Source: an optimization exercise on an open RTL-to-GDS flow (aim: small area). Production flows keep margins and buffers that such runs may drop. Function was checked by simulation only, so behaviour that the tests miss may differ from the original. Not every run is shown, and edits may drop behaviour that the tests do not exercise. No activity file was given, so power comes from the tool's default toggle rates.

File: flow/config.mk
export PLATFORM = sky130hd
export DESIGN_NAME = Car_Simulator_Top
export DESIGN_NICKNAME = Car_Simulator_Top
export VERILOG_FILES = /design/flow/design.v
export SDC_FILE = /design/flow/constraint.sdc
export NUM_CORES = 4
export LEC_CHECK = 0
export ABC_AREA = 1
export CAP_MARGIN = 20
export CORE_MARGIN = 2
export CORE_UTILIZATION = 65
export GPL_TIMING_DRIVEN = 0
export SLEW_MARGIN = 20
File: flow/constraint.sdc
create_clock -name core_clock -period 125.0 [get_ports {CLK}]
set_input_delay 25.0000 -clock core_clock [delete_from_list [all_inputs] [get_ports {CLK}]]
set_output_delay 25.0000 -clock core_clock [all_outputs]
set_load 0.01 [all_outputs]
File: flow/design.v
module Car_Simulator_Top (
    input CLK,
    input RST,  
    input KEY_1, KEY_2, KEY_3, KEY_4, KEY_5, KEY_6,
    input KEY_7, KEY_8, KEY_9, KEY_STAR, KEY_0, KEY_SHARP,
    input [7:0] DIP_SW,
    output SPI_SCK, SPI_AD, SPI_DIN, input SPI_DOUT,
    output [7:0] SEG_DATA, SEG_COM,
    output PIEZO,
    output [7:0] LED,
    output LCD_RS, LCD_RW, LCD_E, output [7:0] LCD_DATA,
    output [7:0] SEG_1_DATA,
    output SERVO_PWM,
    output [3:0] FC_RED, output [3:0] FC_GREEN, output [3:0] FC_BLUE,
    output [3:0] STEP_MOTOR
);
    function [23:0] add;         
        input [23:0] a, b;
        input ci;
        integer i;
        reg c;
        begin
            c = ci;
            for (i = 0; i < 24; i = i + 1) begin
                add[i] = a[i] ^ b[i] ^ c;
                c = (a[i] & b[i]) | (a[i] & c) | (b[i] & c);
            end
        end
    endfunction
    function ge;                 
        input [23:0] a, b;
        integer i;
        reg c;
        begin
            c = 1'b1;
            for (i = 0; i < 24; i = i + 1)
                c = (a[i] & ~b[i]) | (a[i] & c) | (~b[i] & c);
            ge = c;
        end
    endfunction
    function [15:0] l16; input [15:0] s; l16 = {s[14:0], ~(s[15] ^ s[14] ^ s[12] ^ s[3])}; endfunction
    function [13:0] l14; input [13:0] s; l14 = {s[12:0], ~(s[13] ^ s[4] ^ s[2] ^ s[0])}; endfunction
    function [10:0] l11; input [10:0] s; l11 = {s[9:0], ~(s[10] ^ s[8])}; endfunction
    function [7:0]  l8;  input [7:0] s;  l8  = {s[6:0], ~(s[7] ^ s[5] ^ s[4] ^ s[3])}; endfunction
    function [6:0]  l7;  input [6:0] s;  l7  = {s[5:0], ~(s[6] ^ s[5])}; endfunction
    reg  [7:0] speed;
    reg  [1:0] gear;             
    wire gP = (gear == 2'd0);
    wire gR = (gear == 2'd1);
    wire gN = (gear == 2'd2);
    wire gD = (gear == 2'd3);
    wire spd0 = (speed == 8'd0);
    wire rst = RST | (KEY_8 & spd0 & gP & KEY_STAR & DIP_SW[7]);
    reg jr;                      
    always @(posedge CLK) jr <= rst;
    reg [7:0] c250;
    reg [1:0] c4;
    always @(posedge CLK) begin
        if (rst) begin c250 <= 0; c4 <= 0; end
        else if (c250 == 8'd249) begin c250 <= 0; c4 <= c4 + 1'b1; end
        else c250 <= add(c250, 0, 1'b1);
    end
    wire c0       = (c250 == 8'd0) & ~jr;
    wire tick_1s  = c0;
    wire tick_spd = c0 | (c250 == 8'd125);
    wire tick_scn = c0 | (c250 == 8'd50) | (c250 == 8'd100) | (c250 == 8'd150) | (c250 == 8'd200);
    reg [3:0] pwm;               
    always @(posedge CLK) begin
        if (rst || pwm == 4'd9) pwm <= 0;
        else pwm <= pwm + 1'b1;
    end
    reg [2:0] p;
    always @(posedge CLK) begin
        if (rst || p == 3'd5) p <= 0;
        else p <= p + 1'b1;
    end
    wire sck_rise = (p == 3'd3);
    wire sck_fall = (p == 3'd0) & ~jr;
    reg       spi_t;             
    reg [4:0] bcnt;
    reg       ch, prv;
    reg [7:0] sr;
    reg [7:0] accel_raw;
    reg       cds_new;           
    wire spi_done = ~spi_t & (bcnt == 5'd17) & (p == 3'd4);
    always @(posedge CLK) begin
        if (spi_t & sck_rise & (bcnt >= 5'd4) & (bcnt <= 5'd11))
            sr <= {sr[6:0], SPI_DOUT};
    end
    always @(posedge CLK) begin
        if (rst) begin
            spi_t <= 0; bcnt <= 0; ch <= 0; prv <= 0; accel_raw <= 0; cds_new <= 0;
        end else begin
            cds_new <= spi_done & ~prv;
            if (!spi_t) begin
                if (spi_done) begin
                    if (prv) accel_raw <= sr;
                    prv <= ch;
                    ch <= ~ch;
                end
                if (sck_fall) begin spi_t <= 1; bcnt <= 0; end
            end else if (sck_rise) begin
                bcnt <= bcnt + 1'b1;
                if (bcnt == 5'd16) spi_t <= 0;
            end
        end
    end
    assign SPI_SCK = p[2] | (p[1] & p[0]);
    assign SPI_AD  = ~spi_t;
    assign SPI_DIN = (bcnt == 5'd1) | (bcnt == 5'd7) | (bcnt == 5'd8) | (bcnt == 5'd11) |
                     (bcnt == 5'd12) | ((bcnt == 5'd6) & ch);
    reg [6:0] F;
    reg [1:0] fop;               
    wire F_ge8 = ge(F, 8);
    wire fuel_nz = (fop == 2'd0) ? (F != 7'd0) :
                   (fop == 2'd1) ? (F[6:1] != 6'd0) :
                   (fop == 2'd2) ? ge(F, 9) : 1'b0;
    wire [7:0] accel = fuel_nz ? accel_raw : 8'd0;
    wire accel_active = ge(accel, 11);
    wire [7:0] eff = ge(accel, 6) ? add(accel, ~18'd5, 1'b1) : 8'd0;
    reg [1:0] pst;               
    reg prev_key_0;
    wire engine_on = (pst == 2'd2);
    wire is_off = (pst == 2'd0);
    always @(posedge CLK) begin
        if (rst) begin
            pst <= 0; prev_key_0 <= 0;
        end else if (tick_spd) begin
            prev_key_0 <= KEY_0;
            if (engine_on && !fuel_nz) pst <= 2'd1;
            if (KEY_0 && !prev_key_0) begin
                case (pst)
                    2'd0: begin
                        if (KEY_STAR && gP) pst <= fuel_nz ? 2'd2 : 2'd1;
                        else pst <= 2'd1;
                    end
                    2'd1: begin
                        if (KEY_STAR && gP) begin
                            if (fuel_nz) pst <= 2'd2;
                        end else pst <= 2'd0;
                    end
                    2'd2: if (spd0) pst <= 2'd0;
                    default: ;
                endcase
            end
        end
    end
    reg [1:0] mgl;               
    reg prev_key_6, prev_key_sharp;
    always @(posedge CLK) begin
        if (rst) begin
            gear <= 2'd0; mgl <= 2'd3; prev_key_6 <= 0; prev_key_sharp <= 0;
        end else begin
            prev_key_6 <= KEY_6;
            prev_key_sharp <= KEY_SHARP;
            if (KEY_3 && spd0) gear <= 2'd0;
            else if (KEY_9) gear <= 2'd2;
            else if (DIP_SW[5]) begin
                if (KEY_6 && !prev_key_6) begin
                    if (mgl != 2'd3) mgl <= mgl + 1'b1;
                end else if (KEY_SHARP && !prev_key_sharp) begin
                    if (mgl[1]) mgl <= mgl - 1'b1;
                end
            end else begin
                if (KEY_6) begin
                    if (spd0) gear <= 2'd1;
                end else if (KEY_SHARP) begin
                    if (spd0) gear <= 2'd3;
                end
            end
        end
    end
    reg [1:0] jit;
    reg [7:0] smooth;
    wire eff_ge_sm = ge(eff, smooth);
    wire sm_ge_eff = ge(smooth, eff);
    always @(posedge CLK) begin
        if (rst) begin
            jit <= 0; smooth <= 0;
        end else if (tick_spd) begin
            jit <= jit + 1'b1;
            if (!sm_ge_eff) smooth <= eff;
            else if (!eff_ge_sm) begin
                if (smooth[7:3] != 5'd0) smooth <= {smooth[7:3] - 1'b1, smooth[2:0]};
                else smooth <= eff;
            end
        end
    end
    reg [13:0] rpm;
    reg ess_trig;
    reg [4:0] decel;
    reg [2:0] gear_num;
    wire side = DIP_SW[6];
    wire low_mode = DIP_SW[5];
    wire [7:0] power = (engine_on && gD) ? eff :
                       (engine_on && gR) ? {1'b0, eff[7:1]} : 8'd0;
    wire s_ge180 = ge(speed, 180);
    wire [9:0] radd = s_ge180 ? (side ? 10'd315 : 10'd105) : (side ? 10'd215 : 10'd5);
    wire [9:0] resist = add(speed, radd, 1'b0);
    wire pw_ge = ge(power, resist);
    wire rs_ge = ge(resist, power);
    wire pw_gt = ~rs_ge;
    wire pw_lt = ~pw_ge;
    wire can_up = ~ge(speed, 250) & ~ge(rpm, 7900);
    wire s_gt150 = ge(speed, 151);
    wire s_gt80  = ge(speed, 81);
    reg [4:0] dthr;              
    always @(*) begin
        case (gear_num)
            3'd6: dthr = ge(speed, 170) ? 5'd2 : ge(speed, 140) ? 5'd5 : 5'd20;
            3'd5: dthr = ge(speed, 120) ? 5'd8 : 5'd15;
            3'd4: dthr = 5'd10;
            3'd3: dthr = 5'd6;
            3'd2: dthr = 5'd3;
            3'd1: dthr = 5'd1;
            default: dthr = 5'd0;
        endcase
    end
    wire dec_ok = ge(decel, dthr);
    reg [7:0] sdel;
    reg szero, supd;
    always @(*) begin
        sdel = 8'd0; szero = 1'b0; supd = 1'b0;
        if (KEY_7) begin
            supd = 1'b1;
            if (s_gt150) sdel = 8'hfe;
            else if (s_gt80) sdel = 8'hfc;
            else if (ge(speed, 8)) sdel = 8'hf8;
            else szero = 1'b1;
        end else if (KEY_STAR) begin
            supd = 1'b1;
            if (s_gt150) sdel = 8'hff;
            else if (s_gt80) sdel = 8'hfe;
            else if (ge(speed, 3)) sdel = 8'hfd;
            else szero = 1'b1;
        end else if (pw_gt) begin
            if (gR && ge(speed, 50)) begin
            end else if (low_mode && gD && mgl == 2'd1 && ge(speed, 35)) begin
                if (speed != 8'd35) begin supd = 1'b1; sdel = 8'hff; end
            end else if (low_mode && gD && mgl == 2'd2 && ge(speed, 65)) begin
                if (speed != 8'd65) begin supd = 1'b1; sdel = 8'hff; end
            end else if (low_mode && gD && mgl == 2'd3 && ge(speed, 95)) begin
                if (speed != 8'd95) begin supd = 1'b1; sdel = 8'hff; end
            end else if (can_up) begin
                supd = 1'b1; sdel = 8'h01;
            end
        end else if (pw_lt) begin
            if (side) begin
                if (!spd0 && ge(decel, 2)) begin supd = 1'b1; sdel = 8'hff; end
            end else begin
                if (!spd0 && dec_ok) begin supd = 1'b1; sdel = 8'hff; end
            end
        end
    end
    wire [7:0] spd_next = szero ? 8'd0 : add(speed, sdel, 1'b0);
    always @(posedge CLK) begin
        if (rst) begin
            speed <= 0; ess_trig <= 0; decel <= 0; gear_num <= 3'd1;
        end else if (tick_spd) begin
            if (supd) speed <= spd_next;
            if (KEY_7) begin
                ess_trig <= ge(speed, 51);
            end else if (KEY_STAR) begin
                ess_trig <= 0;
            end else begin
                ess_trig <= 0;
                if (pw_gt) begin
                    decel <= 0;
                end else if (pw_lt) begin
                    if (side) begin
                        if (!spd0) begin
                            if (ge(decel, 2)) decel <= 0;
                            else decel <= decel + 1'b1;
                        end
                    end else begin
                        if (!spd0 && dec_ok) decel <= 0;
                        else decel <= decel + 1'b1;
                    end
                end else begin
                    decel <= 0;
                end
                if (gD) begin
                    if (eff == 8'd0) begin
                        if (!ge(speed, 20)) gear_num <= 3'd1;
                        else if (!ge(speed, 31)) gear_num <= 3'd2;
                        else if (!ge(speed, 50)) gear_num <= 3'd3;
                        else if (!ge(speed, 71)) gear_num <= 3'd4;
                        else if (!ge(speed, 105)) gear_num <= 3'd5;
                        else gear_num <= 3'd6;
                    end else begin
                        case (gear_num)
                            3'd1: if (ge(speed, 25)) gear_num <= 3'd2;
                            3'd2: begin
                                if (!ge(speed, 20)) gear_num <= 3'd1;
                                else if (ge(speed, 36)) gear_num <= 3'd3;
                            end
                            3'd3: begin
                                if (!ge(speed, 31)) gear_num <= 3'd2;
                                else if (ge(speed, 55)) gear_num <= 3'd4;
                            end
                            3'd4: begin
                                if (!ge(speed, 50)) gear_num <= 3'd3;
                                else if (ge(speed, 76)) gear_num <= 3'd5;
                            end
                            3'd5: begin
                                if (!ge(speed, 71)) gear_num <= 3'd4;
                                else if (ge(speed, 110)) gear_num <= 3'd6;
                            end
                            3'd6: if (!ge(speed, 105)) gear_num <= 3'd5;
                            default: gear_num <= 3'd1;
                        endcase
                    end
                    if (low_mode && gear_num > {1'b0, mgl}) gear_num <= {1'b0, mgl};
                end else begin
                    gear_num <= 3'd1;
                end
            end
        end
    end
    wire [9:0] s3 = add({speed, 1'b0}, speed, 1'b0);
    reg [12:0] bx, by;
    always @(*) begin
        case (gear_num)
            3'd1: begin bx = {s3, 4'b0}; by = {speed, 1'b0}; end      
            3'd2: begin bx = {s3, 3'b0}; by = {s3, 1'b0}; end         
            3'd3: begin bx = {speed, 4'b0}; by = {speed, 2'b0}; end   
            3'd4: begin bx = {s3, 2'b0}; by = s3; end                 
            3'd5: begin bx = {s3, 2'b0}; by = 13'd0; end              
            3'd6: begin bx = {s3, 1'b0}; by = s3; end                 
            default: begin bx = 13'd400; by = 13'd0; end
        endcase
    end
    wire [12:0] bh = add(bx, by, 1'b0);
    wire [12:0] bh2 = (~ge(bh, 400) | ge(bh, 5001)) ? 13'd400 : bh;
    wire [12:0] hsum = add(bh2, smooth, jit[1]);
    wire [11:0] pn = ge(accel, 160) ? 12'd4000 : add(12'd800, add({accel, 4'b0}, {accel, 2'b0}, 1'b0), 1'b0);
    always @(*) begin
        if (!engine_on) rpm = 14'd0;
        else if (gP || gN) rpm = {pn[11:2], jit};
        else if (ge(hsum, 4001) || (hsum == 13'd4000 && jit[0])) rpm = 14'd8000;
        else rpm = {hsum, jit[0]};
    end
    function [3:0] a3;           
        input [3:0] d;
        begin
            a3[3] = d[3] | (d[2] & (d[1] | d[0]));
            a3[2] = (d[2] & ~d[1] & ~d[0]) | (d[3] & d[0]);
            a3[1] = (d[1] & ~d[2] & ~d[3]) | (d[2] & d[1] & d[0]) | (d[3] & ~d[0]);
            a3[0] = (d[0] & ~d[2] & ~d[3]) | (d[2] & d[1] & ~d[0]) | (d[3] & ~d[0]);
        end
    endfunction
    function [15:0] bcd13;
        input [12:0] v;
        integer i;
        reg [15:0] b;
        begin
            b = 0;
            for (i = 12; i >= 0; i = i - 1) begin
                b[3:0] = a3(b[3:0]);
                b[7:4] = a3(b[7:4]);
                b[11:8] = a3(b[11:8]);
                b[15:12] = a3(b[15:12]);
                b = {b[14:0], v[i]};
            end
            bcd13 = b;
        end
    endfunction
    function [11:0] bcd8;
        input [7:0] v;
        integer i;
        reg [11:0] b;
        begin
            b = 0;
            for (i = 7; i >= 0; i = i - 1) begin
                b[3:0] = a3(b[3:0]);
                b[7:4] = a3(b[7:4]);
                b[11:8] = a3(b[11:8]);
                b = {b[10:0], v[i]};
            end
            bcd8 = b;
        end
    endfunction
    wire [15:0] rpm_bcd = bcd13(rpm[12:0]);
    wire [6:0] rpm_div100 = add(add({rpm_bcd[15:12], 3'b0}, {rpm_bcd[15:12], 1'b0}, 1'b0), rpm_bcd[11:8], 1'b0);
    reg [12:0] fuel_acc;
    reg [7:0]  temp;
    reg [4:0]  temp_acc;
    reg [15:0] dist_acc;         
    reg        odo_p;            
    wire rpm_gt3500 = ge(rpm, 3501);
    reg tact, tup, tclr;
    reg [4:0] tthr;
    always @(*) begin
        tact = 1'b0; tup = 1'b0; tclr = 1'b0; tthr = 5'd20;
        if (engine_on && rpm_gt3500) begin
            tact = ~ge(temp, 130); tup = 1'b1; tthr = 5'd3;
        end else if (engine_on) begin
            if (!ge(temp, 90)) begin tact = 1'b1; tup = 1'b1; tthr = 5'd10; end
            else if (temp != 8'd90) begin tact = 1'b1; tthr = 5'd15; end
            else tclr = 1'b1;
        end else begin
            tact = ge(temp, 26);
        end
    end
    reg dsub;
    wire dact = engine_on & ~spd0;
    reg [15:0] dop;
    reg dstep;
    always @(*) begin
        dstep = dact;
        case (c250)
            8'd246: dop = dsub ? 16'hec78 : {1'b0, speed, 7'b0};     
            8'd247: begin dop = {speed, 3'b0}; dstep = dact & ~dsub; end
            8'd248: begin dop = {speed, 1'b0}; dstep = dact & ~dsub; end
            8'd249: begin dop = {8'b0, speed}; dstep = dact & ~dsub; end
            default: begin dop = 16'd0; dstep = 1'b0; end
        endcase
    end
    always @(posedge CLK) begin
        if (rst) begin
            dist_acc <= 0; dsub <= 0;
        end else begin
            if (c250 == 8'd245) dsub <= ge(dist_acc, 5000);
            if (dstep) dist_acc <= add(dist_acc, dop, 1'b0);
        end
    end
    always @(posedge CLK) begin
        if (rst) begin
            F <= 7'd100; fop <= 0; fuel_acc <= 0; temp <= 8'd25; temp_acc <= 0; odo_p <= 0;
        end else begin
            if (fop == 2'd3) F <= 0;
            else if (fop != 2'd0) F <= add(F, fop[1] ? 7'h78 : 7'h7f, 1'b0);
            fop <= 0;
            odo_p <= 0;
            if (tick_1s) begin
                odo_p <= dact & dsub;
                if (KEY_8) begin
                    fop <= F_ge8 ? 2'd2 : 2'd3;
                end else if (engine_on) begin
                    if (ge(fuel_acc, 5000)) begin
                        if (F != 0) fop <= 2'd1;
                        fuel_acc <= 0;
                    end else
                        fuel_acc <= add(add(fuel_acc, eff, 1'b0), add(rpm_div100, 18'd10, 1'b0), 1'b0);
                end
                if (tact) begin
                    if (ge(temp_acc, tthr)) begin
                        temp <= add(temp, tup ? 8'h01 : 8'hff, 1'b0);
                        temp_acc <= 0;
                    end else temp_acc <= add(temp_acc, 0, 1'b1);
                end else if (tclr) temp_acc <= 0;
            end
        end
    end
    reg [19:0] odo;
    reg [15:0] odo_w;
    function [3:0] dinc;
        input [3:0] d;
        dinc = (d == 4'd9) ? 4'd0 : add(d, 0, 1'b1);
    endfunction
    wire [4:0] o9 = {odo[19:16] == 4'd9, odo[15:12] == 4'd9, odo[11:8] == 4'd9,
                     odo[7:4] == 4'd9, odo[3:0] == 4'd9};
    always @(posedge CLK) begin
        if (rst) begin
            odo <= 0; odo_w <= 0;
        end else if (odo_p) begin
            if (odo_w == 16'h5fee && odo == 20'h67295) begin      
                odo <= 0; odo_w <= 0;
            end else begin
                odo[3:0] <= dinc(odo[3:0]);
                if (o9[0]) odo[7:4] <= dinc(odo[7:4]);
                if (&o9[1:0]) odo[11:8] <= dinc(odo[11:8]);
                if (&o9[2:0]) odo[15:12] <= dinc(odo[15:12]);
                if (&o9[3:0]) odo[19:16] <= dinc(odo[19:16]);
                if (&o9) odo_w <= l16(odo_w);
            end
        end
    end
    reg ess_active;
    reg [1:0] ess_timer;
    always @(posedge CLK) begin
        if (rst) begin
            ess_active <= 0; ess_timer <= 0;
        end else if (ess_trig) begin
            ess_active <= 1; ess_timer <= 2'd3;
        end else if (ess_active) begin
            if (accel_active) begin ess_active <= 0; ess_timer <= 0; end
            else if (ess_timer == 0) ess_active <= 0;
            else if (tick_1s) ess_timer <= ess_timer - 1'b1;
        end
    end
    reg [15:0] blink;
    reg blink_on;
    always @(posedge CLK) begin
        if (rst || blink == 16'h290f) begin
            blink <= 0; blink_on <= 1;
        end else begin
            blink <= l16(blink);
            if (blink == 16'h5801) blink_on <= 0;
        end
    end
    wire led_l = (DIP_SW[0] | DIP_SW[2] | ess_active) & blink_on;
    wire led_r = (DIP_SW[1] | DIP_SW[2] | ess_active) & blink_on;
    reg is_dark;
    always @(posedge CLK) begin
        if (rst) is_dark <= 0;
        else if (jr) is_dark <= 1;
        else if (cds_new) begin
            if (~ge(sr, 150)) is_dark <= 1;
            else if (ge(sr, 161)) is_dark <= 0;
        end
    end
    wire head_on = DIP_SW[3] | is_dark;
    wire high_on = head_on & DIP_SW[4];
    wire brake = KEY_7 | KEY_STAR;
    wire pwm70 = ~ge(pwm, 7);
    wire pwm30 = ~ge(pwm, 3);
    wire tail_outer = brake | (head_on & pwm30);
    wire tail_inner = gR ? pwm70 : tail_outer;
    wire [7:0] led_port = {led_l, led_l, tail_outer, tail_inner, tail_inner, tail_outer, led_r, led_r};
    assign LED = engine_on ? led_port : ((led_port & 8'b11000011) | (brake ? 8'b00111100 : 8'b0));
    wire [3:0] fc = engine_on ? {head_on, head_on, high_on, high_on} : 4'd0;
    assign FC_RED = fc;
    assign FC_GREEN = fc;
    assign FC_BLUE = fc;
    reg [10:0] st_cnt;           
    reg st_g900;                 
    reg st_tick;
    reg [7:0] pos;               
    reg [3:0] step_out;
    wire st_wrap = is_off ? (st_cnt == 11'h293) : st_g900;
    always @(posedge CLK) begin
        if (rst) begin
            st_cnt <= 0; st_g900 <= 0; st_tick <= 0;
        end else if (st_wrap) begin
            st_cnt <= 0; st_g900 <= 0; st_tick <= 1;
        end else begin
            st_cnt <= l11(st_cnt); st_tick <= 0;
            if (st_cnt == 11'h69f) st_g900 <= 1;
        end
    end
    wire pos_neg = pos[7];
    wire pos_zero = (pos == 8'd0);
    reg pdn, pmv;
    always @(*) begin
        pdn = 1'b0; pmv = 1'b0;
        if (KEY_4 && !KEY_5) begin pdn = 1'b1; pmv = (pos != 8'hb5); end          
        else if (KEY_5 && !KEY_4) pmv = (pos != 8'd75);                           
        else if (KEY_2) begin pdn = ~pos_neg; pmv = ~pos_zero; end
    end
    wire [3:0] step_dec = {pos[2:0] == 3'd0 || pos[2:0] == 3'd1 || pos[2:0] == 3'd7,
                           pos[2:0] == 3'd1 || pos[2:0] == 3'd2 || pos[2:0] == 3'd3,
                           pos[2:0] == 3'd3 || pos[2:0] == 3'd4 || pos[2:0] == 3'd5,
                           pos[2:0] == 3'd5 || pos[2:0] == 3'd6 || pos[2:0] == 3'd7};
    always @(posedge CLK) begin
        if (rst) begin
            pos <= 0; step_out <= 0;
        end else if (st_tick) begin
            if (pmv) pos <= add(pos, pdn ? 8'hff : 8'h01, 1'b0);
            step_out <= step_dec;
        end
    end
    assign STEP_MOTOR = step_out;
    wire [9:0] sp5 = add({speed, 2'b0}, speed, 1'b0);
    wire [15:0] sp133 = add({speed, 7'b0}, sp5, 1'b0);
    wire [7:0] pw_raw = add(sp133[15:8], 18'd25, 1'b0);
    wire [7:0] pw = ge(pw_raw, 126) ? 8'd125 : pw_raw;
    reg servo;
    always @(posedge CLK) begin
        if (rst) servo <= 0;
        else servo <= (c4 == 2'd0) & ~ge(c250, pw);
    end
    assign SERVO_PWM = servo;
    reg [2:0] scan_idx;
    wire disp_rst = rst | is_off;
    always @(posedge CLK) begin
        if (disp_rst) scan_idx <= 0;
        else if (tick_scn) scan_idx <= scan_idx + 1'b1;
    end
    wire [7:0] rval = DIP_SW[7] ? temp : (engine_on ? speed : 8'd0);
    wire [11:0] r_bcd = bcd8(rval);
    function [7:0] enc;
        input [3:0] d;
        begin
            enc = (d == 4'h0) ? 8'b0011_1111 : (d == 4'h1) ? 8'b0000_0110 :
                  (d == 4'h2) ? 8'b0101_1011 : (d == 4'h3) ? 8'b0100_1111 :
                  (d == 4'h4) ? 8'b0110_0110 : (d == 4'h5) ? 8'b0110_1101 :
                  (d == 4'h6) ? 8'b0111_1101 : (d == 4'h7) ? 8'b0000_0111 :
                  (d == 4'h8) ? 8'b0111_1111 : (d == 4'h9) ? 8'b0110_1111 : 8'b0000_0000;
        end
    endfunction
    reg [3:0] digit;
    reg blank;
    always @(*) begin
        blank = 1'b0;
        case (scan_idx)
            3'd0: digit = r_bcd[3:0];
            3'd1: begin digit = r_bcd[7:4]; blank = (r_bcd[11:4] == 8'd0); end
            3'd2: begin digit = r_bcd[11:8]; blank = (r_bcd[11:8] == 4'd0); end
            3'd3: begin digit = 4'd0; blank = 1'b1; end
            3'd4: digit = rpm_bcd[3:0];
            3'd5: begin digit = rpm_bcd[7:4]; blank = (rpm_bcd[15:4] == 12'd0); end
            3'd6: begin digit = rpm_bcd[11:8]; blank = (rpm_bcd[15:8] == 8'd0); end
            default: begin digit = rpm_bcd[15:12]; blank = (rpm_bcd[15:12] == 4'd0); end
        endcase
    end
    assign SEG_DATA = (disp_rst | blank) ? 8'h00 : enc(digit);
    assign SEG_COM = disp_rst ? 8'hFF : ~(8'd1 << scan_idx);
    wire [2:0] dnum = (DIP_SW[7] && gD) ? gear_num : (gD && low_mode) ? {1'b0, mgl} : 3'd0;
    wire [7:0] seg1 = disp_rst ? 8'h00 :
                      (dnum == 3'd1) ? 8'b0110_0000 : (dnum == 3'd2) ? 8'b1101_1010 :
                      (dnum == 3'd3) ? 8'b1111_0010 : (dnum == 3'd4) ? 8'b0110_0110 :
                      (dnum == 3'd5) ? 8'b1011_0110 : (dnum == 3'd6) ? 8'b0011_1110 :
                      (DIP_SW[7] && gD) ? 8'h00 :
                      gP ? 8'hCE : gR ? 8'h0A : gN ? 8'h2A : 8'h7A;
    assign SEG_1_DATA = seg1;
    reg prev_eng, prev_off;
    reg emsg, kmsg;
    reg [2:0] eph, kph;
    reg [5:0] ecnt, kcnt;
    wire estart = engine_on & ~prev_eng;
    wire kstart = ~is_off & prev_off;
    wire c1 = (c250 == 8'd1);
    wire c126 = (c250 == 8'd126);
    wire ematch = (c4 == eph[2:1]) & (eph[0] ? c126 : c1);
    wire kmatch = (c4 == kph[2:1]) & (kph[0] ? c126 : c1);
    function [5:0] l6; input [5:0] s; l6 = {s[4:0], ~(s[5] ^ s[4])}; endfunction
    always @(posedge CLK) begin
        if (estart) begin eph <= {c4, c126}; ecnt <= 0; end
        else if (ematch) ecnt <= l6(ecnt);
        if (kstart) begin kph <= {c4, c126}; kcnt <= 0; end
        else if (kmatch) kcnt <= l6(kcnt);
    end
    always @(posedge CLK) begin
        if (rst) begin
            prev_eng <= 0; emsg <= 0; prev_off <= 1; kmsg <= 0;
        end else begin
            prev_eng <= engine_on;
            if (!engine_on) emsg <= 0;
            else if (!prev_eng) emsg <= 1;
            else if (ematch && ecnt == 6'h09) emsg <= 0;             
            prev_off <= is_off;
            if (is_off) kmsg <= 0;
            else if (prev_off) kmsg <= 1;
            else if (kmatch && kcnt == 6'h09) kmsg <= 0;
        end
    end
    reg emsg_l, kmsg_l, side_l;
    always @(posedge CLK) begin
        emsg_l <= emsg; kmsg_l <= kmsg; side_l <= side;
    end
    wire off_l = prev_off;
    function [7:0] dch;          
        input [3:0] d;
        dch = {4'h3, d};
    endfunction
    wire [11:0] f_bcd = bcd8({1'b0, F});
    reg [3:0] cidx;
    localparam [127:0] L_ENG  = "   ENGINE ON!   ";
    localparam [127:0] L_KEY  = "    KEY ON      ";
    localparam [127:0] L_ODO  = "ODO: 00000 km   ";
    localparam [127:0] L_SIDE = "   SIDE ON!     ";
    localparam [127:0] L_FUEL = " FUEL:  00 %    ";
    wire [127:0] odo_line = {L_ODO[127:88], 4'h3, odo[19:16], 4'h3, odo[15:12], 4'h3, odo[11:8],
                             4'h3, odo[7:4], 4'h3, odo[3:0], L_ODO[47:0]};
    wire [7:0] warn = ge(F, 15) ? " " : "!";
    wire [127:0] fuel_line = {L_FUEL[127:72], f_bcd[8] ? "1" : " ", 4'h3, f_bcd[7:4], 4'h3, f_bcd[3:0],
                              L_FUEL[47:24], warn, warn, L_FUEL[7:0]};
    wire [127:0] line1 = off_l ? {16{8'h20}} : emsg_l ? L_ENG : kmsg_l ? L_KEY : odo_line;
    wire [127:0] line2 = (off_l || emsg_l || kmsg_l) ? {16{8'h20}} : side_l ? L_SIDE : fuel_line;
    wire [7:0] ch1 = line1[8 * (15 - cidx) +: 8];
    wire [7:0] ch2 = line2[8 * (15 - cidx) +: 8];
    localparam [3:0] S_POW = 0, S_I1 = 1, S_I2 = 2, S_I3 = 3, S_FS = 4, S_DOFF = 5, S_CLR = 6,
                     S_ENT = 7, S_DON = 8, S_IDLE = 9, S_L1C = 10, S_L1W = 11, S_L2C = 12,
                     S_L2W = 13, S_IDLE2 = 14;
    reg [3:0] lst;
    reg [10:0] lcnt;             
    reg lcd_e, lcd_rs;
    reg [7:0] lcd_data;
    wire [10:0] lend = (lst == S_POW) ? 11'h3a7 :                                   
                       (lst == S_I1) ? 11'h77c :                                    
                       (lst == S_I2) ? 11'h3fe :                                    
                       (lst == S_CLR || lst == S_ENT) ? 11'h438 :                   
                       (lst == S_IDLE || lst == S_L1C) ? 11'h027 :                  
                       (lst == S_L1W || lst == S_L2C || lst == S_L2W || lst == S_IDLE2) ? 11'h1fc :  
                       11'h01f;                                                     
    always @(posedge CLK) begin
        if (rst || (prev_off && !is_off)) begin
            lst <= S_POW; lcnt <= 0; cidx <= 0; lcd_e <= 0; lcd_rs <= 0; lcd_data <= 0;
        end else if (lcnt != lend) begin
            lcnt <= l11(lcnt);
            if (lst != S_POW && lcnt == 11'h01f) lcd_e <= 1;           
            else if (lcnt == 11'h7cf) lcd_e <= 0;                      
        end else begin
            lcnt <= 0;
            case (lst)
                S_POW: lst <= S_I1;
                S_I1: begin lcd_rs <= 0; lcd_data <= 8'h30; lst <= S_I2; end
                S_I2: begin lcd_rs <= 0; lcd_data <= 8'h30; lst <= S_I3; end
                S_I3: begin lcd_rs <= 0; lcd_data <= 8'h30; lst <= S_FS; end
                S_FS: begin lcd_rs <= 0; lcd_data <= 8'h38; lst <= S_DOFF; end
                S_DOFF: begin lcd_rs <= 0; lcd_data <= 8'h08; lst <= S_CLR; end
                S_CLR: begin lcd_rs <= 0; lcd_data <= 8'h01; lst <= S_ENT; end
                S_ENT: begin lcd_rs <= 0; lcd_data <= 8'h06; lst <= S_DON; end
                S_DON: begin lcd_rs <= 0; lcd_data <= 8'h0C; lst <= S_IDLE; end
                S_IDLE, S_IDLE2: lst <= S_L1C;
                S_L1C: begin lcd_rs <= 0; lcd_data <= 8'h80; cidx <= 0; lst <= S_L1W; end
                S_L1W: begin
                    lcd_rs <= 1; lcd_data <= ch1;
                    if (cidx != 4'd15) cidx <= cidx + 1'b1; else lst <= S_L2C;
                end
                S_L2C: begin lcd_rs <= 0; lcd_data <= 8'hC0; cidx <= 0; lst <= S_L2W; end
                S_L2W: begin
                    lcd_rs <= 1; lcd_data <= ch2;
                    if (cidx != 4'd15) cidx <= cidx + 1'b1; else lst <= S_IDLE2;
                end
                default: ;
            endcase
        end
    end
    assign LCD_RS = lcd_rs;
    assign LCD_RW = 1'b0;
    assign LCD_E = lcd_e;
    assign LCD_DATA = lcd_data;
    wire rev_on = gR & engine_on;
    reg [5:0] ni;
    reg nw;
    wire [5:0] note_idx = nw ? ((ni == 6'd45) ? 6'd0 : ni + 1'b1) : ni;
    reg [13:0] note_tmr;         
    reg rev_act;
    function in_set;             
        input [5:0] n;
        input [63:0] set;
        in_set = set[n];
    endfunction
    wire [6:0] note_tab =
        in_set(ni, 64'h0000000015000015) ? 7'd38 :                  
        in_set(ni, 64'h000000000a00000a) ? 7'd40 :                  
        in_set(ni, 64'h000008c02008c020) ? 7'd51 :                  
        in_set(ni, 64'h0000000040000040) ? 7'd43 :                  
        in_set(ni, 64'h0000040080300080) ? 7'd48 :                  
        in_set(ni, 64'h0000302300002300) ? 7'd57 :                  
        in_set(ni, 64'h0000000800000800) ? 7'd96 :                  
        in_set(ni, 64'h0000021000821000) ? 7'd76 :                  
        in_set(ni, 64'h0000000000040000) ? 7'd60 : 7'd0;            
    wire note_end = (note_tmr == 14'h14fa);
    always @(posedge CLK) begin
        if (rst || !rev_on) begin
            ni <= 0; nw <= 0; note_tmr <= 0; rev_act <= 0;
        end else begin
            rev_act <= 1;
            ni <= note_idx;
            nw <= note_end;
            note_tmr <= note_end ? 14'd0 : l14(note_tmr);
        end
    end
    wire [6:0] tone_p = note_tab;
    reg [7:0] rev_cnt;
    reg rev_wave;
    always @(posedge CLK) begin
        if (rst || !(rev_act && tone_p != 0)) begin
            rev_wave <= 0; rev_cnt <= 0;
        end else begin
            if (ge(rev_cnt, {tone_p, 1'b0})) rev_cnt <= 0; else rev_cnt <= add(rev_cnt, 0, 1'b1);
            rev_wave <= ~ge(rev_cnt, tone_p[6:2]);
        end
    end
    wire turn_sig = led_l | led_r;
    reg prev_turn;
    reg [7:0] click_cnt;         
    reg click_run, click_act, is_tick;
    wire click_load = (turn_sig != prev_turn) & ~click_run;
    always @(posedge CLK) click_cnt <= click_load ? 8'd0 : l8(click_cnt);
    always @(posedge CLK) begin
        if (rst) begin
            prev_turn <= 0; click_run <= 0; click_act <= 0; is_tick <= 0;
        end else begin
            prev_turn <= turn_sig;
            if (turn_sig != prev_turn) is_tick <= turn_sig;
            if (click_load) click_run <= 1;
            else if (click_cnt == 8'h67) click_run <= 0;                 
            click_act <= click_run;
        end
    end
    reg [5:0] ctone_cnt;
    reg click_wave;
    always @(posedge CLK) begin
        if (rst || !click_act) begin
            click_wave <= 0; ctone_cnt <= 0;
        end else begin
            if (ge(ctone_cnt, is_tick ? 6'd26 : 6'd32)) ctone_cnt <= 0; else ctone_cnt <= ctone_cnt + 1'b1;
            click_wave <= ~ge(ctone_cnt, is_tick ? 6'd3 : 6'd4);
        end
    end
    reg [6:0] horn_cnt;          
    reg horn_wave;
    always @(posedge CLK) begin
        if (rst || !KEY_1) begin
            horn_wave <= 0; horn_cnt <= 0;
        end else begin
            horn_cnt <= (horn_cnt == 7'h20) ? 7'd0 : l7(horn_cnt);
            horn_wave <= (horn_cnt == 7'd0) | (horn_wave & (horn_cnt != 7'h06));
        end
    end
    reg [9:0] eng_cnt;
    reg [8:0] eng_per;
    reg eng_wave;
    wire [8:0] q20 = add(add({rpm_div100, 2'b0}, rpm_div100, 1'b0), rpm_bcd[7:5], 1'b0);
    wire [4:0] r20 = rpm_bcd[4] ? 5'd10 : 5'd0;
    wire [5:0] rsum = add(add(r20, rpm_bcd[3:0], 1'b0), rpm[12:10], 1'b0);
    wire corr = ge(rsum, 20);
    always @(posedge CLK) begin
        if (rst) begin
            eng_wave <= 0; eng_cnt <= 0; eng_per <= 0;
        end else if (engine_on) begin
            eng_per <= add(9'd400, ~q20, ~corr);
            if (ge(eng_cnt, {eng_per, 1'b0})) eng_cnt <= 0; else eng_cnt <= add(eng_cnt, 0, 1'b1);
            eng_wave <= ~ge(eng_cnt, eng_per[8:4]);
        end else begin
            eng_wave <= 0; eng_cnt <= 0;
        end
    end
    assign PIEZO = KEY_1 ? horn_wave :
                   click_act ? click_wave :
                   rev_act ? rev_wave :
                   engine_on ? eng_wave : 1'b0;
endmodule
File: flow/flow/run.sh
#!/bin/bash
# Own layout flow: the standard synthesis, then the combinational logic is
# re-mapped with a stronger ABC script (every flip-flop of the standard synthesis
# is kept, with its name and cell; eight seeds are tried and the smallest result is
# used), then the standard flow from floorplan to the final layout, with small
# port buffers and a clock tree of small buffers without dummy loads.
set -euo pipefail
W=$PWD
P=${FLOW_PLATFORM:-sky130hd}
LIB=$FLOW_HOME/platforms/$P/lib/sky130_fd_sc_hd__tt_025C_1v80.lib
R=$W/orfs/results/$P/Car_Simulator_Top/base
L=$W/orfs/logs/$P/Car_Simulator_Top/base
T=200

# 1. standard synthesis
bash standard.sh synth > $W/log_1_standard_synth.log 2>&1
cp $R/1_2_yosys.v $W/synth_standard.v

# 2. combinational cell models from the liberty file
yosys -q -l $W/log_2_cells.log -p "read_liberty -ignore_miss_func $LIB; write_verilog -noattr $W/allcells.v" > /dev/null 2>&1
python3 $W/flow/comb_cells.py $W/allcells.v $W/comb_cells.v > $W/log_3_comb_cells.log 2>&1

# 3. re-map with eight seeds, four at a time (same don't-use cells as the standard synthesis)
DU=$(grep -o "abc -script.*" $L/1_2_yosys.log | head -1 | grep -o -- "-dont_use [^ ]*" | tr '\n' ' ' || true)
remap() {
  local S=$1
  sed -e "s|{T}|$T|" -e "s|{SEED}|$S|" $W/flow/area.abc > $W/area_$S.abc
  sed -e "s|{LIB}|$LIB|g" -e "s|{IN}|$W/synth_standard.v|" -e "s|{TOP}|$FLOW_TOP|" \
      -e "s|{CELLS}|$W/comb_cells.v|" -e "s|{ABC}|$W/area_$S.abc|" -e "s|{DONTUSE}|$DU|" \
      -e "s|{STAT}|$W/synth_remap_stat_$S.txt|" -e "s|{OUT}|$W/synth_remap_$S.v|" $W/flow/remap.ys > $W/remap_$S.ys
  yosys -l $W/log_4_remap_$S.log -s $W/remap_$S.ys > /dev/null 2>&1 || rm -f $W/synth_remap_$S.v
}
for S in 1 2 3 4; do remap $S & done
wait
for S in 5 6 7 8; do remap $S & done
wait
BEST=""; BESTA=""
for S in 1 2 3 4 5 6 7 8; do
  if [[ -s $W/synth_remap_$S.v ]]; then
    A=$(grep "Chip area" $W/synth_remap_stat_$S.txt | awk '{print $NF}')
    echo "seed $S: $A" >> $W/log_5_choice.log
    if [[ -z "$BEST" ]] || python3 -c "import sys; sys.exit(0 if $A < $BESTA else 1)"; then BEST=$S; BESTA=$A; fi
  fi
done
if [[ -n "$BEST" ]]; then
  echo "using seed $BEST ($BESTA)" >> $W/log_5_choice.log
  cp $W/synth_remap_$BEST.v $W/synth_remap.v
  cp $W/synth_remap.v $R/1_2_yosys.v
  rm -f $R/1_synth.odb $R/1_synth.sdc
else
  echo "no re-mapped netlist; keeping the standard synthesis" >> $W/log_5_choice.log
fi

# 4. standard flow from the (re-mapped) netlist
export BUFFER_PORTS_ARGS="-buffer_cell sky130_fd_sc_hd__buf_1"
export CTS_ARGS="-sink_clustering_enable -repair_clock_nets -dont_use_dummy_load -buf_list sky130_fd_sc_hd__clkbuf_4 -sink_clustering_size 9 -sink_clustering_max_diameter 40"
bash standard.sh finish > $W/log_6_standard_flow.log 2>&1
File: flow/flow/area.abc
strash
&get -n
&deepsyn -T {T} -S {SEED}
&put
&get -n
&dch -f
&nf -a -R 1000
&put
strash
&get -n
&dch -f
&nf -a -R 1000
&put
strash
&get -n
&dch -f
&nf -a -R 1000
&put
topo
File: flow/flow/comb_cells.py
# Keep only the combinational cell models from a Verilog dump of the liberty file.
import re, sys
src = open(sys.argv[1]).read()
mods = re.findall(r'(module\s+(\S+?)\s*\(.*?endmodule)', src, re.S)
keep = [body for body, name in mods
        if not re.search(r'\breg\b|always|\$_DFF|\$_DLATCH|\$dff|\$dlatch|\$_SR', body)]
open(sys.argv[2], 'w').write('\n'.join(keep) + '\n')
print(len(keep), 'combinational cell models of', len(mods))
File: flow/flow/remap.ys
# Re-map the combinational logic of the standard synthesis; flip-flops are kept as they are.
read_liberty -lib {LIB}
read_verilog {IN}
hierarchy -top {TOP}
techmap -map {CELLS}
techmap
opt -fast -purge
abc -script {ABC} -liberty {LIB} {DONTUSE}
opt_clean -purge
setundef -zero
hilomap -singleton -hicell sky130_fd_sc_hd__conb_1 HI -locell sky130_fd_sc_hd__conb_1 LO
splitnets
opt_clean -purge
insbuf -buf sky130_fd_sc_hd__buf_1 A X
rename -hide w:*.*
opt_clean -purge
check -assert
tee -o {STAT} stat -liberty {LIB}
write_verilog -noattr -nohex -nodec {OUT}
File: flow/standard.sh
#!/bin/bash
# synth_recipe.tcl (not shown) runs the flow's synth.tcl, then flattens the netlist and writes it again
# the make line also repeats each setting of config.mk as NAME=value (left out here)
make -C /OpenROAD-flow-scripts/flow DESIGN_CONFIG=/design/flow/config.mk WORK_HOME=/design/flow/orfs CLKGATE_MAP_FILE= SYNTH_SCRIPT=/design/flow/synth_recipe.tcl "${@:-finish}"
### Logic cells by family, run 1

(2 px per micron)
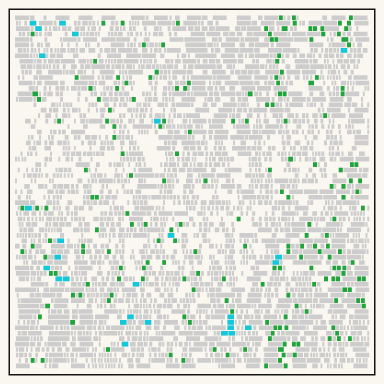
[cyan] fa/ha/maj cells | cells: 27
[green] and/or cells | cells: 201 | where: widely spread
final std cells w/o fill: 3318
multi-input combinational area share: 0.595
commonest non-fill, non-tap cell in the layout: nand2_1

### Cells coloured by class, run 1

(3 px per micron)
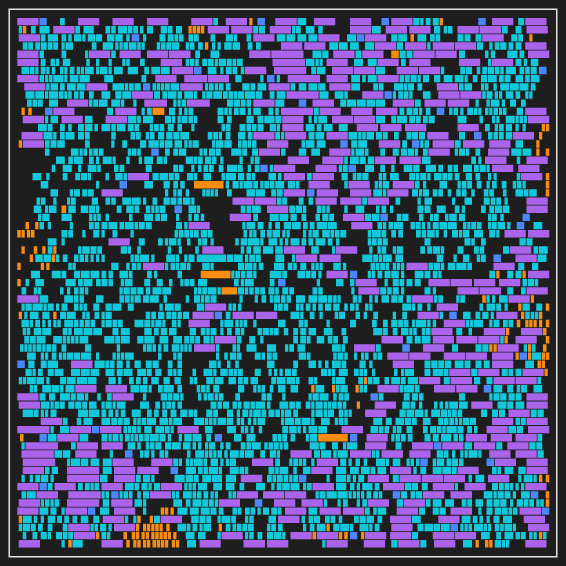
[purple] sequential cells | cells: 350 | share of their area: 33%
[cyan] combinational and other logic | cells: 2376 | share of their area: 62%
[blue] clock drivers | cells: 55 | share of their area: 1.9%
[orange] remaining buffers and delay cells | cells: 133 | share of their area: 2.8%
core area: 31400 sq um
sequential share of cell area: 0.325
final core occ: 0.701

==> flow_summary_export.csv, run 1 <==
group,metric,value,unit
run_status,status,"complete, no violations",
layout,nonClkBufAreaFrac,0.0270,
floorplanning,die_h,182,microns
layout,diodes,2,
layout,fillers,2693,
sta,min_period,56.20,ns
job,cap_violations,0,
clock_tree,cts_made_buffers,55,
sta,fin_setup_tns,0,ns
clock_tree,cts_max_level,2,
layout,nMultiInputCombCells,2314,
layout,clkCellAreaFrac,0.0188,
layout,clkbuf_count,55,
layout,dominant_cells,"multi-input combinational cells",
sta,fmax,17.8,MHz
grt,gr-total-overflow,0,
setup_path,slowest_stage,"o21ai_0",
synth,yosysWarnings,1,
routing,routed_via_density,6.41,
layout,finalNetCount,2939,
setup_path,path_cells,"clkbuf_2, nor2_1, a22oi_1, nand3b_1, nand2b_1, a31oi_1, mux2i_1, o21ai_0, o21ai_0, nor2_1, o31ai_1, o21ai_0, a21oi_1, o41ai_1, nor4_1, and2_0, nor2_1, a41oi_1, nand3_1, nor2_1, a21oi_1, buf_1, buf_1",
setup_path,critPathTopFamily,"compound AO/OA/AOI/OAI gates",
sta,relSlewSlack,0.241,
layout,design.seq.count,350,
placed_design,routabilityCongestion,0.997,
setup_path,critPathKind,"in2out",
setup_path,r2r_end,"fuel_acc[11]",
layout,num-nonclk-buffers,133,
sta,hold_ws,0.351,ns
placed_design,placed_area,21600,sq um
grt,antenna_found_initial,2,
setup_path,r2r_start,"speed[3]",
layout,area_growth_syn_to_layout,6.83,%
min_path,holdPathEnd,"emsg_l",
min_path,hold_path.startpoint,"emsg",
floorplanning,initial_core_util,0.656,
routing,firstDrtPassIters,6,
setup_path,slowest_delay,0.67,ns
synth,synth.avg_cell_area,7.44,sq um
placed_design,io_buffers,83,
setup_path,cpMostUsedCell,"nor2_1",
synth,syn_inst,2768,
min_path,min_path_cells,0,
setup_path,required,100.00,ns
clock_tree,cts_tree,"yes",
synth,synth_area,20600,sq um
layout,final_area,22000,sq um
layout,final_layout_size_suffix_gt1_frac,0.0251,
sta,clock_skew,0.126,ns
routing,wl_per_cell,17.5,microns
sta,worst_pin_slew,1.14,ns
floorplanning,row_count,65,
grt,grt_pass1_vias,19403,
sta,drv_slew,0,
floorplanning,die_area,33100,sq um
sta,hold_viol,0,
clock_tree,root_buffer,"clkbuf_4",
setup_path,worstPathMaxFanout,25,
sta,setup-violations-final,0,
setup_path,critPathLaunchType,"input pin",
layout,inverters_excl_clock,62,
routing,antenna_left,0,
placed_design,placed_cells,3261,
clock_tree,ctsResizeCount,0,
setup_path,cp.buffers_inverters,3,
min_path,holdCritPathClass,"reg2reg",
sta,period_share,0.450,
grt,grt_pass1_wl,94300,microns
clock_tree,clock_path_buffers,3,
setup_path,worstPathArrival,31.20,ns
floorplanning,tapCellCount,402,
layout,final-seq-area,7150,sq um
pwr,p_leak,7.83,nW
pwr,power.total,303,uW
floorplanning,die_x,182,microns
setup_path,crit_path_end_kind,"output pin",
clock_tree,ctsHoldBuffers,0,
clock_tree,cts.sinks,350,
### Track usage over the die, run 1

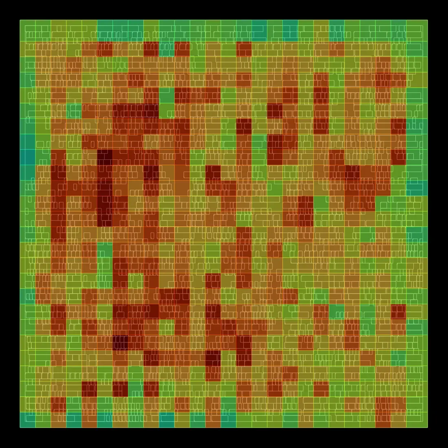
met2 Usage GRT: 0.556
GRT Total Usage: 0.343
most crowded layer after global routing: met2

### Met4 routing, run 1

(2 px per micron)
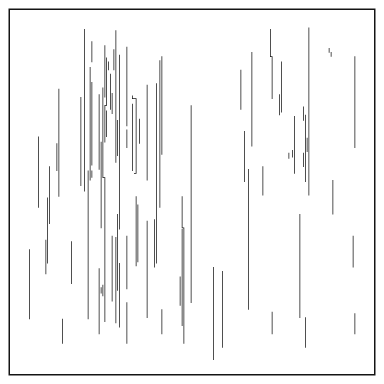
nets with wire on the layer: 67
main direction: vertical
DR vias: 21273
final WL: 58100 microns

-- run 1: placed cells by master, fill, tap and decap left out, types with 55 or more instances in the layout --
| cell | count |
|---|---|
| a21oi_1 | 253 |
| and2_0 | 94 |
| and3_1 | 58 |
| buf_1 | 126 |
| clkbuf_4 | 55 |
| clkinv_1 | 61 |
| dfxtp_1 | 332 |
| nand2_1 | 362 |
| nand3_1 | 79 |
| nor2_1 | 359 |
| nor2b_1 | 55 |
| nor3_1 | 108 |
| o21ai_0 | 204 |
| xnor2_1 | 98 |
| xor2_1 | 68 |
-- run 1: power breakdown --
part	internal [mW]	total, mW	switching, mW
logic	0.0382	0.113	0.0743
clock network	0.0200	0.0576	0.0377
registers	0.119	0.133	0.0139
total	0.177	0.303	0.126
-- run 1: metal layers --
metal,vias to the layer above,routed length (microns),global-route usage
met3,192,4670,0.0566
li1,10327,-,-
met5,-,0,0
met1,9801,24800,0.449
met2,953,25900,0.556
met4,0,2740,0.156
-- run 1: worst max-delay path by stage --
stage                     startpoint           to  slack [ns]  depth (start not counted)
after floorplan             KEY_STAR  SEG_DATA[0]       68.19                         10
after global placement     DIP_SW[7]  SEG_DATA[0]       60.78                         11
after detailed placement   DIP_SW[7]  SEG_DATA[6]       68.59                         23
after CTS                  DIP_SW[7]  SEG_DATA[6]       68.55                         23
after global routing       DIP_SW[7]  SEG_DATA[3]       68.09                         23
final                      DIP_SW[7]  SEG_DATA[6]       68.80                         23
-- run 1: per-stage QoR --
step | setup slack [ns] | utilization
4_1_cts | 68.55 | 0.701
3_3_place_gp | 60.78 | 0.682
6_report | 68.80 | 0.701
2_1_floorplan | 68.19 | -
3_5_place_dp | 68.59 | 0.687
5_1_grt | 68.09 | 0.701
-- run 1: state kept, by name, indices dropped and copies added, names as in the netlist, 7 cells and up --
| signal | flops |
|---|---|
| odo | 20 |
| blink | 16 |
| dist_acc | 16 |
| odo_w | 16 |
| note_tmr | 14 |
| fuel_acc | 13 |
| lcnt | 11 |
| st_cnt | 11 |
| eng_cnt | 10 |
| eng_per | 9 |
| accel_raw | 8 |
| c250 | 8 |
| click_cnt | 8 |
| lcd_data | 8 |
| pos | 8 |
| rev_cnt | 8 |
| smooth | 8 |
| speed | 8 |
| sr | 8 |
| temp | 8 |
| F | 7 |
| horn_cnt | 7 |
### Signal wires by layer, run 1

(2 px per micron) Only two layers are drawn.
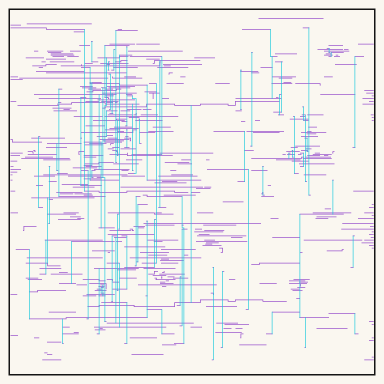

## Run 2: what changed since run 1
--- a/flow/design.v
+++ b/flow/design.v
@@ -111,8 +111,9 @@
                      (bcnt == 5'd12) | ((bcnt == 5'd6) & ch);
-    reg [6:0] F;
+    reg [3:0] Ft, Fo;            
     reg [1:0] fop;               
-    wire F_ge8 = ge(F, 8);
-    wire fuel_nz = (fop == 2'd0) ? (F != 7'd0) :
-                   (fop == 2'd1) ? (F[6:1] != 6'd0) :
-                   (fop == 2'd2) ? ge(F, 9) : 1'b0;
+    wire Ft_nz = (Ft != 4'd0);
+    wire F_ge8 = Ft_nz | (Fo[3] & 1'b1);                        
+    wire fuel_nz = (fop == 2'd0) ? (Ft_nz | (Fo != 4'd0)) :
+                   (fop == 2'd1) ? (Ft_nz | (Fo[3:1] != 3'd0)) :
+                   (fop == 2'd2) ? (Ft_nz | (Fo == 4'd9)) : 1'b0;
     wire [7:0] accel = fuel_nz ? accel_raw : 8'd0;
@@ -428,6 +429,12 @@
         if (rst) begin
-            F <= 7'd100; fop <= 0; fuel_acc <= 0; temp <= 8'd25; temp_acc <= 0; odo_p <= 0;
+            Ft <= 4'd10; Fo <= 4'd0; fop <= 0; fuel_acc <= 0; temp <= 8'd25; temp_acc <= 0; odo_p <= 0;
         end else begin
-            if (fop == 2'd3) F <= 0;
-            else if (fop != 2'd0) F <= add(F, fop[1] ? 7'h78 : 7'h7f, 1'b0);
+            if (fop == 2'd3) begin Ft <= 0; Fo <= 0; end
+            else if (fop == 2'd1) begin                                  
+                if (Fo == 4'd0) begin Ft <= Ft - 1'b1; Fo <= 4'd9; end
+                else Fo <= Fo - 1'b1;
+            end else if (fop == 2'd2) begin                              
+                if (Fo[3]) Fo <= {3'b0, Fo[0]};
+                else begin Ft <= Ft - 1'b1; Fo <= Fo + 4'd2; end
+            end
             fop <= 0;
@@ -440,3 +447,3 @@
                     if (ge(fuel_acc, 5000)) begin
-                        if (F != 0) fop <= 2'd1;
+                        if (Ft_nz | (Fo != 4'd0)) fop <= 2'd1;
                         fuel_acc <= 0;
@@ -656,3 +663,3 @@
     endfunction
-    wire [11:0] f_bcd = bcd8({1'b0, F});
+    wire [11:0] f_bcd = {3'b0, Ft == 4'd10, (Ft == 4'd10) ? 4'd0 : Ft, Fo};
     reg [3:0] cidx;
@@ -665,3 +672,3 @@
                              4'h3, odo[7:4], 4'h3, odo[3:0], L_ODO[47:0]};
-    wire [7:0] warn = ge(F, 15) ? " " : "!";
+    wire [7:0] warn = (Ft[3:1] != 3'd0 || (Ft == 4'd1 && ge(Fo, 5))) ? " " : "!";
     wire [127:0] fuel_line = {L_FUEL[127:72], f_bcd[8] ? "1" : " ", 4'h3, f_bcd[7:4], 4'h3, f_bcd[3:0],
--- a/flow/flow/run.sh
+++ b/flow/flow/run.sh
@@ -3,3 +3,3 @@
 # re-mapped with a stronger ABC script (every flip-flop of the standard synthesis
-# is kept, with its name and cell; eight seeds are tried and the smallest result is
+# is kept, with its name and cell; sixteen seeds are tried and the smallest result is
 # used), then the standard flow from floorplan to the final layout, with small
@@ -22,3 +22,3 @@
 
-# 3. re-map with eight seeds, four at a time (same don't-use cells as the standard synthesis)
+# 3. re-map with sixteen seeds, four at a time (same don't-use cells as the standard synthesis)
 DU=$(grep -o "abc -script.*" $L/1_2_yosys.log | head -1 | grep -o -- "-dont_use [^ ]*" | tr '\n' ' ' || true)
@@ -36,4 +36,8 @@
 wait
+for S in 9 10 11 12; do remap $S & done
+wait
+for S in 13 14 15 16; do remap $S & done
+wait
 BEST=""; BESTA=""
-for S in 1 2 3 4 5 6 7 8; do
+for S in $(seq 1 16); do
   if [[ -s $W/synth_remap_$S.v ]]; then
--- a/flow/config.mk
+++ b/flow/config.mk
@@ -11,3 +11,2 @@
 export CORE_UTILIZATION = 65
-export GPL_TIMING_DRIVEN = 0
 export SLEW_MARGIN = 20
### Signal wires by layer, run 2

(2 px per micron) Only two layers are drawn.
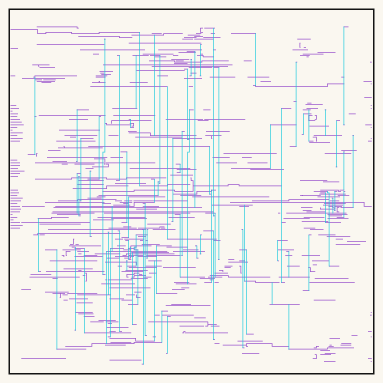
[cyan] metal 4 | wire length: 2830 microns
[purple] metal 3 | wire length: 5060 microns
GRT Total Usage: 0.350
final WL: 58300 microns
DR vias: 21222
Wirelength per Cell: 17.9 microns

### Met4 routing, run 2

(2 px per micron)
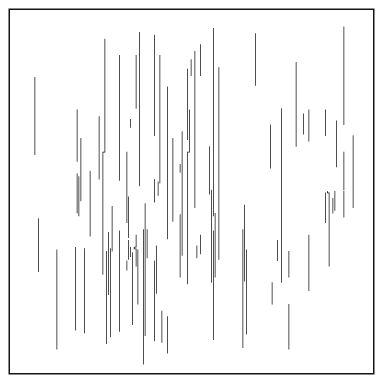
nets with wire on the layer: 65
wire length on this layer: 2830 microns
longest straight run: 95.9 microns
share of all routed wire: 4.9%

### Logic cells by family, run 2

(2 px per micron)
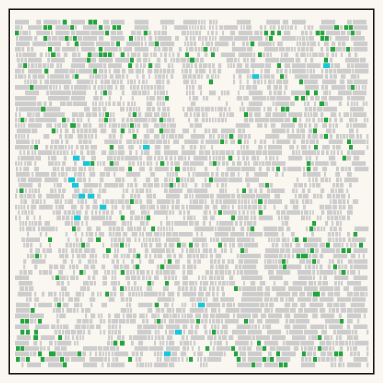
[green] and/or cells | cells: 212 | where: widely spread
[cyan] fa/ha/maj cells | cells: 14
commonest non-fill, non-tap cell in the layout: nor2_1
final std cells w/o fill: 3255
multi-input combinational area share: 0.593

==> run 2 against run 1 <==
Compared with the run above:
- worst setup slack better by 1.3 ns
- sequential cell count up 1
- synthesized area shrank 0.59%
- largest power group unchanged
- count of clock-buffer cells in the layout shrank 3
- cell area decreased by 1.2%
- utilization is 0.41 points higher
==> flow_summary_export.csv, run 2 <==
group,metric,value,unit
sta,min_period,54.90,ns
setup_path,cp.buffers_inverters,5,
setup_path,required,100.00,ns
placed_design,dp_hpwl,42300,microns
floorplanning,die_h,181,microns
min_path,hold_path.startpoint,"emsg",
grt,gr-total-overflow,0,
setup_path,critPathKind,"in2out",
placed_design,routabilityCongestion,1.01,
floorplanning,design.core.area,30800,sq um
synth,syn_inst,2739,
setup_path,slowest_stage,"nor3_1",
pwr,p_leak,7.70,nW
sta,drv_slew,0,
floorplanning,die_x,181,microns
sta,setup-violations-final,0,
clock_tree,ctsResizeCount,0,
job,cap_violations,0,
grt,grt_pass1_vias,19411,
layout,final-seq-area,7170,sq um
setup_path,r2r_setup_slack,105.86,ns
layout,multi_input_area,12900,sq um
routing,routed_via_density,6.52,
clock_tree,path_clk_slew,0.10,ns
clock_tree,cts_made_buffers,52,
layout,fillers,2593,
layout,largest-register,"odo",
clock_tree,root_buffer,"clkbuf_4",
routing,antenna_left,0,
setup_path,r2r_start,"speed[1]",
clock_tree,cts.sinks,351,
min_path,min_path_cells,0,
sta,relSlewSlack,0.267,
sta,period_share,0.439,
setup_path,cpMostUsedCell,"a21oi_1",
setup_path,critPathLaunchType,"input pin",
sta,hold_viol,0,
floorplanning,initial_core_util,0.664,
clock_tree,ctsHoldBuffers,0,
setup_path,r2r_cells,87,
placed_design,placed_cells,3201,
clock_tree,clock_path_buffers,3,
routing,drt_iter0_drc,2132,
clock_tree,clkLatencyLatePin,0.85,ns
grt,grt_start_max_net_pins,52,
placed_design,io_buffers,83,
setup_path,r2r_end,"fuel_acc[11]",
min_path,holdCritPathClass,"reg2reg",
clock_tree,post_cts_buffers,0,
grt,antenna_found_initial,2,
placed_design,place_ws,70.32,ns
routing,drcViolationCount,0,
sta,rsz0062_at_grt,"no",
setup_path,crit_path_end_kind,"output pin",
layout,finalNetCount,2882,
floorplanning,die_area,32900,sq um
run_status,status,"complete, no violations",
setup_path,crit_cells,28,
pwr,power.total,249,uW
setup_path,worstPathArrival,29.90,ns
synth,synth.avg_cell_area,7.48,sq um
pwr,p_per_area,11.5,nW/um^2
routing,firstDrtPassIters,6,
layout,largest_register_ffs,20,
setup_path,slowest_delay,0.49,ns
setup_path,worstPathMaxFanout,23,
synth,yosysWarnings,1,
setup_path,critPathLaunch,"DIP_SW[7]",
setup_path,critPathTopFamily,"compound AO/OA/AOI/OAI gates",
pwr,worst_ir_drop_vdd,0.00935,mV
sta,clock_skew,0.104,ns
sta,fmax,18.2,MHz
floorplanning,row_count,64,
sta,worst_pin_slew,1.09,ns
sta,fin_setup_tns,0,ns
layout,final_layout_size_suffix_gt1_frac,0.0284,
grt,grt_pass1_wl,95700,microns
layout,final_cell_mix,"nor2_1, nand2_1, dfxtp_1",
floorplanning,ios,87,
min_path,holdPathEnd,"emsg_l",
sta,setup_slack,70.10,ns
clock_tree,cts_tree,"yes",
layout,area_growth_syn_to_layout,6.15,%
synth,synth_area,20500,sq um
clock_tree,cts_max_level,2,
## run 2: power by group
part	switching, mW	internal, mW
combinational	0.0452	0.0239
clock	0.0382	0.0189
sequential	0.00562	0.117
total	0.0890	0.160
## run 2: worst max-delay path by stage
stage	end	slack [ns]
after detailed placement	SEG_DATA[3]	70.32
after global routing	SEG_DATA[3]	69.64
after CTS	SEG_DATA[3]	70.29
final	SEG_DATA[3]	70.10
after floorplan	SEG_DATA[3]	68.52
after global placement	SEG_DATA[3]	70.51
## run 2: metrics by stage
stage                     area, sq um  hold WS (ns)   util
after CTS                       21700         0.366  0.705
after detailed placement        21300         0.346  0.692
final                           21700         0.366  0.705
after global routing            21700         0.378  0.705
after floorplan                 20500         0.330      -
after global placement          21300         0.347  0.692
## run 2: layer usage
layer  GRT usage  share of wire  wire length, microns  vias to the layer above
li1            -              -                     -                    10217
met1       0.451           0.42                 24500                     9870
met2       0.563           0.44                 25900                      949
met3      0.0608          0.087                  5060                      186
met4       0.182          0.048                  2830                        0
met5           0              0                     0                        -
## run 2: layout make-up
class / instances / share of cell area
antenna: 2 / 0.000230
clock buffer: 52 / 0.0180
inverter: 76 / 0.0131
multi-input combinational: 2270 / 0.593
sequential: 351 / 0.330
tap: 396 / 0.0228
timing repair buffer: 108 / 0.0230
### Cells coloured by class, run 2

(3 px per micron)
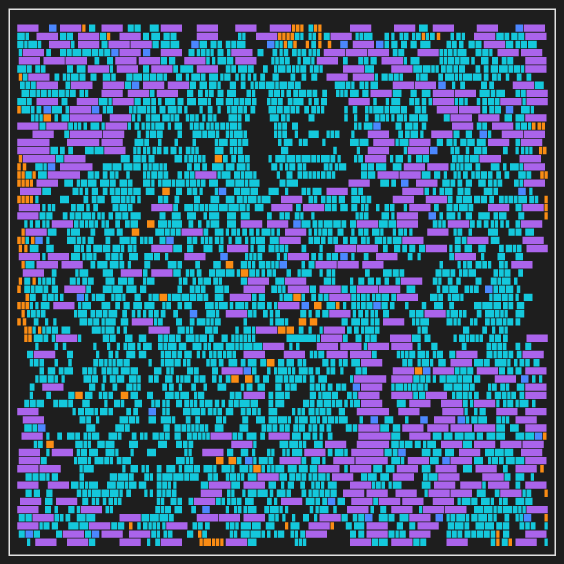

## Run 3: what changed since run 2
--- a/flow/design.v
+++ b/flow/design.v
@@ -78,4 +78,4 @@
     wire sck_fall = (p == 3'd0) & ~jr;
-    reg       spi_t;             
-    reg [4:0] bcnt;
+    reg [4:0] bcnt;              
+    wire      spi_t = ~bcnt[4] | (bcnt[3:0] == 4'd0);               
     reg       ch, prv;
@@ -84,3 +84,3 @@
     reg       cds_new;           
-    wire spi_done = ~spi_t & (bcnt == 5'd17) & (p == 3'd4);
+    wire spi_done = (bcnt == 5'd17) & (p == 3'd4);
     always @(posedge CLK) begin
@@ -91,3 +91,3 @@
         if (rst) begin
-            spi_t <= 0; bcnt <= 0; ch <= 0; prv <= 0; accel_raw <= 0; cds_new <= 0;
+            bcnt <= 5'd18; ch <= 0; prv <= 0; accel_raw <= 0; cds_new <= 0;
         end else begin
@@ -100,6 +100,5 @@
                 end
-                if (sck_fall) begin spi_t <= 1; bcnt <= 0; end
+                if (sck_fall) bcnt <= 0;
             end else if (sck_rise) begin
                 bcnt <= bcnt + 1'b1;
-                if (bcnt == 5'd16) spi_t <= 0;
             end
@@ -659,6 +658,2 @@
     wire off_l = prev_off;
-    function [7:0] dch;          
-        input [3:0] d;
-        dch = {4'h3, d};
-    endfunction
     wire [11:0] f_bcd = {3'b0, Ft == 4'd10, (Ft == 4'd10) ? 4'd0 : Ft, Fo};
--- a/flow/flow/run.sh
+++ b/flow/flow/run.sh
@@ -3,3 +3,3 @@
 # re-mapped with a stronger ABC script (every flip-flop of the standard synthesis
-# is kept, with its name and cell; sixteen seeds are tried and the smallest result is
+# is kept, with its name and cell; 24 seeds are tried and the smallest result is
 # used), then the standard flow from floorplan to the final layout, with small
@@ -22,3 +22,3 @@
 
-# 3. re-map with sixteen seeds, four at a time (same don't-use cells as the standard synthesis)
+# 3. re-map with 24 seeds, four at a time (same don't-use cells as the standard synthesis)
 DU=$(grep -o "abc -script.*" $L/1_2_yosys.log | head -1 | grep -o -- "-dont_use [^ ]*" | tr '\n' ' ' || true)
@@ -40,4 +40,8 @@
 wait
+for S in 17 18 19 20; do remap $S & done
+wait
+for S in 21 22 23 24; do remap $S & done
+wait
 BEST=""; BESTA=""
-for S in $(seq 1 16); do
+for S in $(seq 1 24); do
   if [[ -s $W/synth_remap_$S.v ]]; then
### Cells coloured by class, run 3

(3 px per micron)
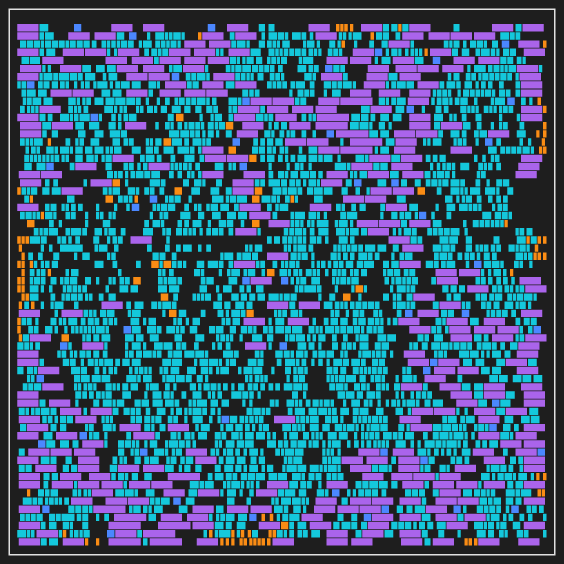
[orange] remaining buffers and delay cells | cells: 107 | share of their area: 2.3%
[cyan] combinational and other logic | cells: 2322 | share of their area: 62%
[blue] clock drivers | cells: 53 | share of their area: 1.9%
[purple] sequential cells | cells: 350 | share of their area: 34%
final instance area: 21700 sq um
sequential share of cell area: 0.329
row cnt: 64
final core occ: 0.706

### Logic cells by family, run 3

(2 px per micron)
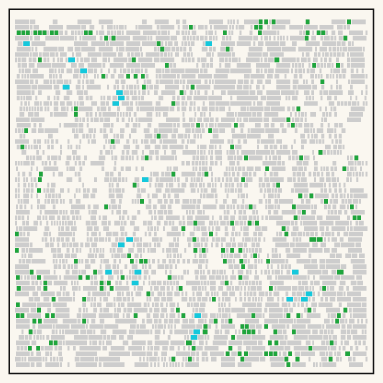
[green] and/or cells | cells: 197 | where: widely spread
[cyan] fa/ha/maj cells | cells: 21 | where: widely spread
multi-input combinational area share: 0.595
final std cells w/o fill: 3229

### Met4 routing, run 3

(2 px per micron)
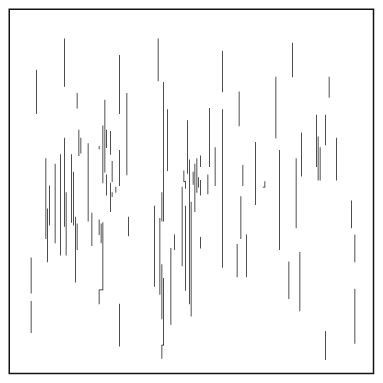
nets with wire on the layer: 66
share of all routed wire: 3.7%
wire length on this layer: 2130 microns
main direction: vertical
longest straight run: 78.9 microns
DR vias: 20905
final WL: 57800 microns

==> run 3 against run 2 <==
Compared with the run above:
- cell count shrank 0.80%
- register-to-register slack got worse by 1.3 ns
- critical path depth is 5 lower
- worst setup slack better by 0.031 ns
- critical path type unchanged
- still clean on timing, DRC and antenna
- largest cell class unchanged
- critical endpoint unchanged
==> flow_summary_export.csv, run 3 <==
group,metric,value,unit
clock_tree,cts_max_level,2,
synth,synth.avg_cell_area,7.53,sq um
sta,min_period,54.87,ns
grt,grt_pass1_wl,93200,microns
routing,firstDrtPassIters,6,
min_path,holdCritPathClass,"reg2reg",
pwr,p_int,165,uW
layout,final_common_cell,"nor2_1",
setup_path,critPathKind,"in2out",
job,cap_violations,0,
layout,fillers,2668,
clock_tree,clock_path_buffers,3,
routing,drcViolationCount,0,
setup_path,crit_path_end_kind,"output pin",
floorplanning,die_x,181,microns
synth,syn_inst,2714,
setup_path,critPathLaunchType,"input pin",
floorplanning,initial_core_util,0.665,
sta,clock_skew,0.107,ns
routing,met3_length,5090,microns
layout,largest-register,"odo",
clock_tree,cts_tree,"yes",
routing,m1WireLength,24200,microns
floorplanning,die_area,32900,sq um
sta,period_share,0.439,
sta,hold_viol,0,
setup_path,worstPathArrival,29.87,ns
pwr,p_per_area,12.1,nW/um^2
setup_path,slowest_stage,"o21ai_0",
sta,fmax,18.2,MHz
pwr,switching_share,0.372,
sta,rsz0062_at_grt,"no",
grt,grt_start_max_net_pins,62,
floorplanning,design.core.area,30700,sq um
clock_tree,post_cts_buffers,0,
run_status,status,"complete, no violations",
routing,wl_per_cell,17.9,microns
clock_tree,root_buffer,"clkbuf_4",
layout,multi_input_area,12900,sq um
layout,largest_register_ffs,20,
clock_tree,ctsResizeCount,0,
pwr,power.total,264,uW
setup_path,path_cells,"buf_1, buf_4, mux2_1, nor2b_1, nor2b_1, nor2_1, o22ai_1, xnor2_1, nand2_1, o21ai_0, xor2_1, nor2_1, a31o_1, xor2_1, nand2_1, nand2b_1, o21ai_0, a32o_1, or2_0, o21bai_1, a21oi_1, nor2b_1, buf_1",
clock_tree,cts.sinks,350,
clock_tree,path_clk_slew,0.10,ns
pwr,power_frac_seq,0.476,
setup_path,required,100.00,ns
clock_tree,clkLatencyLatePin,0.78,ns
layout,finalNetCount,2857,
grt,gr-total-overflow,0,
grt,grt_usage,0.340,
grt,grt_pass1_vias,18939,
sta,fin_setup_tns,0,ns
setup_path,slowest_delay,0.45,ns
placed_design,dp_hpwl,42500,microns
synth,synth_area,20400,sq um
layout,final_cell_mix,"nor2_1, nand2_1, dfxtp_1",
layout,final-seq-area,7150,sq um
pwr,worst_ir_drop_vdd,0.00935,mV
placed_design,placed_cells,3175,
clock_tree,cts_made_buffers,53,
placed_design,routabilityCongestion,1.05,
routing,antenna_left,0,
pwr,p_leak,7.69,nW
layout,area_growth_syn_to_layout,6.11,%
layout,final_layout_size_suffix_gt1_frac,0.0282,
sta,drv_slew,0,
routing,routed_via_density,6.47,
clock_tree,ctsHoldBuffers,0,
routing,top_layer_used,"met4",
setup_path,cpMostUsedCell,"nor2b_1",
synth,yosysWarnings,1,
routing,drt_iter0_drc,2438,
sta,relSlewSlack,0.281,
pwr,p_clk_frac,0.214,
## run 3: cell type report
class | instances | area share
sequential | 350 | 0.329
multi-input combinational | 2256 | 0.595
antenna | 1 | 0.000115
timing repair buffer | 107 | 0.0227
clock buffer | 53 | 0.0183
inverter | 66 | 0.0114
tap | 396 | 0.0228
## run 3: through the flow
| stage | setup WS [ns] | instance area [sq um] |
|---|---|---|
| after global routing | 69.70 | 21700 |
| after CTS | 70.25 | 21700 |
| final | 70.13 | 21700 |
| after global placement | 70.53 | 21300 |
| after detailed placement | 70.28 | 21300 |
| after floorplan | 68.50 | 20500 |
## run 3: worst max-delay path: cells and delay by family
| family | cells | cell delay (ns) |
|---|---|---|
| compound gates | 7 | 1.91 |
| simple gates | 9 | 1.39 |
| xor+xnor | 3 | 0.59 |
| buf+inv | 3 | 0.54 |
| mux | 1 | 0.43 |
## run 3: power groups by stage
stage,logic [mW],registers [mW],clock network [mW]
after floorplan,0.0579,0.127,0
after global placement,0.0769,0.127,0
final,0.0817,0.125,0.0564
after detailed placement,0.0789,0.128,0
after global routing,0.0893,0.126,0.0618
after CTS,0.0793,0.125,0.0576
## run 3: worst paths after layout
check	startpoint	end	slack (ns)	cells past startpoint
setup reg to reg	gear_num[2]	fuel_acc[11]	104.54	88
setup / recovery	DIP_SW[7]	SEG_DATA[3]	70.13	23
hold / removal	emsg	emsg_l	0.37	0
hold reg to reg	emsg	emsg_l	0.37	0
## run 3: per-layer routing
layer  vias to the layer above  global-route usage
met2                      1015               0.565
li1                      10054                   -
met4                         0               0.130
met5                         -                   0
met3                       194              0.0542
met1                      9642               0.445

-- static timing again, ports no longer ideal --
The flow's constraints put no driver on any port. The routed layouts listed below were extracted and timed again, unchanged, in two steps.
Step 1 sets driving cells, clkbuf_16 on the clock port and buf_2 on the other inputs (assumed; they add their load-dependent delay and slew).
Step 2 also shifts input and output timing later by t, the mid clock arrival at the registers, as if the neighbouring blocks saw the same clock.
Three values: ideal, step 1, step 2; two values: the first two.
run	shift t [ns]	setup slack, ns	worst slew at a driven data input, ns
run 1	0.829	68.797 / 68.762 / 68.762	0.04
run 2	0.852	70.097 / 70.077 / 70.077	0.10
run 3	0.770	70.128 / 70.103 / 70.103	0.06
After both steps every run listed still meets setup and hold. The setup slack of run 1, which loses most, moves by -0.035 ns with the drivers and by -0.035 ns with both steps.
